Source: an optimization exercise on an open RTL-to-GDS flow (aim: small area and a short achievable clock period). Production flows keep margins and buffers that such runs may drop.
At most, simulation tests tie the RTL to the original design; equivalence was not proved.
The series may have gaps, and a smaller design here may also do less where the tests do not look.
No functional check of the RTL was part of runs 2 to 5 and 7.

Figure 1. Sizing map (run 1).
Drawn at 3 px/um.
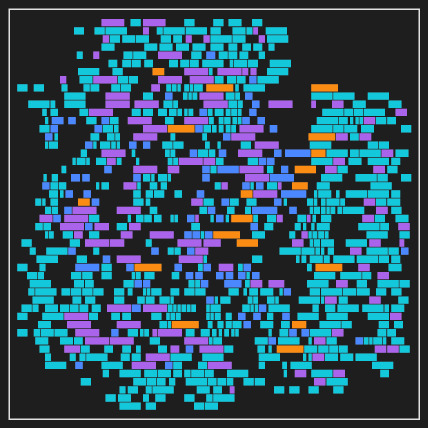
Figure 2. Congestion heat map (run 1).
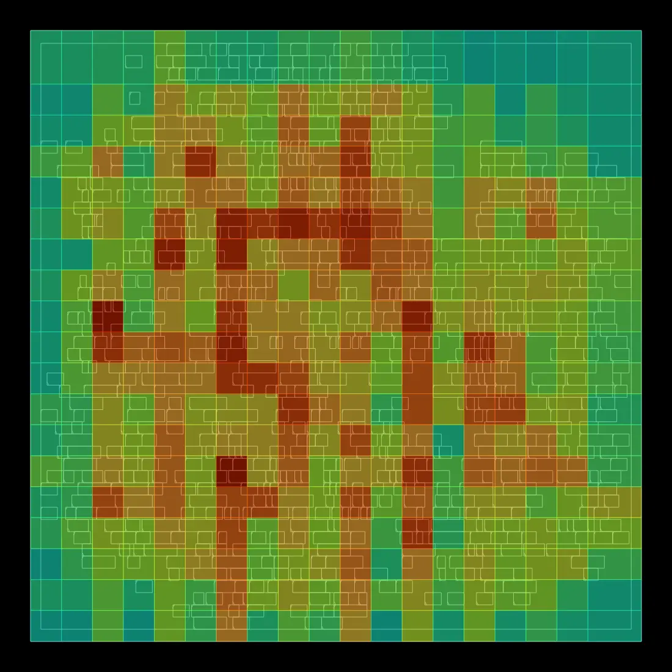
Figure 3. Cell classes on the final placement (run 1).
Drawn at 4 px/um.
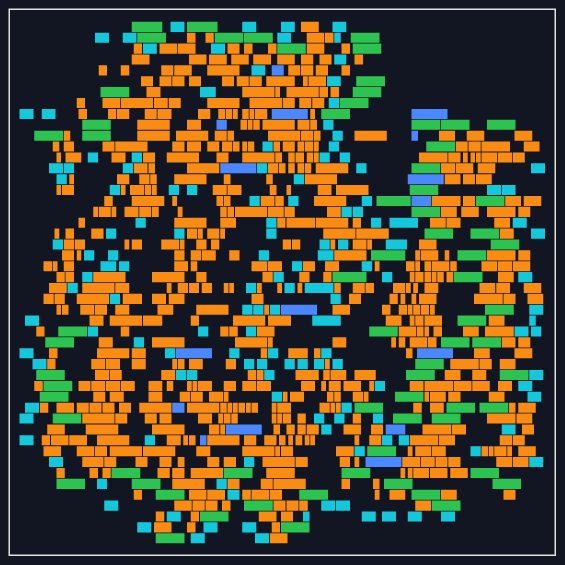
Figure 4. Supply network (run 1).
Drawn at 3 px/um. Pins as bars on the die edge. Tap cells in grey.
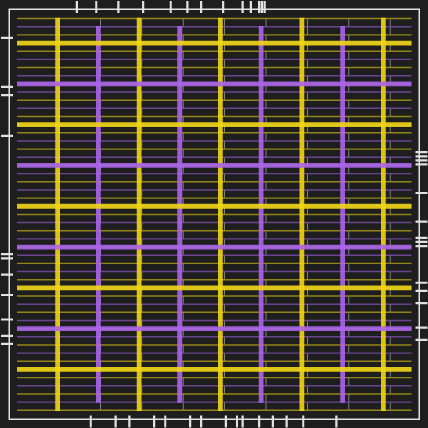
==> design.v <==
module BusMux2_1(out,data0,data1,select);
	output [15:0] out;
	input  [15:0] data0,data1;
	input select;
	reg [15:0] out;
always @ (select or data0 or data1)
        case (select)
                1'b0:  out <= data0;
                1'b1:  out <= data1;
                default: out <= data1; 
        endcase 
endmodule   
module shifter(dataout,datain,shift);
	output [15:0] dataout;
	input [15:0] datain;
	input [3:0] shift;
	assign dataout = datain >> shift;
endmodule
module CLA ( s, co, a, b, ci );
input ci;
input [15:0] a, b;
output [15:0] s;
output co;
reg [15:0] carrychain;
integer i;
wire [15:0] p = a ^ b;
wire [15:0] g = a & b;
wire [15+1:0] shiftedcarry = {carrychain, ci};
wire [15:0] s = p ^ shiftedcarry[15:0];
wire co = shiftedcarry[15+1];
always @ (a or b or ci or g or p)
begin
        carrychain[0] = g[0] | (p[0] & ci);
        for ( i = 1; i <= 15; i = i + 1)
                carrychain[i] = g[i] | (p[i] & carrychain[i-1]);
end
endmodule
module complement (dataout, datain, enable);
        output [15:0] dataout;
        input  [15:0] datain;
        input  enable;
        reg [15:0] Co, dataout, Enable;
        reg Cin;
        integer i,j;
always @ (enable)
        begin
        for(j=0;j<15+1;j=j+1)
                Enable[j] = enable;
        end
        wire [15:0] A = datain ^ Enable;
        always @ (enable)
                begin
                case (enable)
                        1'b0:  Cin = 1'b0;
                        1'b1:  Cin = 1'b1;
                        default:  Cin = 1'b1;
                endcase
                end
always @ (A or Cin )
        begin
           dataout[0] = A[0] ^ Cin;
           Co[0] = A[0] & Cin;
                for(i = 1; i <=15; i = i + 1)
                   begin
                        dataout[i] = A[i] ^ Co[i-1];
                        Co[i] = A[i] & Co[i-1];
                   end
        end
endmodule  
module Adder (S, sign, Asign, A, B, AS);
        output [15:0] S;
        output sign;
        input [15:0] A,B;
        input Asign,AS;
        wire [15:0] Atemp,Btemp,Btemp1,Stemp;
        reg [15:0] CIN;
        wire Y_1,Y_2,Y_3,Y_4;
        assign Y_1 = (~AS) & Asign;
        BusMux2_1 MUX_0 (Atemp,A,B,Y_1);  
        BusMux2_1 MUX_1 (Btemp,B,A,Y_1);
        assign Y_2 = Asign ^ AS;
        integer i;
always @ (Y_2)
        begin
                for(i=0;i<15+1;i=i+1)
                CIN[i] <= Y_2;
        end
        assign Btemp1 = Btemp ^ CIN;
        CLA Add (Stemp,Y_3,Atemp,Btemp1,Y_2);  
        assign Y_4 = (~Y_3) & (Asign ^ AS);
        complement Compl (S,Stemp,Y_4);   
        assign sign = (~Y_3 & AS) | (~Y_3 & Asign) | (AS & Asign);
endmodule  
module MEM (iteration, tanangle ) ;
    output [15:0] tanangle ;
    input [3:0] iteration ;
reg [15:0] tanangle ;
always @ (iteration)
  case (iteration)
    4'b0000: tanangle <= 16'b00101101_00000000 ;  
    4'b0001: tanangle <= 16'b00011010_10010001 ;  
    4'b0010: tanangle <= 16'b00001110_00001001 ;  
    4'b0011: tanangle <= 16'b00000111_00100000 ;  
    4'b0100: tanangle <= 16'b00000011_10010100 ;  
    4'b0101: tanangle <= 16'b00000001_11001010 ;  
    4'b0110: tanangle <= 16'b00000000_11100101 ;  
    4'b0111: tanangle <= 16'b00000000_01110011 ;  
    4'b1000: tanangle <= 16'b00000000_00111001 ;  
    4'b1001: tanangle <= 16'b00000000_00011101 ;  
    4'b1010: tanangle <= 16'b00000000_00001110 ;  
    4'b1011: tanangle <= 16'b00000000_00000111 ;  
    4'b1100: tanangle <= 16'b00000000_00000100 ;  
    4'b1101: tanangle <= 16'b00000000_00000010 ;  
    4'b1110: tanangle <= 16'b00000000_00000001 ;  
    4'b1111: tanangle <= 16'b00000000_00000000 ;  
   endcase
endmodule 
module cordic(CosX,SinX,theta,Sign,clock,reset);
	output [15+1:0] CosX,SinX;
	input [15:0] theta;
	input  Sign,clock,reset;
	reg AngleCin,Xsign,Ysign;
	reg [15:0] X,Y,Angle;
	reg [3:0] iteration;
	wire [15:0] tanangle;
	wire [15:0] BS1,BS2;
	wire [15:0] SumX,SumY,SumAngle;
	wire CarryX,CarryY,AngleCout;
MEM pla ( iteration, tanangle ) ;
        shifter SH1(BS1,Y,iteration); 
        Adder AddX(SumX,CarryX,Xsign,X,BS1,~AngleCin ^ Ysign);  
        shifter SH2(BS2,X,iteration);
        Adder AddY(SumY,CarryY,Ysign,Y,BS2,AngleCin ^ Xsign);
        Adder Add0(SumAngle,AngleCout,AngleCin,Angle,tanangle,~AngleCin);
        assign CosX={CarryX,SumX};
        assign SinX={CarryY,SumY};
	always @ (posedge clock)
		if (reset)
			begin
			iteration<=0;
			Angle <= theta ;
			X<=16'b1001101101110100;              
			Y<=16'b0000000000000000;
			Xsign<=0;
			Ysign<=0;
			AngleCin <= Sign ;
			end
		else
			begin
                        iteration <= iteration + 1;
                        Angle <= SumAngle;
                        X <= SumX;
                        Y <= SumY;
                        Xsign <= CarryX;
                        Ysign <= CarryY;
                        AngleCin <= AngleCout;
                        end
endmodule  
==> run.sh <==
#!/bin/bash
# synth_recipe.tcl (not shown) runs the flow's synth.tcl, then flattens the netlist and writes it again
# the make line also repeats each setting of config.mk as NAME=value (left out here)
make -C /OpenROAD-flow-scripts/flow DESIGN_CONFIG=/design/flow/config.mk WORK_HOME=/design/flow/orfs CLKGATE_MAP_FILE= SYNTH_SCRIPT=/design/flow/synth_recipe.tcl finish
==> config.mk <==
export PLATFORM = sky130hd
export DESIGN_NAME = cordic
export DESIGN_NICKNAME = cordic
export VERILOG_FILES = /design/flow/design.v
export SDC_FILE = /design/flow/constraint.sdc
export NUM_CORES = 4
export LEC_CHECK = 0
export CAP_MARGIN = 20
export CORE_MARGIN = 2
export CORE_UTILIZATION = 40
export SETUP_SLACK_MARGIN = 0.5
export SLEW_MARGIN = 20
==> constraint.sdc <==
create_clock -name core_clock -period 15.0 [get_ports {clock}]
set_input_delay 3.0000 -clock core_clock [delete_from_list [all_inputs] [get_ports {clock}]]
set_output_delay 3.0000 -clock core_clock [all_outputs]
set_load 0.01 [all_outputs]
==> run notes, run 1 <==
- The number of antenna repair diodes is 0.
- Max-cap violations in this run came to 0.
- For this run, asynchronously set or reset flops after synthesis account for 0%.
- The top-level port count is 53.
- For this design, the slowest cell found on the critical path is sky130_fd_sc_hd__mux4_2.
- The die covers 0.01853 mm^2.
- The tree is rooted in a sky130_fd_sc_hd__clkbuf_16.
- Entering global routing, the biggest net connects 61 pins.
- The worst setup path is captured at an output port.
- The critical path in this run is classified as register to output port.
- The cell count after synthesis is 705.
- The minimum clock period is 14140 ps.
- The startpoint identified for the worst register-to-register timing path is AngleCin$_DFF_P_.
- Leaving out fill and tap cells, the most frequent cell in the layout is sky130_fd_sc_hd__buf_4.
- Once the floorplan was initialized, standard cells occupied 40.66% of the core.
- The synthesized cell area is 0.006984 mm^2.
- Static timing analysis puts the maximum clock frequency at 0.07071 GHz.
- The data required time of the critical path is 12000 ps.
- The tightest min-delay check is of the register to register type.
- The final route contains 5587 vias.
- The die is 136.1 um wide.
- The overall routed net length is 19.13 mm.
- The library cells used most frequently in the layout, excluding fill and tap cells, are sky130_fd_sc_hd__buf_4, sky130_fd_sc_hd__dfxtp_1, sky130_fd_sc_hd__mux2i_1, sky130_fd_sc_hd__xnor2_1, sky130_fd_sc_hd__ha_1.
- For the pin with the worst max-slew slack, the measured transition is between 600 and 700 ps.
- The number of enable flip-flop cells after synthesis is 0.
- Once detail routing completed, the nets flagged for antenna violations numbered 0.
- On the critical path the largest part of the delay comes from adder cells.
- The wire length of the first global-routing pass is 30.66 mm.
- The number of warnings reported in the yosys synthesis log is 6.
- The number of nets in the layout is 920.
- The number of hold violations in the final report is 0.
- In the routed design, unresolved DRC markers number 0.
- For this block, the initial DRC count from the detailed router was ~380.
- Along the worst path, the maximum fanout reaches 17.
- The most instantiated flip-flop cell in the synthesis netlist is sky130_fd_sc_hd__dfxtp_1.
- In this run the tool buffered the top-level ports with between 50 and 60 buffer cells.
- The first detailed-routing pass ran for 5 iterations.
- The final worst hold slack is approximately 710 ps.
- The total grt overflow is 0.
- The final weighted congestion of routability-driven global placement is 0.9199.
- The relative max-transition margin is 55.86%.
- At the worst endpoint, the arrival time is between 10000 and 15000 ps.
- The total half-perimeter wirelength after legalization and detailed placement is 15.07 mm.
- The layout cell share with drive strength beyond 1 is 28.84%.
- In this run the critical register-to-register path is captured at Angle[15]$_DFF_P_.
- The proportion of synthesized chip area in sequential cells is 19.78%.
- The worst setup slack for register-to-register paths is 3920 ps.
- The maximum clock insertion buffer count is 2.
- The number of antenna violations at the first check in global routing is 0.
- Counting flops and latches in the post-synthesis netlist gives 69.
- After layout, the worst path uses 94.29% of the clock period.
- Setup repair after global routing left no endpoint under its margin.
- The worst hold path depth is 3.
- The clock sink count is 69.
- The clock buffer count from CTS is 9.
- The area after detailed placement is roughly 0.0082 mm^2.
- The number of distinct library cells after synthesis is 52.
- The sort of element at the start of the critical path is a register.
- The clock tree from TritonCTS is built.
- The number of levels in the clock H-tree is 3.
- Clock-pin slew was measured on the worst setup and hold paths at 60 ps.
- Compared with the post-synthesis result, the final layout area differs by 24.67%.
- The clock latency reported for the late side of the worst-skew pair is 350 ps.
- The maximum clock skew at final layout is 9.951 ps.
- The via count of the first global-routing pass is around 6000.
- The number of setup violations in the final report is 0.
- For this run, the total global-route usage over all layers was measured as 21.55%.
- The biggest cell delay along the critical path is just over 500 ps.
- Using the TritonRoute via totals, the vias-per-cell ratio works out to roughly 5.4.
- The mean post-synth cell area is slightly below 10 um^2.
- Together, buffers and inverters on the worst path number 3.
- The net count after synthesis is approximately 820.
- The number of max-slew violations in the final report is 0.
- The flow ran to the end and the layout has no timing, DRC or antenna violations.
- The hold-critical path endpoint is Ysign$_SDFF_PP0_.
- The startpoint identified for the worst hold timing path is Ysign$_SDFF_PP0_.
- The number of cells on the worst reg-to-reg path is 38.
Back to the opening pictures, Figure 1:
- purple: drive 2 (cells 121; share 15%)
- cyan: drive 1 or less (cells 575; share 71%)
- orange: drive 6 and up (cells 18; share 2.2%)
- blue: drive 3 to 4 (cells 94; share 12%)
crit path setup slack, layout: 857.1 ps
number of signal-net buffers in the layout: 141

Back to the opening pictures, Figure 2:
GRT met2 Usage: 37.88%
grt met3 use: 4.362%
post-layout utilization of the core: 50.69%
average routed wire per standard cell: 18.52 um
met1 usage: 25.95%

Back to the opening pictures, Figure 3:
- blue: clock drivers and dummy loads (cells 16)
- orange: all other logic (cells 582)
- cyan: other buffers and delay cells (cells 141)
- green: flip-flops (cells 69)
number of placement rows: 48
post-route standard cell area excluding fillers: 0.008707 mm^2
share of cell area taken by flip-flops and latches: 16.02%
Floorplan Core Area: 0.01718 mm^2

Back to the opening pictures, Figure 4:
- yellow: VSS
- purple: VDD
- met1 rails: 49
- rows: 48
- tap cells: 225
die outline height: 136.1 um

-- run 1: flip-flops by register name (all words and copies together), names as in the netlist --
register	cells
Y	16
AngleCin	1
X	16
Xsign	1
Ysign	1
iteration	4
Angle	16
Add0.MUX_0.data1	14
-- run 1: area by class of cell --
class                   instances  area [um^2]
multi-input cells             565         5451
flip-flops and latches         69         1395
clock inverters                 5        35.03
inverters                      17        63.81
well taps                     225        281.5
repair buffers                141         1227
fillers                      1568         8469
clock buffers                  11        252.7
-- run 1: synthesized netlist by cell type (3+ instances only) --
master                      n  area, um^2
sky130_fd_sc_hd__mux4_2    22       495.5
sky130_fd_sc_hd__buf_6      3       33.78
sky130_fd_sc_hd__ha_1      56       700.7
sky130_fd_sc_hd__clkbuf_1  26       97.59
sky130_fd_sc_hd__o21bai_1   3       22.52
sky130_fd_sc_hd__o211ai_1   4       30.03
sky130_fd_sc_hd__nor2_1    24       90.09
sky130_fd_sc_hd__nor3_1    13       65.06
sky130_fd_sc_hd__a21oi_1   24       120.1
sky130_fd_sc_hd__o31ai_1    5       37.54
sky130_fd_sc_hd__xnor2_1   62       543.0
sky130_fd_sc_hd__dfxtp_1   69        1381
sky130_fd_sc_hd__and2_1     3       18.77
sky130_fd_sc_hd__nor2b_1   37       231.5
sky130_fd_sc_hd__nor3b_1    3       22.52
sky130_fd_sc_hd__nor4_1     3       18.77
sky130_fd_sc_hd__nand2_1   47       176.4
sky130_fd_sc_hd__mux2_2    36       405.4
sky130_fd_sc_hd__buf_4      5       37.54
sky130_fd_sc_hd__o21ai_0   18       90.09
sky130_fd_sc_hd__or2_2     12       75.07
sky130_fd_sc_hd__fa_1      42       840.8
sky130_fd_sc_hd__buf_2     12       60.06
sky130_fd_sc_hd__buf_1      7       26.28
sky130_fd_sc_hd__inv_2      3       11.26
sky130_fd_sc_hd__xor2_1    23       201.4
sky130_fd_sc_hd__and3_1     5       31.28
sky130_fd_sc_hd__o22ai_1    5       31.28
sky130_fd_sc_hd__a31oi_1    5       31.28
sky130_fd_sc_hd__nand2b_1   3       18.77
sky130_fd_sc_hd__inv_1     13       48.80
sky130_fd_sc_hd__a22oi_1   11       82.58
sky130_fd_sc_hd__mux2i_1   68       680.7
sky130_fd_sc_hd__nand3_1   12       60.06
-- run 1: per-layer routing --
layer / share of wire [%] / routed length [um] / global-route usage [%]
met5: 0 / 0 / 0
met4: 2.4 / 460 / 7.928
met3: 4.1 / 793 / 4.362
met2: 50 / 9546 / 37.88
met1: 44 / 8326 / 25.95
-- run 1: how the worst max path moves through the flow --
stage,start,endpoint,slack [ps],cells after the start
5_1_grt,iteration[3]$_SDFF_PP0_,CosX[15],480,41
4_1_cts,iteration[0]$_SDFF_PP0_,CosX[15],520,41
3_3_place_gp,iteration[1]$_SDFF_PP0_,CosX[15],-170,41
6_report,iteration[1]$_SDFF_PP0_,CosX[15],860,41
3_5_place_dp,iteration[1]$_SDFF_PP0_,CosX[15],-420,41
2_1_floorplan,iteration[0]$_SDFF_PP0_,CosX[15],490,43
-- run 1: metrics by stage --
stage          worst slack (ps)  TNS [ps]  instances
2_1_floorplan             494.7         0        705
3_5_place_dp             -415.6    -811.0       1015
6_report                  857.1         0       1033
4_1_cts                   517.2         0       1032
5_1_grt                   484.1         0       1033
3_3_place_gp             -167.9    -272.9       1015
-- run 1: cell families after synthesis --
| kind of cell | synth area share, % |
|---|---|
| mux | 22.64 |
| simple gates | 12.15 |
| compound gates | 8.062 |
| flops | 19.78 |
| fa+ha+maj | 22.07 |
| buf+inv | 4.640 |
| xor+xnor | 10.66 |
-- run 1: repair_timing --
action,4_1_cts,5_1_grt
hold buffers,0,0
endpoints found under the setup margin,13,7
pin swaps,4,14
gates resized for setup,56,19
buffers inserted,1,1
-- run 1: worst min-delay path: cells and delay by family (launching register included) --
kind	cells	cell delay [ps]
flops	1	350
simple gates	2	240
compound gates	1	80
==> run 2: changes to the inputs <==
==> design.v (replaced) <==
module cordic(CosX,SinX,theta,Sign,clock,reset);
	output [16:0] CosX,SinX;
	input  [15:0] theta;
	input  Sign,clock,reset;
	reg [15:0] X;
	reg [16:0] Y;
	reg [14:0] Z;
	reg        zsr;            
	reg [3:0]  iteration;
	wire zs = zsr;
	wire [14:0] zop =
		(iteration == 4'd1)  ? (Z[14] ? 15'd4720 : (zs ? -15'd4719 : -15'd18321)) :
		(iteration == 4'd2)  ? (zs ? 15'd3593 : -15'd3593) :
		(iteration == 4'd3)  ? (zs ? 15'd1824 : -15'd1824) :
		(iteration == 4'd4)  ? (zs ? 15'd916  : -15'd916)  :
		(iteration == 4'd5)  ? (zs ? 15'd458  : -15'd458)  :
		(iteration == 4'd6)  ? (zs ? 15'd229  : -15'd229)  :
		(iteration == 4'd7)  ? (zs ? 15'd115  : -15'd115)  :
		(iteration == 4'd8)  ? (zs ? 15'd57   : -15'd57)   :
		(iteration == 4'd9)  ? (zs ? 15'd29   : -15'd29)   :
		(iteration == 4'd10) ? (zs ? 15'd14   : -15'd14)   :
		(iteration == 4'd11) ? (zs ? 15'd7    : -15'd7)    :
		(iteration == 4'd12) ? (zs ? 15'd4    : -15'd4)    :
		(iteration == 4'd13) ? (zs ? 15'd2    : -15'd2)    :
		(iteration == 4'd14) ? (zs ? 15'd1    : -15'd1)    : 15'd0;
	wire [16:0] yx = Y ^ {17{~zs}};
	wire [32:0] yext = {{16{yx[16]}}, yx} >> iteration;
	wire [15:0] yop = yext[15:0];
	wire [15:0] xx = X ^ {16{zs}};
	wire [32:0] xext = {{17{zs}}, xx} >> iteration;
	wire [16:0] xop = xext[16:0];
	wire [15:0] ylow = Y[15:0] & ~(16'hFFFF << iteration);
	wire yc = Y[16] & (|ylow);
	wire cx = yc ^ ~zs;
	wire cy = zs;
	wire [15:0] SumX = X + yop + cx;
	wire [16:0] SumY = Y + xop + cy;
	wire [14:0] SumZ = Z + zop;
	always @(posedge clock)
		if (reset) begin
			iteration <= 4'd1;
			X <= 16'h9B74;
			Y <= Sign ? 17'h1648C : 17'h09B74;
			Z <= {Sign, theta[13:0] ^ {14{Sign}}};
			zsr <= ~Sign & (theta != 16'h2D00);
		end else begin
			iteration <= iteration + 4'd1;
			X <= SumX;
			Y <= SumY;
			Z <= SumZ;
			zsr <= SumZ[14];
		end
	wire [15:0] ymag = (Y[15:0] ^ {16{Y[16]}}) + Y[16];
	assign CosX = {1'b0, X};
	assign SinX = {Y[16], ymag};
endmodule
==> run 2 against run 1 <==
  * Cell area is 11% lower
  * Largest cell class unchanged
  * Fmax rose by 130%
  * Die area grew 0.36%
  * Highest routed layer unchanged
  * Clock skew rose by 1.2 ps
  * First-iteration DRC count up 57%
==> run notes, run 2 <==
- The largest net degree at the start of global routing is 65.
- The leading cell type in the layout, fill and taps excluded is sky130_fd_sc_hd__a21oi_1.
- The synthesized netlist contains 66 unique library cells.
- The largest area contributor in the synthesized netlist is sky130_fd_sc_hd__dfxtp_1.
- TritonCTS built the clock tree.
- The register with the most flip-flops in the layout has 17 of them.
- The register with the most flip-flops in the final layout is Y.
- The synthesized cell area is 0.007010 mm^2.
- For the final routed database, the setup TNS stands at 0 ps.
- The total half-perimeter wirelength after legalization and detailed placement is 14.36 mm.
- The data required time of the critical path is 12000 ps.
- The via count of the first global-routing pass came to 6258.
- Clock-pin slew was measured on the worst setup and hold paths at 80 ps.
- The number of hold violations in the final report came to 0.
- For this run, the slowest stage of the critical path takes 550 ps.
- The worst pin sits at a relative slew slack of 30.20%.
- After synthesis, the largest area contributor takes up 15.13% of total cell area.
- Based on the critical path, the design can be clocked at up to around 0.16 GHz.
- For the pin with the worst max-slew slack, the measured transition is 1047 ps.
- The number of max-slew violations in the final report is 0.
- The die boundary width is 136.4 um.
- Hold timing on the final database bottoms out at a slack of about 620 ps.
- The number of antenna repair diodes is 0.
- In the routed design, unresolved DRC markers number 0.
- By startpoint and endpoint, the worst setup path is classified as register to output port.
- The die is between 100 and 150 um tall.
- The class of the most critical hold timing path is register to register.
- The clock buffer count from CTS is 5.
- The count of placed standard cells including taps is approximately 1200.
- The floorplan row count is 48.
- Setup repair after global routing left no endpoint under its margin.
- The hold buffer count at cts is 0.
- The cell count after synthesis is 950.
- The met3 track demand over resource is 2.424%.
- The layout cell share with drive strength beyond 1 is 5.163%.
- The number of antenna violations at the first check in global routing is 0.
- The minimum clock period is 6147 ps.
- The post-route clock period utilization is about two fifths.
- In the final routed layout, each cell accounts on average for approximately 17 um.
- The floorplan step defined a die boundary enclosing about 0.019 mm^2.
- In this run, post-CTS repair resized a total of 0 instances.
- The DRC marker count from the first detailed-route iteration is 600.
- The core outline area is 0.01724 mm^2.
- The number of I/O port buffers is 51.
- A synthesized cell averages 7.379 um^2.
- The number of nets in the layout is 1022.
- Counting flops with a built-in enable in the synthesized netlist gives 0.
- Summing the sequential cell areas from Yosys gives 15.13% of the chip area.
- Data arrives at the worst endpoint at 3150 ps.
- CTS built an H-tree with a depth of 2.
- The first-pass iteration count of the detailed router is 6.
- Across the run, the number of max-cap violations was 0.
- The critical-path maximum fanout is 41.
- The top-level port count is 53.
- The footprint of the multi-input gates is 0.005559 mm^2.
- Synthesis produced a netlist with a net count of between 1000 and 1500.
- In the layout the commonest cells are sky130_fd_sc_hd__a21oi_1, sky130_fd_sc_hd__nand2_1, sky130_fd_sc_hd__nor2_1, sky130_fd_sc_hd__o21ai_0, sky130_fd_sc_hd__xnor2_1.
- Yosys attributes the largest share of cell area to sky130_fd_sc_hd__dfxtp_1, sky130_fd_sc_hd__ha_1, sky130_fd_sc_hd__xnor2_1, sky130_fd_sc_hd__a21oi_1, sky130_fd_sc_hd__mux4_2.
- After filler insertion, the fill cell instance count of the layout stands at 1776.
- The congestion estimate from routability-driven global placement came to 0.9159.
- The slowest stage of the critical path is the sky130_fd_sc_hd__clkdlybuf4s50_1 cell.
- After synthesis, the share of flip-flops with an asynchronous set or reset is 0%.
- Synthesis inferred 53 register bits.
- The sort of element at the start of the critical path is a register.
- The clock sink count is 53.
- In the post-synthesis netlist, the cell with the most instances is sky130_fd_sc_hd__a21oi_1.
- The most instantiated flip-flop cell in the synthesis netlist is sky130_fd_sc_hd__dfxtp_1.
- For this run, the number of Yosys warnings is 1.
- The maximum clock skew at final layout is 11.16 ps.
- After global routing the overflow that remains totals 0.
- The total setup buffers inserted after CTS is 0.
- The largest registers in the layout are Y (17), X (16), Z (15).
- The number of non-filler instances in the completed layout is 1174.
- The flow ran to the end and the layout has no timing, DRC or antenna violations.
- The wire length of the first global-routing pass is roughly 33 mm.
- The effective utilization at floorplan is 40.67%.
- The cell sitting at the root of the clock tree is a sky130_fd_sc_hd__clkbuf_16.
- Sorting the synthesized cells by how often they occur yields sky130_fd_sc_hd__a21oi_1, sky130_fd_sc_hd__nand2_1, sky130_fd_sc_hd__nor2_1.
- The maximum clock insertion buffer count is 2.
- In this run the remaining antenna-violating nets after routing total 0.
- The type of element capturing the critical path is an output port.
- The register area is between 0.001 and 0.0015 mm^2.
- The critical path goes through buf_4 -> or3b_2 -> o21ai_0 -> nand4_1 -> nor2_1 -> a21oi_1 -> o22ai_1 -> xnor2_1 -> clkdlybuf4s50_1.
- Setup violations remaining at the end of the flow were counted as 0.
- The clock latency reported for the late side of the worst-skew pair is 310 ps.
- In the routed layout, each cell is associated on average with a via count of 5.894.
run 2: changes by cell type after synthesis, moves of 37 or more:
cell,delta
sky130_fd_sc_hd__a21oi_1,+67
sky130_fd_sc_hd__fa_1,-37
sky130_fd_sc_hd__mux2i_1,-42
sky130_fd_sc_hd__nand2_1,+42
sky130_fd_sc_hd__nor2_1,+61
sky130_fd_sc_hd__o21ai_0,+60
run 2: layer usage:
layer | vias to the layer above | share of wire, %
met4 | 0 | 1.8
met3 | 25 | 5.1
met5 | - | 0
met1 | 3239 | 48
li1 | 3425 | -
met2 | 231 | 46
run 2: critical path: cells and delay by family, from the launching register on:
family	cells	cell delay [ps]
xor+xnor	1	150
flops	1	310
simple gates	3	920
buf+inv	2	940
compound gates	3	500
run 2: logic make-up (layout without fill, tap and decap cells):
group	count (synthesis)	in the layout	synth area share, %
AO/OA/AOI/OAI	305	305	26.99
XOR/XNOR	102	102	12.74
adder cells (fa/ha/maj)	55	55	10.35
buffers and inverters	99	98	5.568
flip-flops	53	53	15.13
multiplexers	47	47	9.977
other	1	1	0.05349
AND/OR/NAND/NOR	288	288	19.19
run 2: metrics by stage:
step           setup WS [ps]  util [%]  instance area, um^2
2_1_floorplan           9556         -                 7010
3_3_place_gp            9241     44.05                 7594
5_1_grt                 8611     44.90                 7740
6_report                8853     44.90                 7740
4_1_cts                 8850     44.90                 7740
3_5_place_dp            9189     44.05                 7594
run 2: layout make-up:
type,count,area share (%)
multi-input cells,798,71.82
well taps,225,3.637
repair buffers,60,7.404
inverters,30,1.455
clock buffers,5,1.617
flip-flops and latches,53,13.79
clock inverters,3,0.2748
run 2: worst paths after layout:
| path | slack [ps] | depth (start not counted) | from | endpoint |
|---|---|---|---|---|
| max | 8850 | 9 | Y[16]$_DFF_P_ | SinX[15] |
| min | 620 | 3 | Z[0]$_DFF_P_ | Z[0]$_DFF_P_ |
| max reg2reg | 9520 | 18 | iteration[1]$_SDFF_PP0_ | X[14]$_SDFF_PP0_ |
| min reg2reg | 620 | 3 | Z[0]$_DFF_P_ | Z[0]$_DFF_P_ |
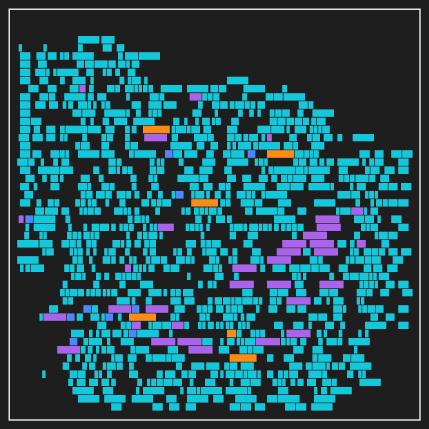
Figure 5: run 2, sizing map.
Drawn at 3 px/um.
area delta synth->final: 10.41%
number of signal-net buffers in the layout: 60
post-route standard cell area excluding fillers: 0.007740 mm^2
crit path setup slack, layout: 8853 ps

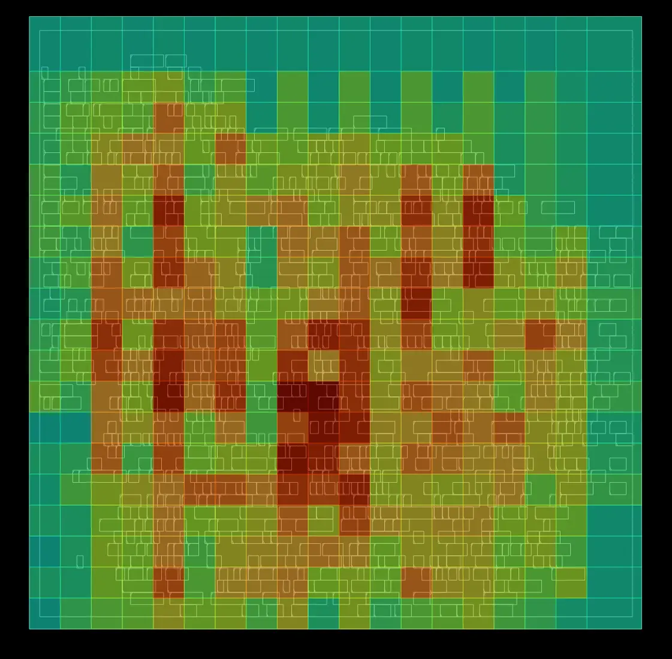
Figure 6: run 2, congestion heat map.
global-route layer with the greatest usage: met2
met1 usage: 31.64%
GRT Resource Usage Total: 22.11%
GRT met2 Usage: 35.15%

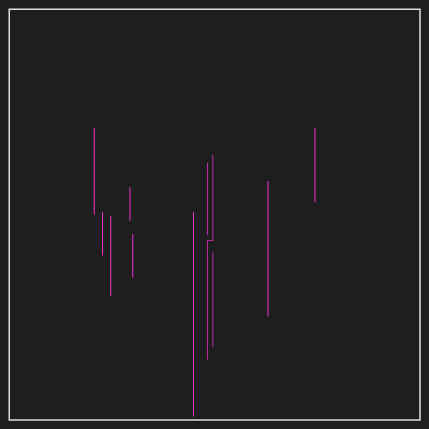
Figure 7: run 2, signal wires on met4.
Drawn at 3 px/um.
- wire length on this layer: 357 um
- nets with wire on the layer: 11
- main direction: vertical
- longest straight run: 68.0 um
via count: 6920
sum of routed wire length over all layers: 19.95 mm

==> run 3: changes to the inputs <==
--- a/config.mk
+++ b/config.mk
@@ -5,8 +5,10 @@
 export SDC_FILE = /design/flow/constraint.sdc
 export NUM_CORES = 4
 export LEC_CHECK = 0
+export ABC_AREA = 1
 export CAP_MARGIN = 20
 export CORE_MARGIN = 2
-export CORE_UTILIZATION = 40
+export CORE_UTILIZATION = 60
+export CTS_BUF_LIST = sky130_fd_sc_hd__clkbuf_8
 export SETUP_SLACK_MARGIN = 0.5
 export SLEW_MARGIN = 20
==> run 3 against run 2 <==
  * Still clean on timing, DRC and antenna
  * Via count down 0.32%
  * Synthesized cell count up 9.7%
  * Synthesized area down 5.9%
  * First-iteration DRC count up 1.2%
  * Routed wire length down 7.3%
  * Cell area down 6.5%
  * Register-to-register slack better by 210 ps
  * Clock skew down 5.2 ps
  * Critical endpoint is now SinX[14]
  * Largest cell class unchanged
==> run notes, run 3 <==
- The final layout contains 1138 nets.
- The number of antenna violations at the first check in global routing was 0.
- The most instantiated flip-flop cell in the synthesis netlist is sky130_fd_sc_hd__dfxtp_1.
- The routed wire length on met3 is approximately 1.3 mm.
- Tracing the worst setup path back leads to its startpoint at Y[16]$_DFF_P_.
- The number of max-slew violations in the final report came to 0.
- The clock passes through at most 2 buffers.
- In the layout the commonest cells are sky130_fd_sc_hd__nand2_1, sky130_fd_sc_hd__inv_1, sky130_fd_sc_hd__o21ai_0, sky130_fd_sc_hd__a21oi_1, sky130_fd_sc_hd__nor2_1.
- The final total negative setup slack is 0 ps.
- In this run the cell area of the synthesized design comes to ~0.0066 mm^2.
- The H-tree was split into 2 levels.
- In this run, post-CTS hold repair placed 0 buffers.
- Setup repair after global routing left no endpoint under its margin.
- The first-pass iteration count of the detailed router is 7.
- In this run the tightest slew margin relative to its limit is 33.09%.
- Post-CTS timing repair inserted 0 buffers for setup.
- The leading cell type in the layout, fill and taps excluded is sky130_fd_sc_hd__nand2_1.
- The die footprint is between 0.01 and 0.015 mm^2.
- Summed over all instances, the cell type with the most area after synthesis is sky130_fd_sc_hd__dfxtp_1.
- For the final database, setup skew stands at 5.917 ps.
- The number of hold violations in the final report is 0.
- The die is 108.8 um wide.
- The proportion of synthesized chip area in sequential cells is 16.09%.
- The net count after synthesis is 1116.
- The proportion of synthesized flip-flops having asynchronous set or reset is 0%.
- The worst setup path is of the register to output port kind.
- The arrival time of data at the critical path endpoint is around 3500 ps.
- STA classifies the critical path startpoint as a register.
- The number of placed instances, taps included, is around 1200.
- In the synthesized netlist, the number of instances is 1042.
- The final worst hold slack is 607.3 ps.
- By area the synthesized netlist is led by sky130_fd_sc_hd__dfxtp_1, sky130_fd_sc_hd__nand2_1, sky130_fd_sc_hd__ha_1, sky130_fd_sc_hd__o21ai_0, sky130_fd_sc_hd__inv_1.
- Setup violations remaining at the end of the flow were counted as 0.
- The worst min-delay path startpoint is Z[0]$_DFF_P_.
- The type of element capturing the critical path is an output port.
- The number of distinct library cells after synthesis is 55.
- The total length of routed met2 wires is 7.880 mm.
- In this run the remaining antenna-violating nets after routing total 0.
- The detailed-route wire length per cell is between 15 and 20 um.
- For this run, the number of Yosys warnings is 1.
- The via count is slightly below 7000.
- The total half-perimeter wirelength after legalization and detailed placement is 14.23 mm.
- Summed over all layers, the routed wires come to 18.49 mm.
- The clock sink count is 53.
- The clock root buffer is sky130_fd_sc_hd__clkbuf_8.
- In this run the worst path has a maximum fanout of 21.
- Entering global routing, the biggest net connects 53 pins.
- The CTS clock-pin slew for the worst setup and hold paths is 110 ps.
- 0 antenna diodes ended up in the layout.
- The flow ran to the end and the layout has no timing, DRC or antenna violations.
- The number of I/O port buffers is 51.
- The area growth from synthesis to layout is 9.810%.
- The top-level port count is 53.
- The total DRC errors in the routed layout is 0.
- Of the cells placed in the final design, the portion with a size suffix greater than 1 is under 10%.
- The number of enable flip-flop cells after synthesis is 0.
- The minimum clock period is about 6500 ps.
- The clock buffer count from CTS is 5.
- Counting flops per register, the top entry is Y.
- The wire length of the first global-routing pass is 30.09 mm.
- The DRC marker count from the first detailed-route iteration is 607.
- Max-cap violations in this run came to 0.
- Yosys instantiated no cell more often than sky130_fd_sc_hd__nand2_1.
- For the pin with the worst max-slew slack, the measured transition is 1002 ps.
- The mean post-synth cell area is about 6.3 um^2.
- The highest metal layer carrying signal wires in the routed design is met4.
- The final weighted congestion of routability-driven global placement is about 0.94.
- Counting instances in the post-synthesis netlist gives the leading cell types as sky130_fd_sc_hd__nand2_1, sky130_fd_sc_hd__inv_1, sky130_fd_sc_hd__o21ai_0.
- TritonCTS built the clock tree.
- The total of cells resized after clock tree synthesis is 0.
- The maximum clock frequency is 0.1540 GHz.
- The effective utilization at floorplan is 61.09%.
- The number of non-filler instances in the completed layout is approximately 1200.
run 3: cell count changes after synthesis, moves of 18 or more:
cell and delta:
sky130_fd_sc_hd__nand2_1 +141, sky130_fd_sc_hd__inv_1 +92, sky130_fd_sc_hd__o21ai_0 +41, sky130_fd_sc_hd__xnor2_1 -27
sky130_fd_sc_hd__nand3_1 +25, sky130_fd_sc_hd__mux2i_1 -21, sky130_fd_sc_hd__clkbuf_1 -20, sky130_fd_sc_hd__mux4_2 -18
sky130_fd_sc_hd__nor2b_1 -18
run 3: path summary, 6_finish.rpt:
kind / end / slack (ps) / cells after the start
worst max-delay path: SinX[14] / 8510 / 10
worst min-delay path: Z[0]$_DFF_P_ / 610 / 3
worst max register to register: zsr$_DFF_P_ / 9730 / 26
worst min register to register: Z[0]$_DFF_P_ / 610 / 3
run 3: layout make-up:
type	count	area (um^2)
Multi-Input combinational cell	820	4855
Fill cell	1037	3552
Sequential cell	53	1062
Timing Repair Buffer	58	563.0
Inverter	126	473.0
Tap cell	140	175.2
Clock buffer	5	68.82
Clock inverter	3	43.79
run 3: logic make-up after synthesis:
kind of cell | count (synthesis) | synth area share [%]
AND/OR/NAND/NOR | 397 | 26.38
other | 1 | 0.05687
AO/OA/AOI/OAI | 279 | 24.29
buffers and inverters | 169 | 10.28
flip-flops | 53 | 16.09
adder cells (fa/ha/maj) | 55 | 11.01
XOR/XNOR | 83 | 11.14
multiplexers | 5 | 0.7590
run 3: metal layers:
metal  GRT usage, %  vias up
li1               -     3539
met5              0        -
met3          5.260       38
met4          11.72        0
met2          49.02      270
met1          45.99     3051
run 3: through the flow:
stage / area (um^2) / worst slack [ps]
finish: 7241 / 8508
floorplan: 6594 / 10110
global route: 7241 / 8218
CTS: 7241 / 8538
global placement: 7128 / 8546
detailed placement: 7128 / 8401
run 3: critical path, cell delays in order, from the launching register on:
cell,delay [ps]
sky130_fd_sc_hd__dfxtp_1,1000
sky130_fd_sc_hd__ha_1,310
sky130_fd_sc_hd__ha_1,180
sky130_fd_sc_hd__nand2_1,110
sky130_fd_sc_hd__nor4_4,260
sky130_fd_sc_hd__nand2_1,150
sky130_fd_sc_hd__nor2_1,130
sky130_fd_sc_hd__nand3b_1,150
sky130_fd_sc_hd__nor3_2,160
sky130_fd_sc_hd__xor2_1,150
sky130_fd_sc_hd__clkdlybuf4s50_1,540
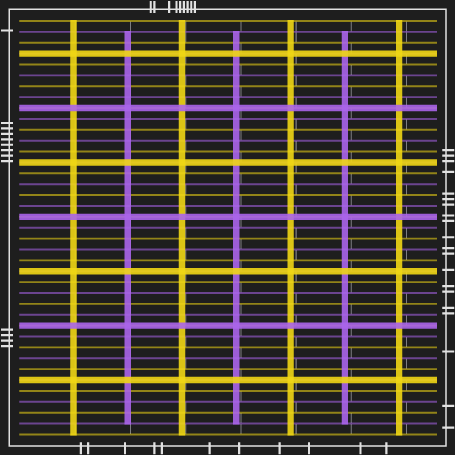
Figure 8: run 3, supply network.
Drawn at 4 px/um. Pins as bars on the die edge. Tap cells in grey.
die outline height: 108.8 um
Floorplan Core Area: 0.01079 mm^2

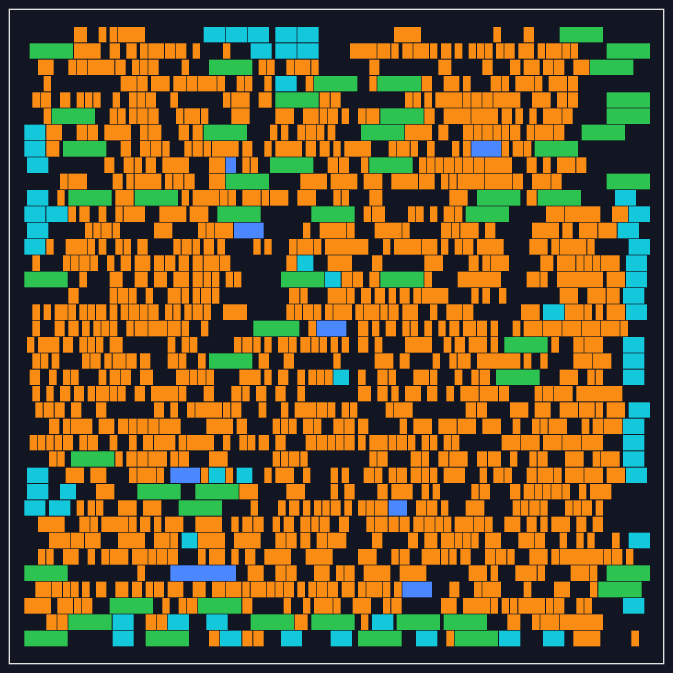
Figure 9: run 3, cell classes on the final placement.
Drawn at 6 px/um.
number of placement rows: 38
share of cell area taken by flip-flops and latches: 14.67%
post-layout utilization of the core: 67.09%

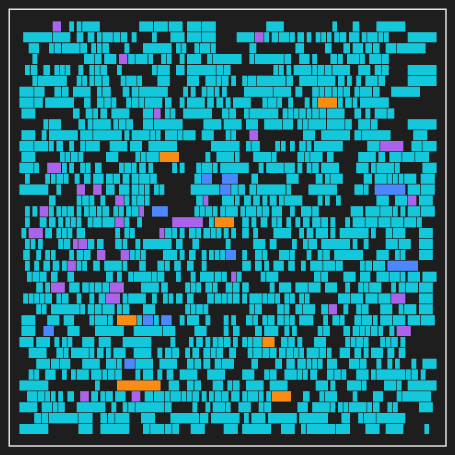
Figure 10: run 3, sizing map.
Drawn at 4 px/um.
- purple: drive 2 (cells 32; share 3.0%)
- cyan: drive 1 or less (cells 1015; share 95%)
- orange: drive 6 and up (cells 7; share 0.66%)
- blue: drive 3 to 4 (cells 11; share 1.0%)
crit path setup slack, layout: 8508 ps
number of signal-net buffers in the layout: 58
post-route standard cell area excluding fillers: 0.007241 mm^2

==> run 4: changes to the inputs <==
--- a/design.v
+++ b/design.v
@@ -8,6 +8,7 @@
 	reg        zsr;            
 	reg [3:0]  iteration;
 	wire zs = zsr;
+	wire last = (iteration == 4'd15);
 	wire [14:0] zop =
 		(iteration == 4'd1)  ? (Z[14] ? 15'd4720 : (zs ? -15'd4719 : -15'd18321)) :
 		(iteration == 4'd2)  ? (zs ? 15'd3593 : -15'd3593) :
@@ -23,34 +24,38 @@
 		(iteration == 4'd12) ? (zs ? 15'd4    : -15'd4)    :
 		(iteration == 4'd13) ? (zs ? 15'd2    : -15'd2)    :
 		(iteration == 4'd14) ? (zs ? 15'd1    : -15'd1)    : 15'd0;
+	wire b = X[15];
+	wire ysame = &(Y[15:0] ~^ {16{Y[16]}});      
+	wire neg = last & (Y[16] ^ (ysame & b & (Y[16] ^ zs)));
 	wire [16:0] yx = Y ^ {17{~zs}};
 	wire [32:0] yext = {{16{yx[16]}}, yx} >> iteration;
 	wire [15:0] yop = yext[15:0];
 	wire [15:0] xx = X ^ {16{zs}};
 	wire [32:0] xext = {{17{zs}}, xx} >> iteration;
-	wire [16:0] xop = xext[16:0];
+	wire [16:0] xop = neg ? {15'd0, zs & b, ~b} : xext[16:0];
 	wire [15:0] ylow = Y[15:0] & ~(16'hFFFF << iteration);
 	wire yc = Y[16] & (|ylow);
 	wire cx = yc ^ ~zs;
-	wire cy = zs;
+	wire cy = zs & ~neg;
+	wire [16:0] ya = Y ^ {17{neg}};
 	wire [15:0] SumX = X + yop + cx;
-	wire [16:0] SumY = Y + xop + cy;
+	wire [16:0] SumY = ya + xop + cy;
 	wire [14:0] SumZ = Z + zop;
+	wire t45 = theta[13] & theta[11] & theta[10] & theta[8];
 	always @(posedge clock)
 		if (reset) begin
 			iteration <= 4'd1;
 			X <= 16'h9B74;
 			Y <= Sign ? 17'h1648C : 17'h09B74;
 			Z <= {Sign, theta[13:0] ^ {14{Sign}}};
-			zsr <= ~Sign & (theta != 16'h2D00);
+			zsr <= ~Sign & ~t45;
 		end else begin
 			iteration <= iteration + 4'd1;
 			X <= SumX;
-			Y <= SumY;
+			Y <= {SumY[16] | neg, SumY[15:0]};
 			Z <= SumZ;
 			zsr <= SumZ[14];
 		end
-	wire [15:0] ymag = (Y[15:0] ^ {16{Y[16]}}) + Y[16];
 	assign CosX = {1'b0, X};
-	assign SinX = {Y[16], ymag};
+	assign SinX = Y;
 endmodule
==> flow/run.sh (new file) <==
#!/bin/bash
set -euo pipefail
sed -e "s/SETUP_SLACK_MARGIN=[0-9.]*/SETUP_SLACK_MARGIN=9.5 'BUFFER_PORTS_ARGS=-buffer_cell sky130_fd_sc_hd__buf_2'/" standard.sh > my_standard.sh
bash my_standard.sh > flow_make.log 2>&1
==> standard.sh (new file) <==
#!/bin/bash
# synth_recipe.tcl (not shown) runs the flow's synth.tcl, then flattens the netlist and writes it again
# the make line also repeats each setting of config.mk as NAME=value (left out here)
make -C /OpenROAD-flow-scripts/flow DESIGN_CONFIG=/design/flow/config.mk WORK_HOME=/design/flow/orfs CLKGATE_MAP_FILE= SYNTH_SCRIPT=/design/flow/synth_recipe.tcl "${@:-finish}"
removed: run.sh
==> run 4 against run 3 <==
  * Sequential cell count is the same
  * Die area fell by 3.5%
  * Synthesized area is 3.6% lower
  * Highest routed layer unchanged
  * Register-to-register slack better by 320 ps
  * Global-route usage decreased by 0.35 points
  * Clock-buffer cell count stayed put
  * Via count shrank 3.8%
  * Critical path type is now register to register
  * Still clean
==> run notes, run 4 <==
- Leaving out fill and tap cells, the most frequent cell in the layout is sky130_fd_sc_hd__nand2_1.
- Global routing used 31.96% of the available tracks across all layers.
- The number of max-slew violations in the final report is 0.
- The number of enable flip-flop cells after synthesis is 0.
- The clock sink count is 53.
- The mean post-synth cell area is 6.347 um^2.
- The type of element capturing the critical path is a register.
- The CTS clock-pin slew for the worst setup and hold paths is 120 ps.
- The via count is approximately 6600.
- After floorplanning, the core was sized to cover 0.01032 mm^2.
- The number of hold violations in the final report came to 0.
- The maximum clock frequency is roughly 0.20 GHz.
- The startpoint of the worst register-to-register path is iteration[1]$_SDFF_PP0_.
- The hold-critical path endpoint is Z[0]$_DFF_P_.
- The total half-perimeter wirelength after legalization and detailed placement is 13.18 mm.
- STA classifies the critical path startpoint as a register.
- The clock latency reported for the late side of the worst-skew pair is 360 ps.
- The root buffer cell chosen for the clock tree is sky130_fd_sc_hd__clkbuf_8.
- The run finished with no timing, DRC or antenna violations.
- Yosys instantiated no cell more often than sky130_fd_sc_hd__nand2_1.
- The first-pass iteration count of the detailed router is 5.
- The cell count after synthesis is 1001.
- Setup repair after global routing left no endpoint under its margin.
- The endpoint of the worst-slack reg-to-reg timing path is Z[12]$_DFF_P_.
- The number of levels in the clock H-tree is 2.
- The post-route netlist has 10.49% of its cells at a drive strength greater than 1.
- The number of setup violations in the final report is 0.
- The overall routed net length is 17.74 mm.
- The total grt overflow is 0.
- The clock tree from TritonCTS is built.
- The detail route stage leaves a number of antenna-violating nets equal to 0.
- The initial utilization of the core area, before any placement, comes to a little over 60%.
- The startpoint identified for the worst hold timing path is Z[0]$_DFF_P_.
- Fill cells in the final layout number 1026.
- The number of cells on the worst reg-to-reg path is 27.
- The worst hold path depth is 3.
- The arrival time of data at the critical path endpoint is approximately 5200 ps.
- The proportion of synthesized flip-flops having asynchronous set or reset is 0%.
- The net count after synthesis is 1075.
- The register with the most flip-flops in the layout has 17 of them.
- The number of antenna violations at the first check in global routing is 0.
- The chip height is 106.9 um.
- The tightest min-delay check is of the register to register type.
- In the synthesized netlist, the cells that appear most often are sky130_fd_sc_hd__nand2_1, sky130_fd_sc_hd__o21ai_0, sky130_fd_sc_hd__inv_1.
- The most used flip-flop cell after synthesis is sky130_fd_sc_hd__dfxtp_1.
- In this run the most used layer during global routing was met2.
- The area fraction of the dominant cell type after synthesis is 16.70%.
- The critical path is of the register to register type.
- The library cells used most frequently in the layout, excluding fill and tap cells, are sky130_fd_sc_hd__nand2_1, sky130_fd_sc_hd__o21ai_0, sky130_fd_sc_hd__inv_1, sky130_fd_sc_hd__a21oi_1, sky130_fd_sc_hd__nor2_1.
- The synthesized design spends more area on one cell type than any other, namely sky130_fd_sc_hd__dfxtp_1.
- The number of I/O port buffers is a little under 50.
- The via density per instance is 5.741.
- The worst setup slack for register-to-register paths is 10050 ps.
- For the pin with the worst max-slew slack, the measured transition is 1086 ps.
- The register containing the most flip-flops in the final layout is Y.
- The die is 106.9 um wide.
- Final hold analysis gives a worst-case slack of just under 600 ps.
- The post-route clock period utilization is 32.99%.
- The die footprint is roughly 0.011 mm^2.
- The number of antenna repair diodes is 0.
- In this run the tightest slew margin relative to its limit is 27.53%.
- For this run, the post-layout net count is roughly 1100.
- The routed design could run at a clock period as short as roughly 5000 ps.
- The clock passes through at most 2 buffers.
- The congestion estimate from routability-driven global placement came to 0.9491.
- Counting the buffers created by CTS gives 5.
- The critical-path maximum fanout is 35.
- After synthesis the netlist holds a flip-flop and latch count of 53.
- For this run, the register share of the synthesized area comes to 16.70%.
- The largest registers in the layout are Y (17), X (16), Z (15).
- The data required time of the critical path is 15260 ps.
- The maximum clock skew at final layout is 7.338 ps.
- The number of distinct library cells after synthesis is 52.
- between 50 and 60 I/O pins were placed.
- The DRC marker count from the first detailed-route iteration is 610.
- In the routed design, unresolved DRC markers number 0.
- By area the synthesized netlist is led by sky130_fd_sc_hd__dfxtp_1, sky130_fd_sc_hd__nand2_1, sky130_fd_sc_hd__ha_1, sky130_fd_sc_hd__o21ai_0, sky130_fd_sc_hd__a21oi_1.
- Global routing used around 4.4% of the available met3 tracks.
- The cell area that synthesis handed to floorplanning was 0.006354 mm^2.
- In the final timing run, aggregate negative setup slack is 0 ps.
- The wire length of the first global-routing pass is 29.12 mm.
- The number of warnings reported in the yosys synthesis log is 1.
- The via count of the first global-routing pass is 5848.
- The largest net degree at the start of global routing is between 50 and 60.
- Max-cap violations in this run came to 0.
==> run 4: cell types whose count changed after synthesis, moves of 6 or more <==
cell / delta
sky130_fd_sc_hd__nand3_1: -7
sky130_fd_sc_hd__nor2_1: -7
sky130_fd_sc_hd__o21ai_0: -12
sky130_fd_sc_hd__xnor2_1: -11
sky130_fd_sc_hd__o21ai_1: +15
sky130_fd_sc_hd__inv_1: -15
sky130_fd_sc_hd__inv_2: +8
sky130_fd_sc_hd__a21o_1: -6
==> run 4: critical path, cell delays in order, from the launching register on <==
cell and delay (ps):
sky130_fd_sc_hd__dfxtp_1 320, sky130_fd_sc_hd__buf_4 330, sky130_fd_sc_hd__clkinvlp_4 530, sky130_fd_sc_hd__ha_1 480, sky130_fd_sc_hd__inv_2 180, sky130_fd_sc_hd__nor2_4 70, sky130_fd_sc_hd__inv_2 90, sky130_fd_sc_hd__o21ai_0 100
sky130_fd_sc_hd__o21bai_1 180, sky130_fd_sc_hd__a31oi_1 130, sky130_fd_sc_hd__o21ai_0 110, sky130_fd_sc_hd__a21oi_1 210, sky130_fd_sc_hd__inv_1 90, sky130_fd_sc_hd__fa_1 420, sky130_fd_sc_hd__nor2_1 170, sky130_fd_sc_hd__o21ai_1 80
sky130_fd_sc_hd__and2_1 150, sky130_fd_sc_hd__nor2_1 130, sky130_fd_sc_hd__or2_1 120, sky130_fd_sc_hd__nand2_1 50, sky130_fd_sc_hd__nand2_1 130, sky130_fd_sc_hd__a21boi_1 110, sky130_fd_sc_hd__o21ai_0 320, sky130_fd_sc_hd__nand2_1 130
sky130_fd_sc_hd__nand2_1 80, sky130_fd_sc_hd__nand2_1 50, sky130_fd_sc_hd__nand3_1 60, sky130_fd_sc_hd__nand2_1 50
==> run 4: layer usage <==
metal / vias up / part of all wire (%) / wire [um]
met5: - / 0 / 0
met4: 0 / 1.6 / 289
met3: 26 / 6.7 / 1197
li1: 3398 / - / -
met1: 2982 / 48 / 8459
met2: 231 / 44 / 7798
==> run 4: timing repair <==
item                       in CTS  in global routing
resized for setup               0                  1
setup buffers                   0                  0
setup endpoints to repair       0                  1
hold buffers                    0                  0
==> run 4: how the worst max path moves through the flow <==
stage	from	endpoint	cells after the start
floorplan	reset	Z[13]$_DFF_P_	6
global placement	reset	Y[16]$_DFF_P_	6
detailed placement	reset	Y[16]$_DFF_P_	6
CTS	iteration[1]$_SDFF_PP0_	X[14]$_SDFF_PP0_	17
global route	iteration[1]$_SDFF_PP0_	Z[12]$_DFF_P_	27
finish	iteration[1]$_SDFF_PP0_	Z[12]$_DFF_P_	27
==> run 4: kinds of logic (layout without fill, tap and decap cells) <==
| logic type | count (synthesis) | count (layout) | share of synthesized area [%] |
|---|---|---|---|
| AO/OA/AOI/OAI | 274 | 274 | 24.50 |
| XOR/XNOR | 72 | 72 | 10.04 |
| adder cells (fa/ha/maj) | 55 | 55 | 11.42 |
| buffers and inverters | 161 | 180 | 10.38 |
| flip-flops | 53 | 53 | 16.70 |
| multiplexers | 6 | 6 | 0.9453 |
| other | 1 | 1 | 0.05902 |
| AND/OR/NAND/NOR | 379 | 379 | 25.96 |
==> run 4: area by class of cell <==
| type | instances | area [um^2] | share of cell area [%] |
|---|---|---|---|
| sequential | 53 | 1062 | 15.84 |
| clock inverter | 3 | 43.79 | 0.6530 |
| multi-input combinational | 787 | 4636 | 69.12 |
| inverter | 119 | 450.4 | 6.716 |
| clock buffer | 5 | 68.82 | 1.026 |
| timing repair buffer | 53 | 275.3 | 4.104 |
| tap | 136 | 170.2 | 2.537 |
==> run 4: metrics by stage <==
step / util [%] / cell area [um^2] / setup slack, ps / instances
after floorplan: - / 6354 / 10690 / 1001
after global placement: 63.81 / 6588 / 9705 / 1148
after detailed placement: 63.81 / 6588 / 9711 / 1148
after CTS: 64.90 / 6700 / 9970 / 1156
after global routing: 64.96 / 6706 / 9625 / 1156
final: 64.96 / 6706 / 10050 / 1156
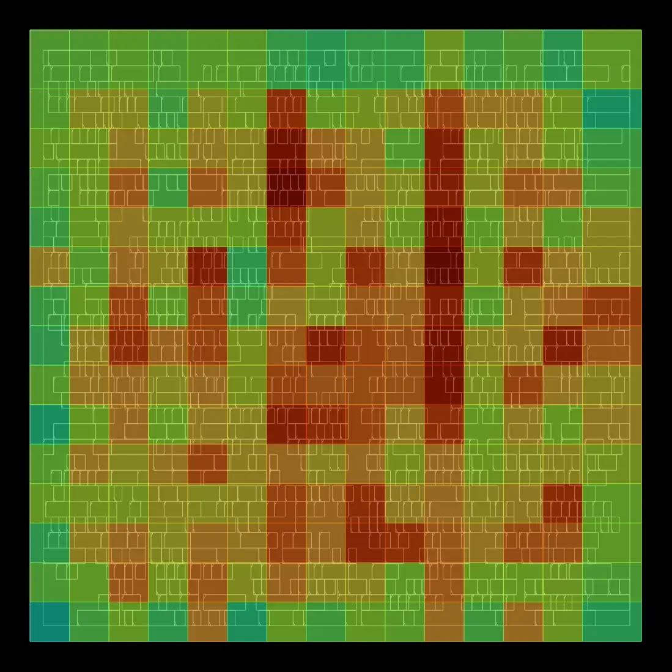
Figure 11: run 4, congestion heat map.
met1 usage: 45.85%
average routed wire per standard cell: 15.35 um
GRT met2 Usage: 50.23%

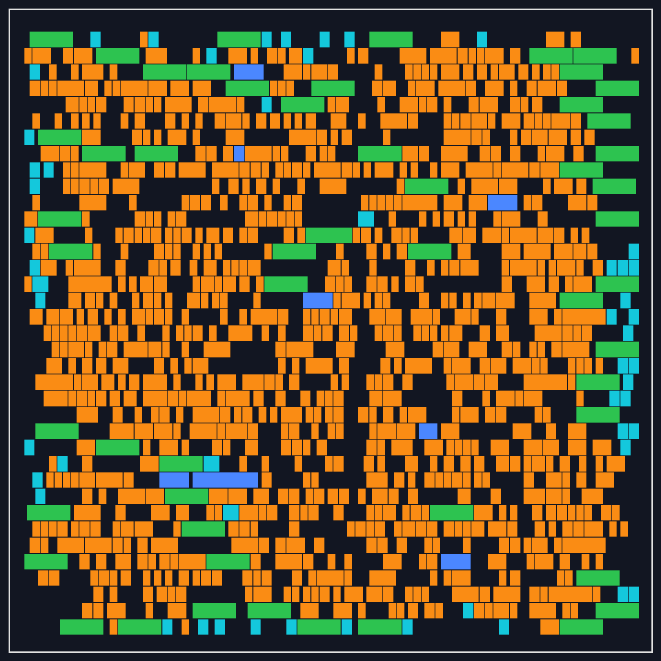
Figure 12: run 4, cell classes on the final placement.
Drawn at 6 px/um.
- green: flip-flops (cells 53)
- cyan: other buffers and delay cells (cells 53)
- blue: clock drivers and dummy loads (cells 8)
- orange: all other logic (cells 906)
number of placement rows: 37
post-route standard cell area excluding fillers: 0.006706 mm^2

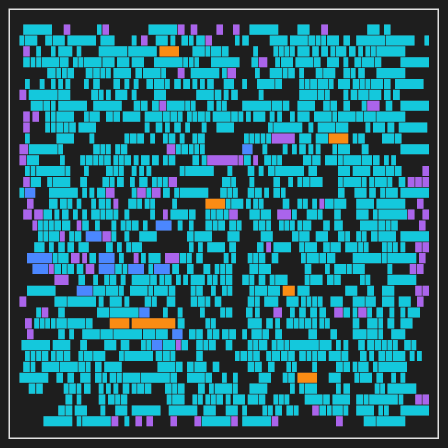
Figure 13: run 4, sizing map.
Drawn at 4 px/um.
- cyan: drive 1 or less (cells 913; share 90%)
- purple: drive 2 (cells 86; share 8.4%)
- orange: drive 6 and up (cells 7; share 0.69%)
- blue: drive 3 to 4 (cells 14; share 1.4%)
number of signal-net buffers in the layout: 53
area delta synth->final: 5.553%
crit path setup slack, layout: 10050 ps

==> run 5: changes to the inputs <==
==> flow/run.sh (replaced) <==
#!/bin/bash
set -euo pipefail
sed -e "s/SETUP_SLACK_MARGIN=[0-9.]*/SETUP_SLACK_MARGIN=10.5 'BUFFER_PORTS_ARGS=-buffer_cell sky130_fd_sc_hd__buf_2'/" standard.sh > my_standard.sh
bash my_standard.sh > flow_make.log 2>&1
==> run 5 against run 4 <==
  * Still clean
  * Via count is 1.6% higher
  * Synthesized cell count stayed put
  * Core utilization is 1.3 points higher
  * Sequential cell count stayed put
  * Fmax is 16% higher
  * Critical path depth is 21 lower
  * Cell count is 0.69% higher
  * Worst hold slack better by 0.93 ps
  * Routed wire length is 2.3% higher
  * Critical path type is now primary input to register
  * Critical endpoint is now Y[16]$_DFF_P_
  * Largest cell class unchanged
==> run notes, run 5 <==
- After synthesis the cells add up to 0.006354 mm^2.
- The worst setup path is launched from a primary input.
- Detailed placement finished with a half-perimeter wire length of between 10 and 15 mm.
- The total DRC errors in the routed layout is 0.
- The relative max-transition margin is 47.42%.
- The via count of the first global-routing pass is 5942.
- Sorting the synthesized cells by area gives the leading types as sky130_fd_sc_hd__dfxtp_1, sky130_fd_sc_hd__nand2_1, sky130_fd_sc_hd__ha_1, sky130_fd_sc_hd__o21ai_0, sky130_fd_sc_hd__a21oi_1.
- The most common cell in the synthesized netlist is sky130_fd_sc_hd__nand2_1.
- The post-route clock period utilization is roughly 29%.
- The number of antenna violations at the first check in global routing is 0.
- Walking the worst path, the cells encountered are buf_2 -> clkinv_1 -> nor2_4 -> inv_1 -> nand2_1 -> inv_1.
- The detailed router finished its first iteration with between 500 and 600 violations.
- For the pin with the worst max-slew slack, the measured transition is 786.9 ps.
- For this run, the number of Yosys warnings is 1.
- Setup repair after global routing left no endpoint under its margin.
- The largest net degree at the start of global routing is 51.
- The net count after synthesis is 1075.
- The tool flagged a number of max-cap violations equal to 0.
- After synthesis, the netlist uses 52 different library cells.
- The number of cells on the worst reg-to-reg path is 24.
- After detailed routing, the average wire length per cell comes to 15.60 um.
- The chip height is 106.9 um.
- The number of max-slew violations in the final report is 0.
- In this run, synthesis produced a sequential element count of 53.
- The top-level port count is 53.
- For this design, the slowest cell found on the critical path is sky130_fd_sc_hd__buf_2.
- The largest total area in the synthesized netlist belongs to sky130_fd_sc_hd__dfxtp_1.
- The minimum clock period is 4283 ps.
- The total grt overflow is 0.
- The core outline area is 0.01032 mm^2.
- In this run the worst setup path terminates at Y[16]$_DFF_P_.
- The longest clock path from root to sink contains 2 buffers.
- Of all nets on the critical path, the largest fanout is 28.
- The maximum clock skew at final layout is between 10 and 15 ps.
- The final total negative setup slack is 0 ps.
- Setup violations remaining at the end of the flow were counted as 0.
- The largest registers in the layout are Y (17), X (16), Z (15).
- The antenna violation net count after detailed routing is 0.
- In the layout the commonest cells are sky130_fd_sc_hd__nand2_1, sky130_fd_sc_hd__o21ai_0, sky130_fd_sc_hd__inv_1, sky130_fd_sc_hd__a21oi_1, sky130_fd_sc_hd__nor2_1.
- The clock latency reported for the late side of the worst-skew pair is 360 ps.
- The wire length of the first global-routing pass is 29.71 mm.
- The effective utilization at floorplan is 61.54%.
- The leading cell type in the layout, fill and taps excluded is sky130_fd_sc_hd__nand2_1.
- The CTS clock-pin slew for the worst setup and hold paths is 120 ps.
- For this run, asynchronously set or reset flops after synthesis account for 0%.
- The most critical setup path has its startpoint at reset.
- The overall track demand over capacity in global routing is 32.62%.
- For the worst setup path, the data arrival time is 4550 ps.
- After synthesis, the mean cell area works out to ~6.3 um^2.
- After floorplanning, the core was divided into 37 placement rows.
- The clock buffer count from CTS is 5.
- After detailed routing, the number of vias per cell comes to approximately 5.8.
- The clock root buffer is sky130_fd_sc_hd__clkbuf_8.
- The worst hold path passes through 3 cells.
- The worst register-to-register path ends at Z[12]$_DFF_P_.
- The run finished with no timing, DRC or antenna violations.
- The critical path class is primary input to register.
- The maximum clock frequency is 0.2335 GHz.
- The class of the most critical hold timing path is register to register.
- The final weighted congestion of routability-driven global placement is 0.9491.
- The clock sink count is 53.
- The die boundary width is 106.9 um.
- After filler insertion, the fill cell instance count of the layout stands at 1007.
- The most used flip-flop cell after synthesis is sky130_fd_sc_hd__dfxtp_1.
- The die footprint is 0.01143 mm^2.
- The proportion of synthesized chip area in sequential cells is approximately 17%.
- The number of I/O port buffers is 49.
- The post-route netlist has roughly 12% of its cells at a drive strength greater than 1.
- The data required time of the critical path is 15270 ps.
- The number of nets in the layout is 1101.
- The largest single stage delay on the critical path is about 500 ps.
- The number of antenna repair diodes is 0.
- For this design, the CTS-stage hold fixing added 0 buffers.
- The worst setup slack for register-to-register paths is about 11000 ps.
- The flip-flop count of the largest register after layout is 17.
[run 5: cell counts after synthesis]
No cell type changed its count.
[run 5: worst min path at each step]
stage / startpoint / to / slack [ps]
4_1_cts: Z[0]$_DFF_P_ / Z[0]$_DFF_P_ / 600
5_1_grt: Z[0]$_DFF_P_ / Z[0]$_DFF_P_ / 650
2_1_floorplan: Z[0]$_DFF_P_ / Z[0]$_DFF_P_ / 560
3_3_place_gp: Z[0]$_DFF_P_ / Z[0]$_DFF_P_ / 570
3_5_place_dp: Z[0]$_DFF_P_ / Z[0]$_DFF_P_ / 570
6_report: Z[0]$_DFF_P_ / Z[0]$_DFF_P_ / 600
[run 5: layout make-up]
class	count	area [um^2]	share of cell area (%)
multi-input cells	788	4684	68.43
flip-flops and latches	53	1069	15.61
repair inverters	2	12.51	0.1828
well taps	136	170.2	2.486
clock inverters	3	43.79	0.6397
inverters	119	460.4	6.726
repair buffers	58	336.6	4.917
clock buffers	5	68.82	1.005
[run 5: routing by layer]
metal / part of all wire (%) / global-route usage, % / wire, um / up-vias
met5: 0 / 0 / 0 / -
met4: 1.9 / 8.720 / 348 / 0
met3: 7.2 / 4.681 / 1299 / 36
met2: 44 / 51.27 / 7954 / 260
met1: 47 / 46.67 / 8554 / 3024
li1: - / - / - / 3420
[run 5: per-stage QoR]
step	hold slack (ps)	instances	setup slack (ps)	cell area (um^2)
4_1_cts	600.7	1163	10420	6777
6_report	596.8	1164	10720	6845
2_1_floorplan	556.3	1001	10690	6354
5_1_grt	653.4	1164	10510	6845
3_3_place_gp	569.9	1148	9705	6588
3_5_place_dp	572.7	1148	9711	6588
[run 5: logic make-up (layout without fill, tap and decap cells)]
group | count (synthesis) | in the layout | synth area share, %
mux | 6 | 6 | 0.9453
flops | 53 | 53 | 16.70
compound gates | 274 | 274 | 24.50
buf+inv | 161 | 187 | 10.38
simple gates | 379 | 380 | 25.96
other cells | 1 | 1 | 0.05902
xor+xnor | 72 | 72 | 10.04
fa+ha+maj | 55 | 55 | 11.42
[run 5: repair_timing]
| action | 4_1_cts | 5_1_grt |
|---|---|---|
| endpoints found under the hold margin | 0 | 0 |
| cloned | 2 | 1 |
| setup buffers | 5 | 0 |
| gates resized for setup | 8 | 22 |
| endpoints found under the setup margin | 32 | 15 |
| pin swaps | 0 | 1 |
[run 5: critical path: cells and delay by family]
family                 cells  cell delay (ps)
AND/OR/NAND/NOR            2              490
buffers and inverters      4             1060
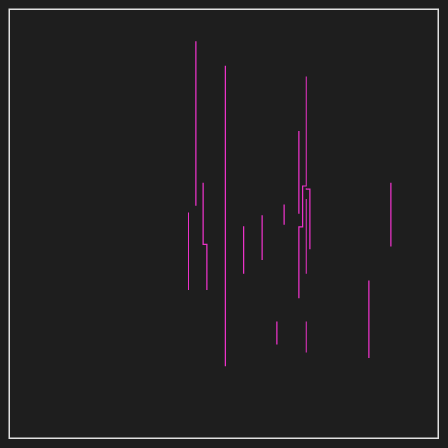
Figure 14: run 5, signal wires on met4.
Drawn at 4 px/um.
- longest straight run: 74.8 um
- wire length on this layer: 348 um
via count: 6740
sum of routed wire length over all layers: 18.16 mm

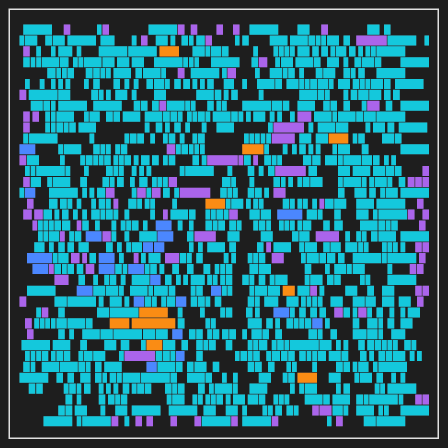
Figure 15: run 5, sizing map.
Drawn at 4 px/um.
- blue: drive 3 to 4 (cells 23; share 2.2%)
- cyan: drive 1 or less (cells 901; share 88%)
- purple: drive 2 (cells 94; share 9.1%)
- orange: drive 6 and up (cells 10; share 0.97%)
number of signal-net buffers in the layout: 58
post-route standard cell area excluding fillers: 0.006845 mm^2
area delta synth->final: 7.739%
crit path setup slack, layout: 10720 ps

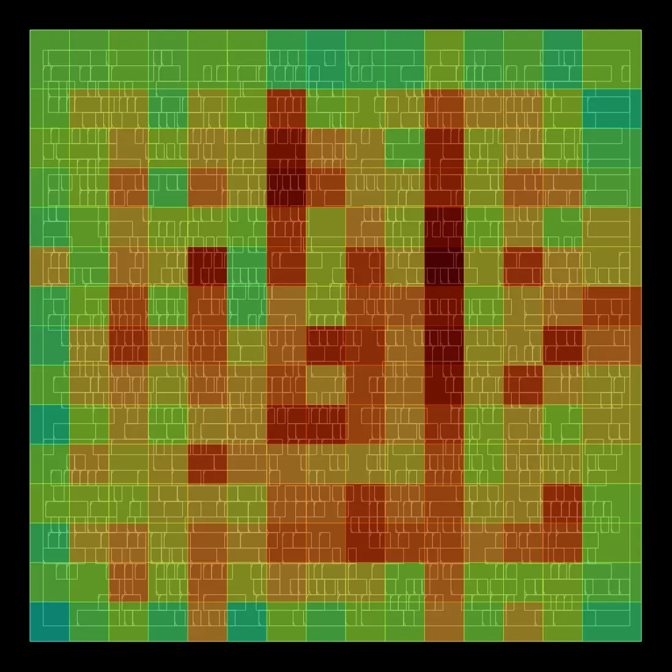
Figure 16: run 5, congestion heat map.
grt met3 use: 4.681%
post-layout utilization of the core: 66.31%
GRT met2 Usage: 51.27%

==> run 6: changes to the inputs <==
==> design.v (replaced) <==
module cordic(CosX,SinX,theta,Sign,clock,reset);
	output [16:0] CosX,SinX;
	input  [15:0] theta;
	input  Sign,clock,reset;
	reg [15:0] X;
	reg [16:0] Y;
	reg [14:0] Z;
	reg [3:0]  iteration;
	wire zs = Z[14];           
	reg [13:0] atan;
	always @* case (iteration)
		4'd0:  atan = 14'd11520; 4'd1:  atan = 14'd6801;
		4'd2:  atan = 14'd3593;  4'd3:  atan = 14'd1824;
		4'd4:  atan = 14'd916;   4'd5:  atan = 14'd458;
		4'd6:  atan = 14'd229;   4'd7:  atan = 14'd115;
		4'd8:  atan = 14'd57;    4'd9:  atan = 14'd29;
		4'd10: atan = 14'd14;    4'd11: atan = 14'd7;
		4'd12: atan = 14'd4;     4'd13: atan = 14'd2;
		4'd14: atan = 14'd1;     default: atan = 14'd0;
	endcase
	wire [32:0] yext = {{16{Y[16]}}, Y} >> iteration;
	wire [16:0] ysh = yext[16:0];
	wire [15:0] ylow = Y[15:0] & ~(16'hFFFF << iteration);
	wire yc = Y[16] & (|ylow);
	wire [15:0] xsh = X >> iteration;
	wire cx = yc ^ ~zs;
	wire cz = ~zs;
	wire [15:0] SumX = X + (ysh[15:0] ^ {16{~zs}}) + cx;
	wire [16:0] SumY = Y + ({1'b0, xsh} ^ {17{zs}}) + zs;
	wire [14:0] SumZ = Z + ({1'b0, atan} ^ {15{~zs}}) + cz;
	wire [14:0] Z0 = (theta[14:0] ^ {15{Sign}}) + (Sign ? 15'd11521 : -15'd11520);
	always @(posedge clock)
		if (reset) begin
			iteration <= 4'd1;
			X <= 16'h9B74;
			Y <= Sign ? -17'h09B74 : 17'h09B74;
			Z <= Z0;
		end else begin
			iteration <= iteration + 4'd1;
			X <= SumX;
			Y <= SumY;
			Z <= SumZ;
		end
	wire [15:0] ymag = (Y[15:0] ^ {16{Y[16]}}) + Y[16];
	assign CosX = {1'b0, X};
	assign SinX = {Y[16], ymag};
endmodule
==> run.sh (new file) <==
#!/bin/bash
# synth_recipe.tcl (not shown) runs the flow's synth.tcl, then flattens the netlist and writes it again
# the make line also repeats each setting of config.mk as NAME=value (left out here)
make -C /OpenROAD-flow-scripts/flow DESIGN_CONFIG=/design/flow/config.mk WORK_HOME=/design/flow/orfs CLKGATE_MAP_FILE= SYNTH_SCRIPT=/design/flow/synth_recipe.tcl finish
==> config.mk (replaced) <==
export PLATFORM = sky130hd
export DESIGN_NAME = cordic
export DESIGN_NICKNAME = cordic
export VERILOG_FILES = /design/flow/design.v
export SDC_FILE = /design/flow/constraint.sdc
export NUM_CORES = 4
export LEC_CHECK = 0
export CAP_MARGIN = 20
export CORE_MARGIN = 2
export CORE_UTILIZATION = 40
export SETUP_SLACK_MARGIN = 0.5
export SLEW_MARGIN = 20
removed: flow/run.sh
removed: standard.sh
==> run 6 against run 5 <==
  * Core utilization decreased by 20 points
  * Sequential share of layout area increased by 0.41 points
  * Critical path type is now register to output port
  * Still clean on timing, DRC and antenna
  * Non-clock buffer count increased by 1
  * Routed wire length increased by 4.2%
  * Worst hold slack got worse by 32 ps
==> run notes, run 6 <==
- The via density per instance is 5.624.
- The total grt overflow is 0.
- The footprint of the multi-input gates is 0.005592 mm^2.
- For this block, the initial DRC count from the detailed router was 459.
- The flow ran to the end and the layout has no timing, DRC or antenna violations.
- The mean post-synth cell area is ~7.6 um^2.
- Dividing the detail-routed wire length by the instance count gives between 15 and 20 um.
- The adder-cell share of the synthesized area is 11.53%.
- The CTS clock-pin slew for the worst setup and hold paths is 60 ps.
- In this run the remaining antenna-violating nets after routing total 0.
- The number of distinct library cells after synthesis is 70.
- The number of register bits inferred by synthesis is 66.
- The via count of the first global-routing pass is between 6000 and 7000.
- For this design, the sink count on the clock tree is 66.
- STA puts the critical path data arrival time at 3440 ps.
- The relative max-transition margin is 32.05%.
- The critical-path maximum fanout is 30.
- The mapped netlist covers 0.007316 mm^2.
- The largest registers in the layout are Y (17), X (16), Z (15).
- Post-CTS timing repair inserted 0 buffers for setup.
- The most instantiated flip-flop cell in the synthesis netlist is sky130_fd_sc_hd__dfxtp_1.
- In the final layout, flip-flops and latches occupy 0.001324 mm^2.
- The first global-routing pass estimated around 31 mm of wire.
- The final total negative setup slack is 0 ps.
- The layout cell share with drive strength beyond 1 is 5.441%.
- The number of violations of the max-capacitance limit is 0.
- The most used standard cell by instance count after synthesis is sky130_fd_sc_hd__nand2_1.
- The sort of element at the start of the critical path is a register.
- The final weighted congestion of routability-driven global placement is 0.8580.
- The net count of the finished layout is about 1100.
- The number of fillers in the final layout is 1829.
- The total of cells resized after clock tree synthesis is 0.
- The hold buffer count at cts is 0.
- The actual slew at the worst max-slew pin is 1018 ps.
- Detailed placement finished with a half-perimeter wire length of about 14 mm.
- After Yosys synthesis, XOR and XNOR cells account for 14.25% of the synthesized area.
- The number of max-slew violations in the final report is 0.
- The count of placed standard cells including taps is 1187.
- The smallest clock period supported by the final layout is computed as 6441 ps.
- The number of non-filler instances in the completed layout is between 1000 and 1500.
- The first-pass iteration count of the detailed router is 5.
- The floorplan step defined a die boundary enclosing around 0.019 mm^2.
- The number of warnings reported in the yosys synthesis log is 1.
- The final layout contains routed wiring with a total length of ~19 mm.
- The critical path class is register to output port.
- The post-route clock period utilization is 42.94%.
- The data required time of the critical path is 12000 ps.
- After global routing, the most crowded layer is met2.
- The maximum clock frequency is 0.1553 GHz.
- The maximum clock insertion buffer count is 2.
- The worst hold path was traced through 2 stages.
- For this run, asynchronously set or reset flops after synthesis account for 0%.
- Counting instances in the post-synthesis netlist gives the leading cell types as sky130_fd_sc_hd__nand2_1, sky130_fd_sc_hd__nor2_1, sky130_fd_sc_hd__xnor2_1.
- After detailed placement, the total cell area comes to 0.007915 mm^2.
- Entering global routing, the biggest net connects between 50 and 60 pins.
- The worst hold path belongs to the class register to register.
- The number of cells on the worst reg-to-reg path is 16.
- The maximum clock skew at final layout is around 9.5 ps.
- The effective utilization at floorplan is 40.73%.
- The flip-flop count of the largest register after layout is 17.
- The number of enable flip-flop cells after synthesis is 0.
- The number of hold violations in the final report is 0.
- Y holds more flip-flops than any other register.
- The number of levels in the clock H-tree is 3.
- For this run, the register share of the synthesized area comes to 18.06%.
- The cell count after synthesis is between 900 and 1000.
- The top-level port count is 53.
- The die boundary width is roughly 140 um.
- Detailed routing inserted a total of 6766 vias.
- The net count after synthesis is 1045.
- In this run the clock root is driven by a sky130_fd_sc_hd__clkbuf_16.
- From bottom edge to top edge, the die measures 139.2 um.
- TritonCTS built the clock tree.
- By area the synthesized netlist is led by sky130_fd_sc_hd__dfxtp_1, sky130_fd_sc_hd__ha_1, sky130_fd_sc_hd__xnor2_1, sky130_fd_sc_hd__mux2i_1, sky130_fd_sc_hd__xor2_1.
- After synthesis, the share of cell area in mux cells is under 10%.
- In the layout the commonest cells are sky130_fd_sc_hd__nand2_1, sky130_fd_sc_hd__nor2_1, sky130_fd_sc_hd__xnor2_1, sky130_fd_sc_hd__o21ai_0, sky130_fd_sc_hd__a21oi_1.
- The number of antenna violations at the first check in global routing is 0.
- By area, the combinational part of the netlist is dominated by compound AO/OA/AOI/OAI gates.
- Setup repair after global routing left no endpoint under its margin.
- The clock reaches the later pin of the worst-skew pair after 340 ps.
- The clock buffer count from CTS is 9.
- The largest area contributor in the synthesized netlist is sky130_fd_sc_hd__dfxtp_1.
- The post-synthesis simple-gate area fraction is 17.48%.
- Setup violations remaining at the end of the flow were counted as 0.
- STA classifies the critical path endpoint as an output port.
- The synthesized netlist devotes between 20% and 30% of its cell area to compound gates.
- In this run the tool buffered the top-level ports with 50 buffer cells.
- The area fraction of the dominant cell type after synthesis is 18.06%.
- After detailed routing, the number of remaining DRC violations is 0.
- 0 antenna diodes ended up in the layout.
- The leading cell type in the layout, fill and taps excluded is sky130_fd_sc_hd__nand2_1.
==> run 6: cell count changes after synthesis, moves of 18 or more <==
cell,before,now
sky130_fd_sc_hd__o21ai_0,107,72
sky130_fd_sc_hd__nor2_1,64,82
sky130_fd_sc_hd__mux2i_1,6,41
sky130_fd_sc_hd__xnor2_1,30,76
sky130_fd_sc_hd__inv_1,104,38
sky130_fd_sc_hd__clkbuf_1,21,41
sky130_fd_sc_hd__nand2_1,227,96
sky130_fd_sc_hd__nand3_1,38,20
==> run 6: critical path: stages, from the launching register on <==
cell and delay [ps]:
sky130_fd_sc_hd__dfxtp_1 670, sky130_fd_sc_hd__buf_4 400, sky130_fd_sc_hd__ha_1 340, sky130_fd_sc_hd__ha_1 290, sky130_fd_sc_hd__nand3_1 180, sky130_fd_sc_hd__a21o_1 240
sky130_fd_sc_hd__o21ai_0 150, sky130_fd_sc_hd__o2bb2ai_1 140, sky130_fd_sc_hd__xnor2_1 130, sky130_fd_sc_hd__clkdlybuf4s50_1 540
==> run 6: final timing paths <==
check	start	endpoint	slack, ps
worst max-delay path	Y[16]$_DFF_P_	SinX[14]	8560
worst min-delay path	Z[0]$_DFF_P_	Z[0]$_DFF_P_	560
worst max register to register	iteration[1]$_SDFF_PP0_	X[15]$_SDFF_PP1_	10070
worst min register to register	Z[0]$_DFF_P_	Z[0]$_DFF_P_	560
==> run 6: logic make-up (layout without fill, tap and decap cells) <==
group           after synthesis  in the layout
simple gates                278            278
compound gates              273            273
xor+xnor                    119            119
buf+inv                     102            115
flops                        66             66
fa+ha+maj                    65             65
mux                          57             57
other cells                   1              1
==> run 6: final cells by class <==
cell class / count / area share, %
clock inverter: 6 / 1.347
inverter: 40 / 1.817
multi-input combinational: 793 / 67.65
tap: 229 / 3.467
clock buffer: 10 / 2.891
timing repair buffer: 59 / 6.812
sequential: 66 / 16.02
==> run 6: through the flow <==
stage                     hold WS, ps  worst slack (ps)
after floorplan                 522.9              9713
after global placement          542.6              8546
after detailed placement        547.8              8529
after CTS                       566.7              8517
after global routing            606.2              8304
final                           564.9              8559
==> run 6: metal layers <==
layer | wire length [um] | vias to the layer above
li1 | - | 3435
met1 | 9038 | 3159
met2 | 8862 | 145
met3 | 647 | 27
met4 | 376 | 0
met5 | 0 | -
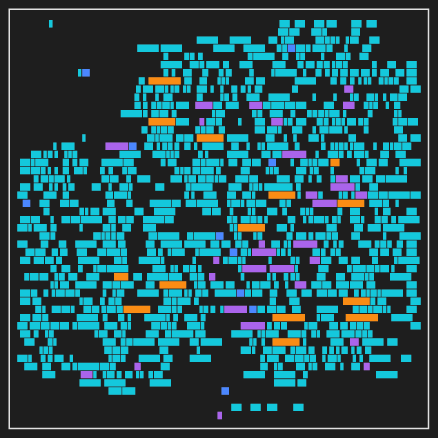
Figure 17: run 6, sizing map.
Drawn at 3 px/um.
- blue: drive 3 to 4 (cells 10; share 1.0%)
- orange: drive 6 and up (cells 14; share 1.4%)
- cyan: drive 1 or less (cells 921; share 95%)
- purple: drive 2 (cells 29; share 3.0%)
number of signal-net buffers in the layout: 59
area delta synth->final: 12.98%

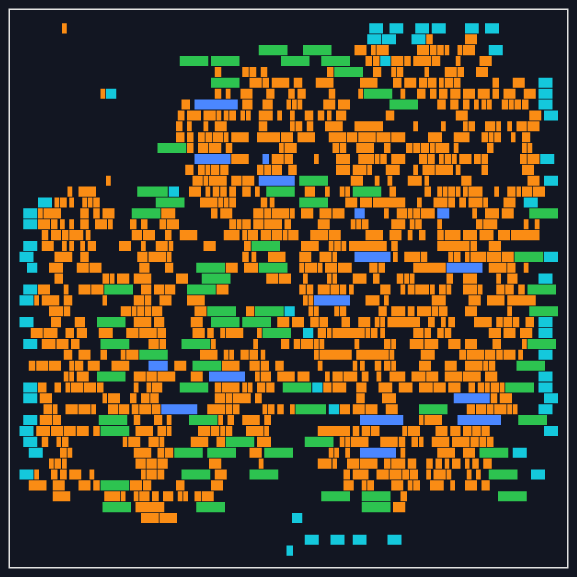
Figure 18: run 6, cell classes on the final placement.
Drawn at 4 px/um.
- cyan: other buffers and delay cells (cells 59)
- orange: all other logic (cells 833)
- green: flip-flops (cells 66)
- blue: clock drivers and dummy loads (cells 16)
post-layout utilization of the core: 46.01%
Floorplan Core Area: 0.01796 mm^2
post-route standard cell area excluding fillers: 0.008265 mm^2
number of placement rows: 49

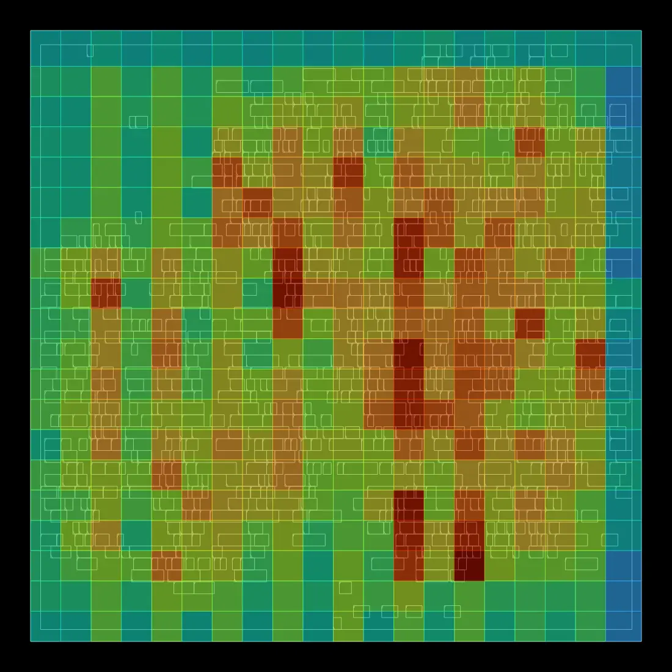
Figure 19: run 6, congestion heat map.
grt met3 use: 3.476%
GRT met2 Usage: 32.61%
met1 usage: 25.23%
GRT Resource Usage Total: 19.27%

--- run 7 (changed files replaced; the others as in run 6) ---
removed: run.sh
==> design.v <==
module cordic(CosX,SinX,theta,Sign,clock,reset);
	output [16:0] CosX,SinX;
	input  [15:0] theta;
	input  Sign,clock,reset;
	reg [15:0] X;
	reg [16:0] Y;
	reg [14:0] Z;
	reg        zsr;            
	reg [3:0]  iteration;
	wire zs = zsr;
	wire last = (iteration == 4'd15);
	wire [14:0] zop =
		(iteration == 4'd1)  ? (Z[14] ? 15'd4720 : (zs ? -15'd4719 : -15'd18321)) :
		(iteration == 4'd2)  ? (zs ? 15'd3593 : -15'd3593) :
		(iteration == 4'd3)  ? (zs ? 15'd1824 : -15'd1824) :
		(iteration == 4'd4)  ? (zs ? 15'd916  : -15'd916)  :
		(iteration == 4'd5)  ? (zs ? 15'd458  : -15'd458)  :
		(iteration == 4'd6)  ? (zs ? 15'd229  : -15'd229)  :
		(iteration == 4'd7)  ? (zs ? 15'd115  : -15'd115)  :
		(iteration == 4'd8)  ? (zs ? 15'd57   : -15'd57)   :
		(iteration == 4'd9)  ? (zs ? 15'd29   : -15'd29)   :
		(iteration == 4'd10) ? (zs ? 15'd14   : -15'd14)   :
		(iteration == 4'd11) ? (zs ? 15'd7    : -15'd7)    :
		(iteration == 4'd12) ? (zs ? 15'd4    : -15'd4)    :
		(iteration == 4'd13) ? (zs ? 15'd2    : -15'd2)    :
		(iteration == 4'd14) ? (zs ? 15'd1    : -15'd1)    : 15'd0;
	wire b = X[15];
	wire ysame = &(Y[15:0] ~^ {16{Y[16]}});      
	wire neg = last & (Y[16] ^ (ysame & b & (Y[16] ^ zs)));
	wire [16:0] yx = Y ^ {17{~zs}};
	wire [32:0] yext = {{16{yx[16]}}, yx} >> iteration;
	wire [15:0] yop = yext[15:0];
	wire [15:0] xx = X ^ {16{zs}};
	wire [32:0] xext = {{17{zs}}, xx} >> iteration;
	wire [16:0] xop = neg ? {15'd0, zs & b, ~b} : xext[16:0];
	wire [15:0] ylow = Y[15:0] & ~(16'hFFFF << iteration);
	wire yc = Y[16] & (|ylow);
	wire cx = yc ^ ~zs;
	wire cy = zs & ~neg;
	wire [16:0] ya = Y ^ {17{neg}};
	wire [15:0] SumX; addx ax(.a(X), .b(yop), .ci(cx), .s(SumX));
	wire [16:0] SumY; addy ay(.a(ya), .b(xop), .ci(cy), .s(SumY));
	wire [14:0] SumZ; addz az(.a(Z), .b(zop), .ci(1'b0), .s(SumZ));
	wire t45 = theta[13] & theta[11] & theta[10] & theta[8];
	always @(posedge clock)
		if (reset) begin
			iteration <= 4'd1;
			X <= 16'h9B74;
			Y <= Sign ? 17'h1648C : 17'h09B74;
			Z <= {Sign, theta[13:0] ^ {14{Sign}}};
			zsr <= ~Sign & ~t45;
		end else begin
			iteration <= iteration + 4'd1;
			X <= SumX;
			Y <= {SumY[16] | neg, SumY[15:0]};
			Z <= SumZ;
			zsr <= SumZ[14];
		end
	assign CosX = {1'b0, X};
	assign SinX = Y;
endmodule
module addx(input [15:0] a, input [15:0] b, input ci, output [15:0] s);
  wire [15:0] p = a ^ b;
  wire [15:0] g = a & b;
  wire g0c = g[0] | (p[0] & ci);
  wire gn1 = g[1] | (p[1] & g0c);
  wire gn2 = g[3] | (p[3] & g[2]);
  wire pn2 = p[3] & p[2];
  wire gn3 = g[5] | (p[5] & g[4]);
  wire pn3 = p[5] & p[4];
  wire gn4 = g[7] | (p[7] & g[6]);
  wire pn4 = p[7] & p[6];
  wire gn5 = g[9] | (p[9] & g[8]);
  wire pn5 = p[9] & p[8];
  wire gn6 = g[11] | (p[11] & g[10]);
  wire pn6 = p[11] & p[10];
  wire gn7 = g[13] | (p[13] & g[12]);
  wire pn7 = p[13] & p[12];
  wire gn8 = g[15] | (p[15] & g[14]);
  wire pn8 = p[15] & p[14];
  wire gn9 = g[2] | (p[2] & gn1);
  wire gn10 = gn2 | (pn2 & gn1);
  wire gn11 = g[6] | (p[6] & gn3);
  wire pn11 = p[6] & pn3;
  wire gn12 = gn4 | (pn4 & gn3);
  wire pn12 = pn4 & pn3;
  wire gn13 = g[10] | (p[10] & gn5);
  wire pn13 = p[10] & pn5;
  wire gn14 = gn6 | (pn6 & gn5);
  wire pn14 = pn6 & pn5;
  wire gn15 = g[14] | (p[14] & gn7);
  wire pn15 = p[14] & pn7;
  wire gn16 = gn8 | (pn8 & gn7);
  wire pn16 = pn8 & pn7;
  wire gn17 = g[4] | (p[4] & gn10);
  wire gn18 = gn3 | (pn3 & gn10);
  wire gn19 = gn11 | (pn11 & gn10);
  wire gn20 = gn12 | (pn12 & gn10);
  wire gn21 = g[12] | (p[12] & gn14);
  wire pn21 = p[12] & pn14;
  wire gn22 = gn7 | (pn7 & gn14);
  wire pn22 = pn7 & pn14;
  wire gn23 = gn15 | (pn15 & gn14);
  wire pn23 = pn15 & pn14;
  wire gn24 = gn16 | (pn16 & gn14);
  wire pn24 = pn16 & pn14;
  wire gn25 = g[8] | (p[8] & gn20);
  wire gn26 = gn5 | (pn5 & gn20);
  wire gn27 = gn13 | (pn13 & gn20);
  wire gn28 = gn14 | (pn14 & gn20);
  wire gn29 = gn21 | (pn21 & gn20);
  wire gn30 = gn22 | (pn22 & gn20);
  wire gn31 = gn23 | (pn23 & gn20);
  wire gn32 = gn24 | (pn24 & gn20);
  wire [15:0] c = {gn31, gn30, gn29, gn28, gn27, gn26, gn25, gn20, gn19, gn18, gn17, gn10, gn9, gn1, g0c, ci};
  assign s = p ^ c;
endmodule
module addy(input [16:0] a, input [16:0] b, input ci, output [16:0] s);
  wire [16:0] p = a ^ b;
  wire [16:0] g = a & b;
  wire g0c = g[0] | (p[0] & ci);
  wire gn1 = g[1] | (p[1] & g0c);
  wire gn2 = g[3] | (p[3] & g[2]);
  wire pn2 = p[3] & p[2];
  wire gn3 = g[5] | (p[5] & g[4]);
  wire pn3 = p[5] & p[4];
  wire gn4 = g[7] | (p[7] & g[6]);
  wire pn4 = p[7] & p[6];
  wire gn5 = g[9] | (p[9] & g[8]);
  wire pn5 = p[9] & p[8];
  wire gn6 = g[11] | (p[11] & g[10]);
  wire pn6 = p[11] & p[10];
  wire gn7 = g[13] | (p[13] & g[12]);
  wire pn7 = p[13] & p[12];
  wire gn8 = g[15] | (p[15] & g[14]);
  wire pn8 = p[15] & p[14];
  wire gn9 = g[2] | (p[2] & gn1);
  wire gn10 = gn2 | (pn2 & gn1);
  wire gn11 = g[6] | (p[6] & gn3);
  wire pn11 = p[6] & pn3;
  wire gn12 = gn4 | (pn4 & gn3);
  wire pn12 = pn4 & pn3;
  wire gn13 = g[10] | (p[10] & gn5);
  wire pn13 = p[10] & pn5;
  wire gn14 = gn6 | (pn6 & gn5);
  wire pn14 = pn6 & pn5;
  wire gn15 = g[14] | (p[14] & gn7);
  wire pn15 = p[14] & pn7;
  wire gn16 = gn8 | (pn8 & gn7);
  wire pn16 = pn8 & pn7;
  wire gn17 = g[4] | (p[4] & gn10);
  wire gn18 = gn3 | (pn3 & gn10);
  wire gn19 = gn11 | (pn11 & gn10);
  wire gn20 = gn12 | (pn12 & gn10);
  wire gn21 = g[12] | (p[12] & gn14);
  wire pn21 = p[12] & pn14;
  wire gn22 = gn7 | (pn7 & gn14);
  wire pn22 = pn7 & pn14;
  wire gn23 = gn15 | (pn15 & gn14);
  wire pn23 = pn15 & pn14;
  wire gn24 = gn16 | (pn16 & gn14);
  wire pn24 = pn16 & pn14;
  wire gn25 = g[8] | (p[8] & gn20);
  wire gn26 = gn5 | (pn5 & gn20);
  wire gn27 = gn13 | (pn13 & gn20);
  wire gn28 = gn14 | (pn14 & gn20);
  wire gn29 = gn21 | (pn21 & gn20);
  wire gn30 = gn22 | (pn22 & gn20);
  wire gn31 = gn23 | (pn23 & gn20);
  wire gn32 = gn24 | (pn24 & gn20);
  wire gn33 = g[16] | (p[16] & gn32);
  wire [16:0] c = {gn32, gn31, gn30, gn29, gn28, gn27, gn26, gn25, gn20, gn19, gn18, gn17, gn10, gn9, gn1, g0c, ci};
  assign s = p ^ c;
endmodule
module addz(input [14:0] a, input [14:0] b, input ci, output [14:0] s);
  wire [14:0] p = a ^ b;
  wire [14:0] g = a & b;
  wire g0c = g[0] | (p[0] & ci);
  wire gn1 = g[1] | (p[1] & g0c);
  wire gn2 = g[3] | (p[3] & g[2]);
  wire pn2 = p[3] & p[2];
  wire gn3 = g[5] | (p[5] & g[4]);
  wire pn3 = p[5] & p[4];
  wire gn4 = g[7] | (p[7] & g[6]);
  wire pn4 = p[7] & p[6];
  wire gn5 = g[9] | (p[9] & g[8]);
  wire pn5 = p[9] & p[8];
  wire gn6 = g[11] | (p[11] & g[10]);
  wire pn6 = p[11] & p[10];
  wire gn7 = g[13] | (p[13] & g[12]);
  wire pn7 = p[13] & p[12];
  wire gn8 = gn2 | (pn2 & gn1);
  wire gn9 = gn4 | (pn4 & gn3);
  wire pn9 = pn4 & pn3;
  wire gn10 = gn6 | (pn6 & gn5);
  wire pn10 = pn6 & pn5;
  wire gn11 = gn9 | (pn9 & gn8);
  wire gn12 = gn10 | (pn10 & gn11);
  wire gn13 = gn3 | (pn3 & gn8);
  wire gn14 = gn5 | (pn5 & gn11);
  wire gn15 = gn7 | (pn7 & gn12);
  wire gn16 = g[2] | (p[2] & gn1);
  wire gn17 = g[4] | (p[4] & gn8);
  wire gn18 = g[6] | (p[6] & gn13);
  wire gn19 = g[8] | (p[8] & gn11);
  wire gn20 = g[10] | (p[10] & gn14);
  wire gn21 = g[12] | (p[12] & gn12);
  wire gn22 = g[14] | (p[14] & gn15);
  wire [14:0] c = {gn15, gn21, gn12, gn20, gn14, gn19, gn11, gn18, gn13, gn17, gn8, gn16, gn1, g0c, ci};
  assign s = p ^ c;
endmodule
==> flow/run.sh <==
#!/bin/bash
# The standard layout (standard.sh), with repair_timing aiming for a
# setup margin of 10.9 ns and buf_2 port buffers. make's output goes to
# flow_make.log here; each ORFS step logs under orfs/logs.
set -euo pipefail
sed -e "s/SETUP_SLACK_MARGIN=[0-9.]*/SETUP_SLACK_MARGIN=10.9 'BUFFER_PORTS_ARGS=-buffer_cell sky130_fd_sc_hd__buf_2'/" standard.sh > my_standard.sh
bash my_standard.sh > flow_make.log 2>&1
==> standard.sh <==
#!/bin/bash
# synth_recipe.tcl (not shown) runs the flow's synth.tcl, then flattens the netlist and writes it again
# the make line also repeats each setting of config.mk as NAME=value (left out here)
make -C /OpenROAD-flow-scripts/flow DESIGN_CONFIG=/design/flow/config.mk WORK_HOME=/design/flow/orfs CLKGATE_MAP_FILE= SYNTH_SCRIPT=/design/flow/synth_recipe.tcl "${@:-finish}"
==> config.mk <==
export PLATFORM = sky130hd
export DESIGN_NAME = cordic
export DESIGN_NICKNAME = cordic
export VERILOG_FILES = /design/flow/design.v
export SDC_FILE = /design/flow/constraint.sdc
export NUM_CORES = 4
export LEC_CHECK = 0
export ABC_AREA = 1
export CAP_MARGIN = 20
export CORE_MARGIN = 2
export CORE_UTILIZATION = 60
export CTS_BUF_LIST = sky130_fd_sc_hd__clkbuf_8
export SETUP_SLACK_MARGIN = 0.5
export SLEW_MARGIN = 20
==> run 7 against run 6 <==
  * Die area down 42%
  * Fmax up 58%
  * Synthesized area down 15%
  * Worst hold slack better by 39 ps
  * Sequential share of layout area down 1.4 points
  * Clock skew down 0.98 ps
  * Non-clock buffer count up 44
  * Clock-buffer cell count down 4
  * Register-to-register slack better by 850 ps
  * Critical endpoint is now X[8]$_SDFF_PP1_
  * Largest cell class unchanged
==> run notes, run 7 <==
- The flow ran to the end and the layout has no timing, DRC or antenna violations.
- The number of register bits inferred by synthesis is 53.
- The synthesized design contains 0 enable-type register cells.
- The count of placed standard cells including taps is 1086.
- The number of antenna diodes in the final layout is 0.
- For this run, the number of Yosys warnings is 1.
- The floorplan row count is 37.
- The most repeated library cell on the critical path is sky130_fd_sc_hd__nand2_2.
- In the routed design, unresolved DRC markers number 0.
- Clock tree synthesis selected as its root buffer the cell sky130_fd_sc_hd__clkbuf_8.
- The clock latency reported for the late side of the worst-skew pair is 320 ps.
- The top-level port count is 53.
- The minimum clock period is 4082 ps.
- The number of I/O port buffers is ~50.
- The clock sink count is 53.
- Leaving out fill and tap cells, the most frequent cell in the layout is sky130_fd_sc_hd__nand2_1.
- Counting buffers and inverters, the worst setup path is 19 cells deep.
- Counting instances in the post-synthesis netlist gives the leading cell types as sky130_fd_sc_hd__nand2_1, sky130_fd_sc_hd__inv_1, sky130_fd_sc_hd__o21ai_0.
- The layout cell share with drive strength beyond 1 is 22.50%.
- The number of distinct library cells after synthesis is 52.
- In this run the remaining antenna-violating nets after routing total 0.
- The largest total area in the synthesized netlist belongs to sky130_fd_sc_hd__dfxtp_1.
- Entering global routing, the biggest net connects 37 pins.
- The first global-routing pass estimated between 20 and 30 mm of wire.
- The total half-perimeter wirelength after legalization and detailed placement is 13.05 mm.
- No sink is reached through more buffers than the 2 on the longest clock path.
- The number of max-slew violations in the final report came to 0.
- The largest registers in the layout are Y (17), X (16), Z (15).
- More flip-flops sit in one register than any other, and that register is Y.
- The most instantiated flip-flop cell in the synthesis netlist is sky130_fd_sc_hd__dfxtp_1.
- The detailed-route wire length per cell is 16.73 um.
- The die footprint is 0.01123 mm^2.
- The layout has 850 filler cells.
- The mean post-synth cell area is 6.657 um^2.
- The detailed router finished its first iteration with 723 violations.
- The net count after synthesis is 1019.
- The worst register-to-register path has a depth of 19.
- The area after detailed placement is 0.006461 mm^2.
- Setup violations remaining at the end of the flow were counted as 0.
- The arrival time of data at the critical path endpoint is 4300 ps.
- Traced cell by cell, the critical path runs through buf_12 -> buf_4 -> ha_4 -> nand2_2 -> o22ai_2 -> o41ai_2 -> a31oi_2 -> xor2_2 -> fa_2 -> fa_2 -> nor2_2 -> a211oi_2 -> o21ai_1 -> nand2_1 -> nand2_2 -> nand2_2 -> nand2_4 -> fa_1 -> or2_2.
- Using the TritonRoute via totals, the vias-per-cell ratio works out to 5.855.
- Across all layers, the routed design uses 6704 vias.
- The count of buffer and inverter cells on the critical path is 2.
- sky130_fd_sc_hd__nand2_1 is the most common cell in the netlist.
- Yosys attributes the largest share of cell area to sky130_fd_sc_hd__dfxtp_1, sky130_fd_sc_hd__nand2_1, sky130_fd_sc_hd__ha_1, sky130_fd_sc_hd__inv_1, sky130_fd_sc_hd__o21ai_0.
- The register with the most flip-flops in the layout has 17 of them.
- The total grt overflow is 0.
- The critical path class is register to register.
- The path class of the tightest hold or removal check is register to register.
- The synthesized cell area is slightly above 0.006 mm^2.
- The final layout contains routed wiring with a total length of 19.16 mm.
- Across the run, the number of max-cap violations was 0.
- On the final layout, the worst clock skew is 8.495 ps.
- The clock buffer count from CTS is 5.
- The area fraction of the dominant cell type after synthesis is 17.01%.
- The number of antenna violations at the first check in global routing is 0.
- The number of non-filler instances in the completed layout is 1145.
- In the layout the commonest cells are sky130_fd_sc_hd__nand2_1, sky130_fd_sc_hd__inv_1, sky130_fd_sc_hd__o21ai_0, sky130_fd_sc_hd__a21oi_1, sky130_fd_sc_hd__buf_2.
- STA puts the critical path data required time at 15220 ps.
- The biggest cell delay along the critical path is 420 ps.
- The number of levels in the clock H-tree is 2.
- The congestion estimate from routability-driven global placement came to between 0.9 and 1.
- Based on the critical path, the design can be clocked at up to 0.2450 GHz.
- The via count of the first global-routing pass is 6118.
- The number of hold violations in the final report is 0.
- For this design, the CTS-stage hold fixing added 0 buffers.
- STA classifies the critical path endpoint as a register.
- The proportion of synthesized chip area in sequential cells is 17.01%.
- At the end of the flow, the number of nets in the layout was ~1100.
- The worst setup path is launched from a register.
- After clock tree synthesis, the clock-pin slew on the worst setup and hold paths is 100 ps.
- Once the floorplan was initialized, standard cells occupied approximately three fifths of the core.
- Adding up every negative setup slack in the final design gives 0 ps.
- Along the worst path, the maximum fanout reaches 5.
- The clock tree from TritonCTS is built.
- Among all stages on the critical path, the largest delay is contributed by sky130_fd_sc_hd__fa_2.
- The proportion of synthesized flip-flops having asynchronous set or reset is 0%.
- At the pin with the least slew margin, the transition time is 562.2 ps.
- The worst hold path depth is 3.
- The cell type group with the largest total delay on the critical path is adder cells.
- The worst pin sits at a relative slew slack of 62.13%.
- Setup repair after global routing could not meet its margin everywhere.
- Synthesis produced a netlist whose cell count is 937.
- The final critical path takes up 27.22% of the cycle.
- The first-pass iteration count of the detailed router is 5.
==> run 7: kinds of logic (layout without fill, tap and decap cells) <==
group,count (synthesis),in the layout,synth area share (%)
multiplexers,7,7,1.123
buffers and inverters,173,244,11.82
adder cells (fa/ha/maj),63,63,14.68
flip-flops,53,53,17.01
AO/OA/AOI/OAI,219,219,20.44
AND/OR/NAND/NOR,355,356,25.60
other,1,1,0.06012
XOR/XNOR,66,66,9.268
==> run 7: worst reg2reg max path, stage by stage (launching register included) <==
cell and delay, ps:
sky130_fd_sc_hd__dfxtp_4 370, sky130_fd_sc_hd__buf_12 140, sky130_fd_sc_hd__buf_4 150, sky130_fd_sc_hd__ha_4 160, sky130_fd_sc_hd__nand2_2 80, sky130_fd_sc_hd__o22ai_2 90
sky130_fd_sc_hd__o41ai_2 380, sky130_fd_sc_hd__a31oi_2 200, sky130_fd_sc_hd__xor2_2 220, sky130_fd_sc_hd__fa_2 380, sky130_fd_sc_hd__fa_2 420, sky130_fd_sc_hd__nor2_2 120
sky130_fd_sc_hd__a211oi_2 70, sky130_fd_sc_hd__o21ai_1 200, sky130_fd_sc_hd__nand2_1 110, sky130_fd_sc_hd__nand2_2 90, sky130_fd_sc_hd__nand2_2 70, sky130_fd_sc_hd__nand2_4 80
sky130_fd_sc_hd__fa_1 380, sky130_fd_sc_hd__or2_2 280
==> run 7: layout make-up <==
class	instances	area (um^2)	share of cell area [%]
Multi-Input combinational cell	712	4707	63.54
Sequential cell	53	1080	14.58
Timing Repair Buffer	103	798.3	10.78
Inverter	132	550.5	7.431
Tap cell	136	170.2	2.297
Clock buffer	6	82.58	1.115
Timing Repair inverter	2	12.51	0.1689
Clock inverter	1	7.507	0.1013
==> run 7: timing repair <==
item,CTS,global route
setup buffers,23,23
gates resized for setup,39,83
pin swaps,7,28
gates cloned,5,1
setup endpoints to repair,45,29
==> run 7: stage by stage <==
step / hold slack (ps) / utilization (%) / worst slack (ps)
2_1_floorplan: 556.2 / - / 10910
3_3_place_gp: 566.8 / 63.44 / 9234
3_5_place_dp: 584.5 / 63.44 / 9194
4_1_cts: 607.4 / 68.32 / 10900
5_1_grt: 647.4 / 72.74 / 10780
6_report: 603.5 / 72.74 / 10920
==> run 7: metal layers <==
metal  up-vias  share of wire (%)  global-route usage (%)  routed length, um
met5         -                  0                       0                  0
met1      3095                 44                   47.17               8405
met2       333                 45                   53.55               8672
li1       3235                  -                       -                  -
met3        41                8.8                   3.679               1678
met4         0                2.1                   8.835                402
==> run 7: path summary, 6_finish.rpt <==
check                          startpoint         endpoint  slack [ps]
setup / recovery  iteration[0]$_SDFF_PP1_  X[8]$_SDFF_PP1_       10920
hold / removal               Z[0]$_DFF_P_     Z[0]$_DFF_P_         600
setup reg to reg  iteration[0]$_SDFF_PP1_  X[8]$_SDFF_PP1_       10920
hold reg to reg              Z[0]$_DFF_P_     Z[0]$_DFF_P_         600
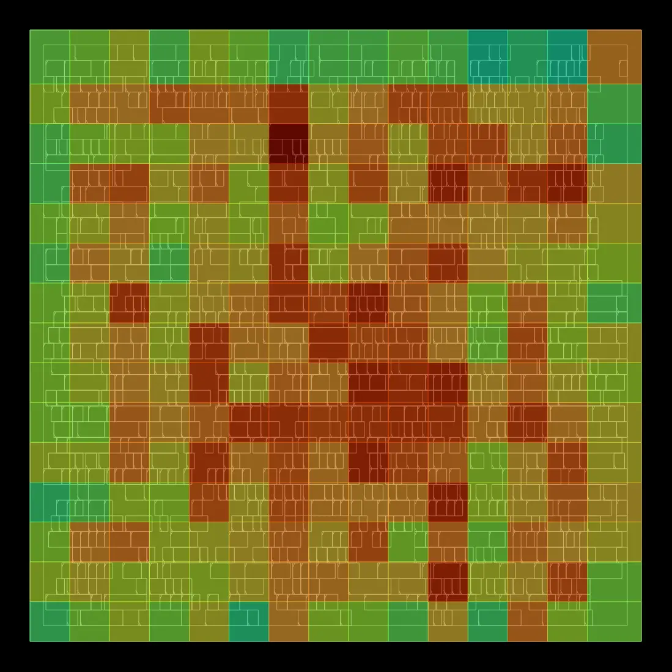
Figure 20: run 7, congestion heat map.
met1 usage: 47.17%
GRT Resource Usage Total: 33.15%
grt met3 use: 3.679%

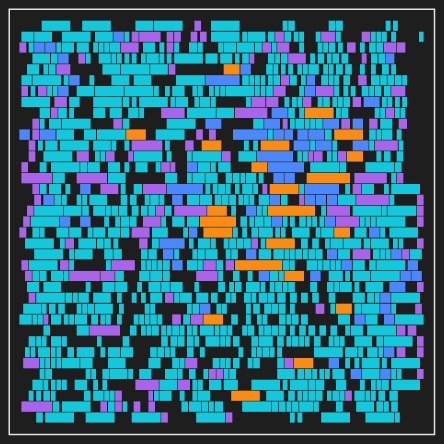
Figure 21: run 7, sizing map.
Drawn at 4 px/um.
crit path setup slack, layout: 10920 ps
area delta synth->final: 18.78%
post-route standard cell area excluding fillers: 0.007408 mm^2
number of signal-net buffers in the layout: 103

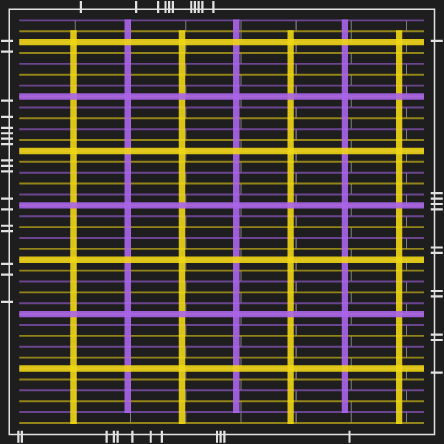
Figure 22: run 7, supply network.
Drawn at 4 px/um. Pins as bars on the die edge. Tap cells in grey.
Floorplan Core Area: 0.01018 mm^2
Die W: 106.0 um

==> run 8: changes to the inputs <==
--- a/design.v
+++ b/design.v
@@ -78,41 +78,29 @@
   wire pn7 = p[13] & p[12];
   wire gn8 = g[15] | (p[15] & g[14]);
   wire pn8 = p[15] & p[14];
-  wire gn9 = g[2] | (p[2] & gn1);
-  wire gn10 = gn2 | (pn2 & gn1);
-  wire gn11 = g[6] | (p[6] & gn3);
-  wire pn11 = p[6] & pn3;
-  wire gn12 = gn4 | (pn4 & gn3);
-  wire pn12 = pn4 & pn3;
-  wire gn13 = g[10] | (p[10] & gn5);
-  wire pn13 = p[10] & pn5;
-  wire gn14 = gn6 | (pn6 & gn5);
-  wire pn14 = pn6 & pn5;
-  wire gn15 = g[14] | (p[14] & gn7);
-  wire pn15 = p[14] & pn7;
-  wire gn16 = gn8 | (pn8 & gn7);
-  wire pn16 = pn8 & pn7;
-  wire gn17 = g[4] | (p[4] & gn10);
-  wire gn18 = gn3 | (pn3 & gn10);
-  wire gn19 = gn11 | (pn11 & gn10);
-  wire gn20 = gn12 | (pn12 & gn10);
-  wire gn21 = g[12] | (p[12] & gn14);
-  wire pn21 = p[12] & pn14;
-  wire gn22 = gn7 | (pn7 & gn14);
-  wire pn22 = pn7 & pn14;
-  wire gn23 = gn15 | (pn15 & gn14);
-  wire pn23 = pn15 & pn14;
-  wire gn24 = gn16 | (pn16 & gn14);
-  wire pn24 = pn16 & pn14;
-  wire gn25 = g[8] | (p[8] & gn20);
-  wire gn26 = gn5 | (pn5 & gn20);
-  wire gn27 = gn13 | (pn13 & gn20);
-  wire gn28 = gn14 | (pn14 & gn20);
-  wire gn29 = gn21 | (pn21 & gn20);
-  wire gn30 = gn22 | (pn22 & gn20);
-  wire gn31 = gn23 | (pn23 & gn20);
-  wire gn32 = gn24 | (pn24 & gn20);
-  wire [15:0] c = {gn31, gn30, gn29, gn28, gn27, gn26, gn25, gn20, gn19, gn18, gn17, gn10, gn9, gn1, g0c, ci};
+  wire gn9 = gn2 | (pn2 & gn1);
+  wire gn10 = gn4 | (pn4 & gn3);
+  wire pn10 = pn4 & pn3;
+  wire gn11 = gn6 | (pn6 & gn5);
+  wire pn11 = pn6 & pn5;
+  wire gn12 = gn8 | (pn8 & gn7);
+  wire pn12 = pn8 & pn7;
+  wire gn13 = gn10 | (pn10 & gn9);
+  wire gn14 = gn12 | (pn12 & gn11);
+  wire pn14 = pn12 & pn11;
+  wire gn15 = gn14 | (pn14 & gn13);
+  wire gn16 = gn11 | (pn11 & gn13);
+  wire gn17 = gn3 | (pn3 & gn9);
+  wire gn18 = gn5 | (pn5 & gn13);
+  wire gn19 = gn7 | (pn7 & gn16);
+  wire gn20 = g[2] | (p[2] & gn1);
+  wire gn21 = g[4] | (p[4] & gn9);
+  wire gn22 = g[6] | (p[6] & gn17);
+  wire gn23 = g[8] | (p[8] & gn13);
+  wire gn24 = g[10] | (p[10] & gn18);
+  wire gn25 = g[12] | (p[12] & gn16);
+  wire gn26 = g[14] | (p[14] & gn19);
+  wire [15:0] c = {gn26, gn19, gn25, gn16, gn24, gn18, gn23, gn13, gn22, gn17, gn21, gn9, gn20, gn1, g0c, ci};
   assign s = p ^ c;
 endmodule
 module addy(input [16:0] a, input [16:0] b, input ci, output [16:0] s);
@@ -134,42 +122,30 @@
   wire pn7 = p[13] & p[12];
   wire gn8 = g[15] | (p[15] & g[14]);
   wire pn8 = p[15] & p[14];
-  wire gn9 = g[2] | (p[2] & gn1);
-  wire gn10 = gn2 | (pn2 & gn1);
-  wire gn11 = g[6] | (p[6] & gn3);
-  wire pn11 = p[6] & pn3;
-  wire gn12 = gn4 | (pn4 & gn3);
-  wire pn12 = pn4 & pn3;
-  wire gn13 = g[10] | (p[10] & gn5);
-  wire pn13 = p[10] & pn5;
-  wire gn14 = gn6 | (pn6 & gn5);
-  wire pn14 = pn6 & pn5;
-  wire gn15 = g[14] | (p[14] & gn7);
-  wire pn15 = p[14] & pn7;
-  wire gn16 = gn8 | (pn8 & gn7);
-  wire pn16 = pn8 & pn7;
-  wire gn17 = g[4] | (p[4] & gn10);
-  wire gn18 = gn3 | (pn3 & gn10);
-  wire gn19 = gn11 | (pn11 & gn10);
-  wire gn20 = gn12 | (pn12 & gn10);
-  wire gn21 = g[12] | (p[12] & gn14);
-  wire pn21 = p[12] & pn14;
-  wire gn22 = gn7 | (pn7 & gn14);
-  wire pn22 = pn7 & pn14;
-  wire gn23 = gn15 | (pn15 & gn14);
-  wire pn23 = pn15 & pn14;
-  wire gn24 = gn16 | (pn16 & gn14);
-  wire pn24 = pn16 & pn14;
-  wire gn25 = g[8] | (p[8] & gn20);
-  wire gn26 = gn5 | (pn5 & gn20);
-  wire gn27 = gn13 | (pn13 & gn20);
-  wire gn28 = gn14 | (pn14 & gn20);
-  wire gn29 = gn21 | (pn21 & gn20);
-  wire gn30 = gn22 | (pn22 & gn20);
-  wire gn31 = gn23 | (pn23 & gn20);
-  wire gn32 = gn24 | (pn24 & gn20);
-  wire gn33 = g[16] | (p[16] & gn32);
-  wire [16:0] c = {gn32, gn31, gn30, gn29, gn28, gn27, gn26, gn25, gn20, gn19, gn18, gn17, gn10, gn9, gn1, g0c, ci};
+  wire gn9 = gn2 | (pn2 & gn1);
+  wire gn10 = gn4 | (pn4 & gn3);
+  wire pn10 = pn4 & pn3;
+  wire gn11 = gn6 | (pn6 & gn5);
+  wire pn11 = pn6 & pn5;
+  wire gn12 = gn8 | (pn8 & gn7);
+  wire pn12 = pn8 & pn7;
+  wire gn13 = gn10 | (pn10 & gn9);
+  wire gn14 = gn12 | (pn12 & gn11);
+  wire pn14 = pn12 & pn11;
+  wire gn15 = gn14 | (pn14 & gn13);
+  wire gn16 = gn11 | (pn11 & gn13);
+  wire gn17 = gn3 | (pn3 & gn9);
+  wire gn18 = gn5 | (pn5 & gn13);
+  wire gn19 = gn7 | (pn7 & gn16);
+  wire gn20 = g[2] | (p[2] & gn1);
+  wire gn21 = g[4] | (p[4] & gn9);
+  wire gn22 = g[6] | (p[6] & gn17);
+  wire gn23 = g[8] | (p[8] & gn13);
+  wire gn24 = g[10] | (p[10] & gn18);
+  wire gn25 = g[12] | (p[12] & gn16);
+  wire gn26 = g[14] | (p[14] & gn19);
+  wire gn27 = g[16] | (p[16] & gn15);
+  wire [16:0] c = {gn15, gn26, gn19, gn25, gn16, gn24, gn18, gn23, gn13, gn22, gn17, gn21, gn9, gn20, gn1, g0c, ci};
   assign s = p ^ c;
 endmodule
 module addz(input [14:0] a, input [14:0] b, input ci, output [14:0] s);
==> run 8 against run 7 <==
  * Still clean
  * Synthesized area increased by 1.3%
  * Cell count shrank 3.3%
  * Sequential share of layout area is 0.61 points higher
  * Synthesized cell count decreased by 0.21%
  * Cell area is 3.2% lower
  * Critical path depth is 18 lower
  * Critical path type is now register to output port
  * Highest routed layer unchanged
==> run notes, run 8 <==
- The flow ran to the end and the layout has no timing, DRC or antenna violations.
- The critical path class is register to output port.
- The mean post-synth cell area is 6.755 um^2.
- The type of element capturing the critical path is an output port.
- Of the synthesized area, sequential elements account for 16.80%.
- The effective utilization at floorplan is 61.46%.
- Walking the worst path, the cells encountered are buf_2.
- The adder-cell share of the synthesized area is 16.84%.
- The synthesized cell area is 0.006316 mm^2.
- By count the netlist is led by sky130_fd_sc_hd__nand2_1, sky130_fd_sc_hd__inv_1, sky130_fd_sc_hd__o21ai_0.
- The most used standard cell by instance count after synthesis is sky130_fd_sc_hd__nand2_1.
- The final total negative setup slack is 0 ps.
- For this run, the leading register cell type out of synthesis is sky130_fd_sc_hd__dfxtp_1.
- In this run the number of cells on the critical path is 1.
- Clock-pin slew was measured on the worst setup and hold paths at between 100 and 150 ps.
- For this run, the post-layout net count is 1059.
- When the netlist entered floorplanning its net count stood at 1024.
- The worst hold path was traced through 3 stages.
- The minimum clock period is 4040 ps.
- Y holds more flip-flops than any other register.
- The proportion of synthesized flip-flops having asynchronous set or reset is 0%.
- The top cell type by area accounts for about 17% of the synthesized area.
- Counting flops with a built-in enable in the synthesized netlist gives 0.
- The relative max-transition margin is 64.10%.
- The number of max-slew violations in the final report is 0.
- The class of the most critical hold timing path is register to register.
- Summing the areas of all xor and xnor instances in the mapped netlist gives 10.60% of the synthesized area.
- For this run, the number of Yosys warnings is 1.
- The data required time of the critical path is 12000 ps.
- The clock arrives with 12.20 ps of skew.
- The sequential cells in the finished layout cover a total of 0.001089 mm^2.
- For this run, the detailed router's first-pass iteration total came to 6.
- The wire length of the first global-routing pass is 29.80 mm.
- The count of buffers added on input and output ports is 49.
- For the pin with the worst max-slew slack, the measured transition is 537.9 ps.
- Setup repair after global routing could not meet its margin everywhere.
- The synthesized netlist devotes 18.80% of its cell area to compound gates.
- Counting the buffers created by CTS gives 5.
- The biggest cell delay along the critical path is 510 ps.
- In the final layout, the registers with the most flip-flops are Y (17), X (16), Z (15).
- After detailed routing, the average wire length per cell comes to 16.69 um.
- The number of fillers in the final layout is approximately 950.
- For flop-to-flop paths, the worst setup slack is roughly 11000 ps.
- The count of buffer and inverter cells on the critical path is 1.
- For this run, the total global-route usage over all layers was measured as 32.72%.
- The biggest area contributor in the post-synthesis netlist is sky130_fd_sc_hd__dfxtp_1.
- The number of antenna repair diodes is 0.
- The die footprint is between 0.01 and 0.015 mm^2.
- Static timing analysis puts the maximum clock frequency at 0.2475 GHz.
- The cell count after synthesis is 935.
- Setup violations remaining at the end of the flow were counted as 0.
- The clock tree from TritonCTS is built.
- The number of violations of the max-capacitance limit is 0.
- The worst path uses 26.94% of the clock period.
- The flip-flop count of the largest register after layout is 17.
- The floorplan row count is 37.
- The top-level port count is 53.
- The number of register bits inferred by synthesis is 53.
- In this run, post-CTS hold repair placed 0 buffers.
- Using the TritonRoute via totals, the vias-per-cell ratio works out to 5.814.
- The via count of the first global-routing pass is 5946.
- STA classifies the critical path startpoint as a register.
- The number of hold violations in the final report was 0.
- The wire-length estimate of the detail-placed layout is between 10 and 15 mm.
- After synthesis, the netlist uses between 40 and 50 different library cells.
- Ranked by total cell area, the synthesized netlist is headed by sky130_fd_sc_hd__dfxtp_1, sky130_fd_sc_hd__nand2_1, sky130_fd_sc_hd__ha_1, sky130_fd_sc_hd__fa_1, sky130_fd_sc_hd__o21ai_0.
- Of the total synthesized cell area, the portion taken by AND, OR, NAND and NOR gates is about a quarter.
- In the layout the commonest cells are sky130_fd_sc_hd__nand2_1, sky130_fd_sc_hd__inv_1, sky130_fd_sc_hd__o21ai_0, sky130_fd_sc_hd__nor2_1, sky130_fd_sc_hd__buf_2.
- The final weighted congestion of routability-driven global placement is 0.9958.
- The arrival time of data at the critical path endpoint is 1040 ps.
- The utilization of the core after routing is a little over two thirds.
- The maximum clock insertion buffer count is 2.
- After synthesis, the share of cell area in mux cells is 0.7924%.
- Counting cells, the worst reg-to-reg path comes to 23.
- Of all nets on the critical path, the largest fanout is 5.
- The largest family of logic cells by synthesized area is simple AND/OR/NAND/NOR gates.
- In the final layout, the share of cells above drive strength 1 is between 15 and 20%.
- The footprint of the multi-input gates is ~0.0047 mm^2.
- The kind of cell with the highest combined delay along the critical path is flip-flops.
- After the first detailed-routing iteration, the DRC count stood at 630.
- Once detail routing completed, the nets flagged for antenna violations numbered 0.
- The number of antenna violations at the first check in global routing is 0.
- The tree is rooted in a sky130_fd_sc_hd__clkbuf_8.
- The H-tree generated during clock tree synthesis spans 2 levels.
- Entering global routing, the biggest net connects 38 pins.
- The total overflow left after global routing is 0.
- The leading cell type in the layout, fill and taps excluded is sky130_fd_sc_hd__nand2_1.
- For this run, design rule violations remaining after detail routing come to 0.
- Clock latency on the worst-skew pair, taken at its later pin, is 340 ps.
- The critical path's slowest cell is sky130_fd_sc_hd__dfxtp_1.
- The tree built by TritonCTS fans out to 53 sinks.
-- run 8: cell types whose count changed in the layout (fill, tap and decap cells not counted), sizes merged, moves of 5 or more --
cell,delta
buf,-31
a21oi,-10
xor2,+10
fa,+8
clkinvlp,-6
o21ai,+6
a21boi,+5
nand4,+5
-- run 8: kinds of logic after synthesis --
group	after synthesis
AOI/OAI and AO/OA	208
and+or+nand+nor	356
DFF	53
xor gates and xnor gates	73
muxes	5
adders and majority gates	70
buffers and inverters	169
other	1
-- run 8: timing repair --
item,CTS,global route
pin swaps,6,18
endpoints found under the hold margin,0,0
cloned,3,1
resized for setup,41,53
endpoints found under the setup margin,49,24
buffers inserted,9,6
-- run 8: final timing paths --
kind	startpoint	end
min	Z[0]$_DFF_P_	Z[0]$_DFF_P_
max reg2reg	iteration[1]$_SDFF_PP0_	X[15]$_SDFF_PP1_
min reg2reg	Z[0]$_DFF_P_	Z[0]$_DFF_P_
max	Y[15]$_DFF_P_	SinX[15]
-- run 8: metrics by stage --
step           setup WS [ps]  cell area, um^2  hold slack (ps)  std cells
2_1_floorplan          10840             6329            556.2        935
3_3_place_gp            9310             6505            566.1       1080
3_5_place_dp            9242             6505            596.8       1080
4_1_cts                10900             6909            620.7       1100
5_1_grt                10830             7169            646.1       1107
6_report               10960             7169            612.7       1107
-- run 8: worst reg2reg max path: cells and delay by family (launching register included) --
| kind | cells | cell delay, ps |
|---|---|---|
| adder cells (fa/ha/maj) | 4 | 1360 |
| AND/OR/NAND/NOR | 9 | 930 |
| AO/OA/AOI/OAI | 6 | 710 |
| flip-flops | 1 | 370 |
| buffers and inverters | 2 | 270 |
| XOR/XNOR | 2 | 240 |
-- run 8: layer usage --
| layer | part of all wire [%] | wire, um | track usage [%] | up-vias |
|---|---|---|---|---|
| met2 | 45 | 8367 | 51.36 | 282 |
| met3 | 7.8 | 1435 | 3.647 | 33 |
| met5 | 0 | 0 | 0 | - |
| met1 | 45 | 8234 | 47.34 | 2992 |
| li1 | - | - | - | 3129 |
| met4 | 2.3 | 434 | 9.740 | 0 |
-- run 8: final cells by class --
type	instances	share of cell area (%)
Sequential cell	53	15.18
Tap cell	136	2.373
Inverter	124	7.208
Multi-Input combinational cell	714	65.86
Clock buffer	5	0.9599
Timing Repair Buffer	72	8.045
Clock inverter	3	0.3665
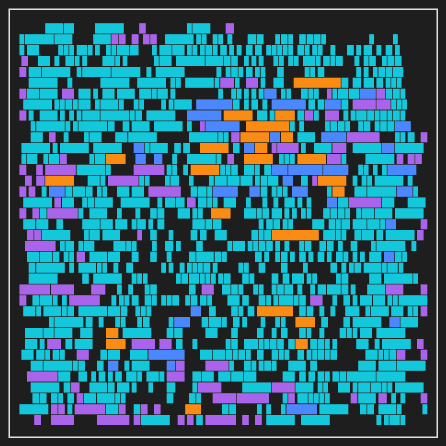
Figure 23: run 8, sizing map.
Drawn at 4 px/um.
- purple: drive 2 (cells 104; share 11%)
- cyan: drive 1 or less (cells 809; share 83%)
- orange: drive 6 and up (cells 23; share 2.4%)
- blue: drive 3 to 4 (cells 35; share 3.6%)
post-route standard cell area excluding fillers: 0.007169 mm^2
crit path setup slack, layout: 10960 ps
area delta synth->final: 13.51%

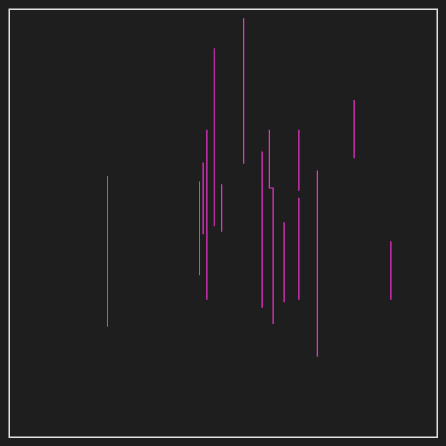
Figure 24: run 8, signal wires on met4.
Drawn at 4 px/um.
sum of routed wire length over all layers: 18.47 mm
via count: 6436

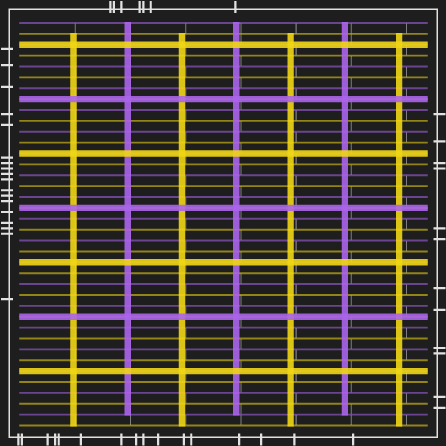
Figure 25: run 8, supply network.
Drawn at 4 px/um. Pins as bars on the die edge. Tap cells in grey.
Floorplan Core Area: 0.01028 mm^2
Die W: 106.6 um
die outline height: 106.6 um

==> afterwards: timing with drivers on the ports <==
Ports are ideal in the flow. The routed layouts listed here were re-timed in OpenROAD.
Step 1 sets driving cells, clkbuf_16 on the clock port and buf_2 on the other inputs (assumed; they add their load-dependent delay and slew).
Step 2 times the ports against the registers' clock, not the clock port: input delays grow and output delays shrink by t, the midpoint of the rising clock arrivals with the driver on.
Slacks: ideal ports / drivers / drivers and shift; pairs: ideal ports / drivers.
| run | shift t [ns] | setup slack, ns | clock arrival spread, ns | worst data-port slew with drivers (ns) | pins driven straight from the clock port |
|---|---|---|---|---|---|
| run 1 | 0.391 | 0.857 / 0.809 / 1.200 | 0.010 / 0.010 | 0.04 | 1 |
| run 2 | 0.349 | 8.853 / 8.812 / 9.161 | 0.011 / 0.011 | 0.03 | 1 |
| run 3 | 0.376 | 8.508 / 8.471 / 8.404 | 0.006 / 0.006 | 0.04 | 1 |
| run 4 | 0.388 | 10.052 / 10.052 / 10.052 | 0.007 / 0.007 | 0.04 | 1 |
| run 5 | 0.388 | 10.717 / 10.731 / 10.343 | 0.013 / 0.012 | 0.04 | 1 |
| run 6 | 0.385 | 8.559 / 8.515 / 8.527 | 0.010 / 0.009 | 0.03 | 1 |
| run 7 | 0.351 | 10.918 / 10.888 / 10.759 | 0.008 / 0.008 | 0.03 | 1 |
| run 8 | 0.371 | 10.960 / 10.924 / 10.771 | 0.012 / 0.012 | 0.03 | 1 |
After both steps every run listed still meets setup and hold. For run 5, which loses most, drivers alone change the setup slack by +0.014 ns; drivers and shift together by -0.374 ns.
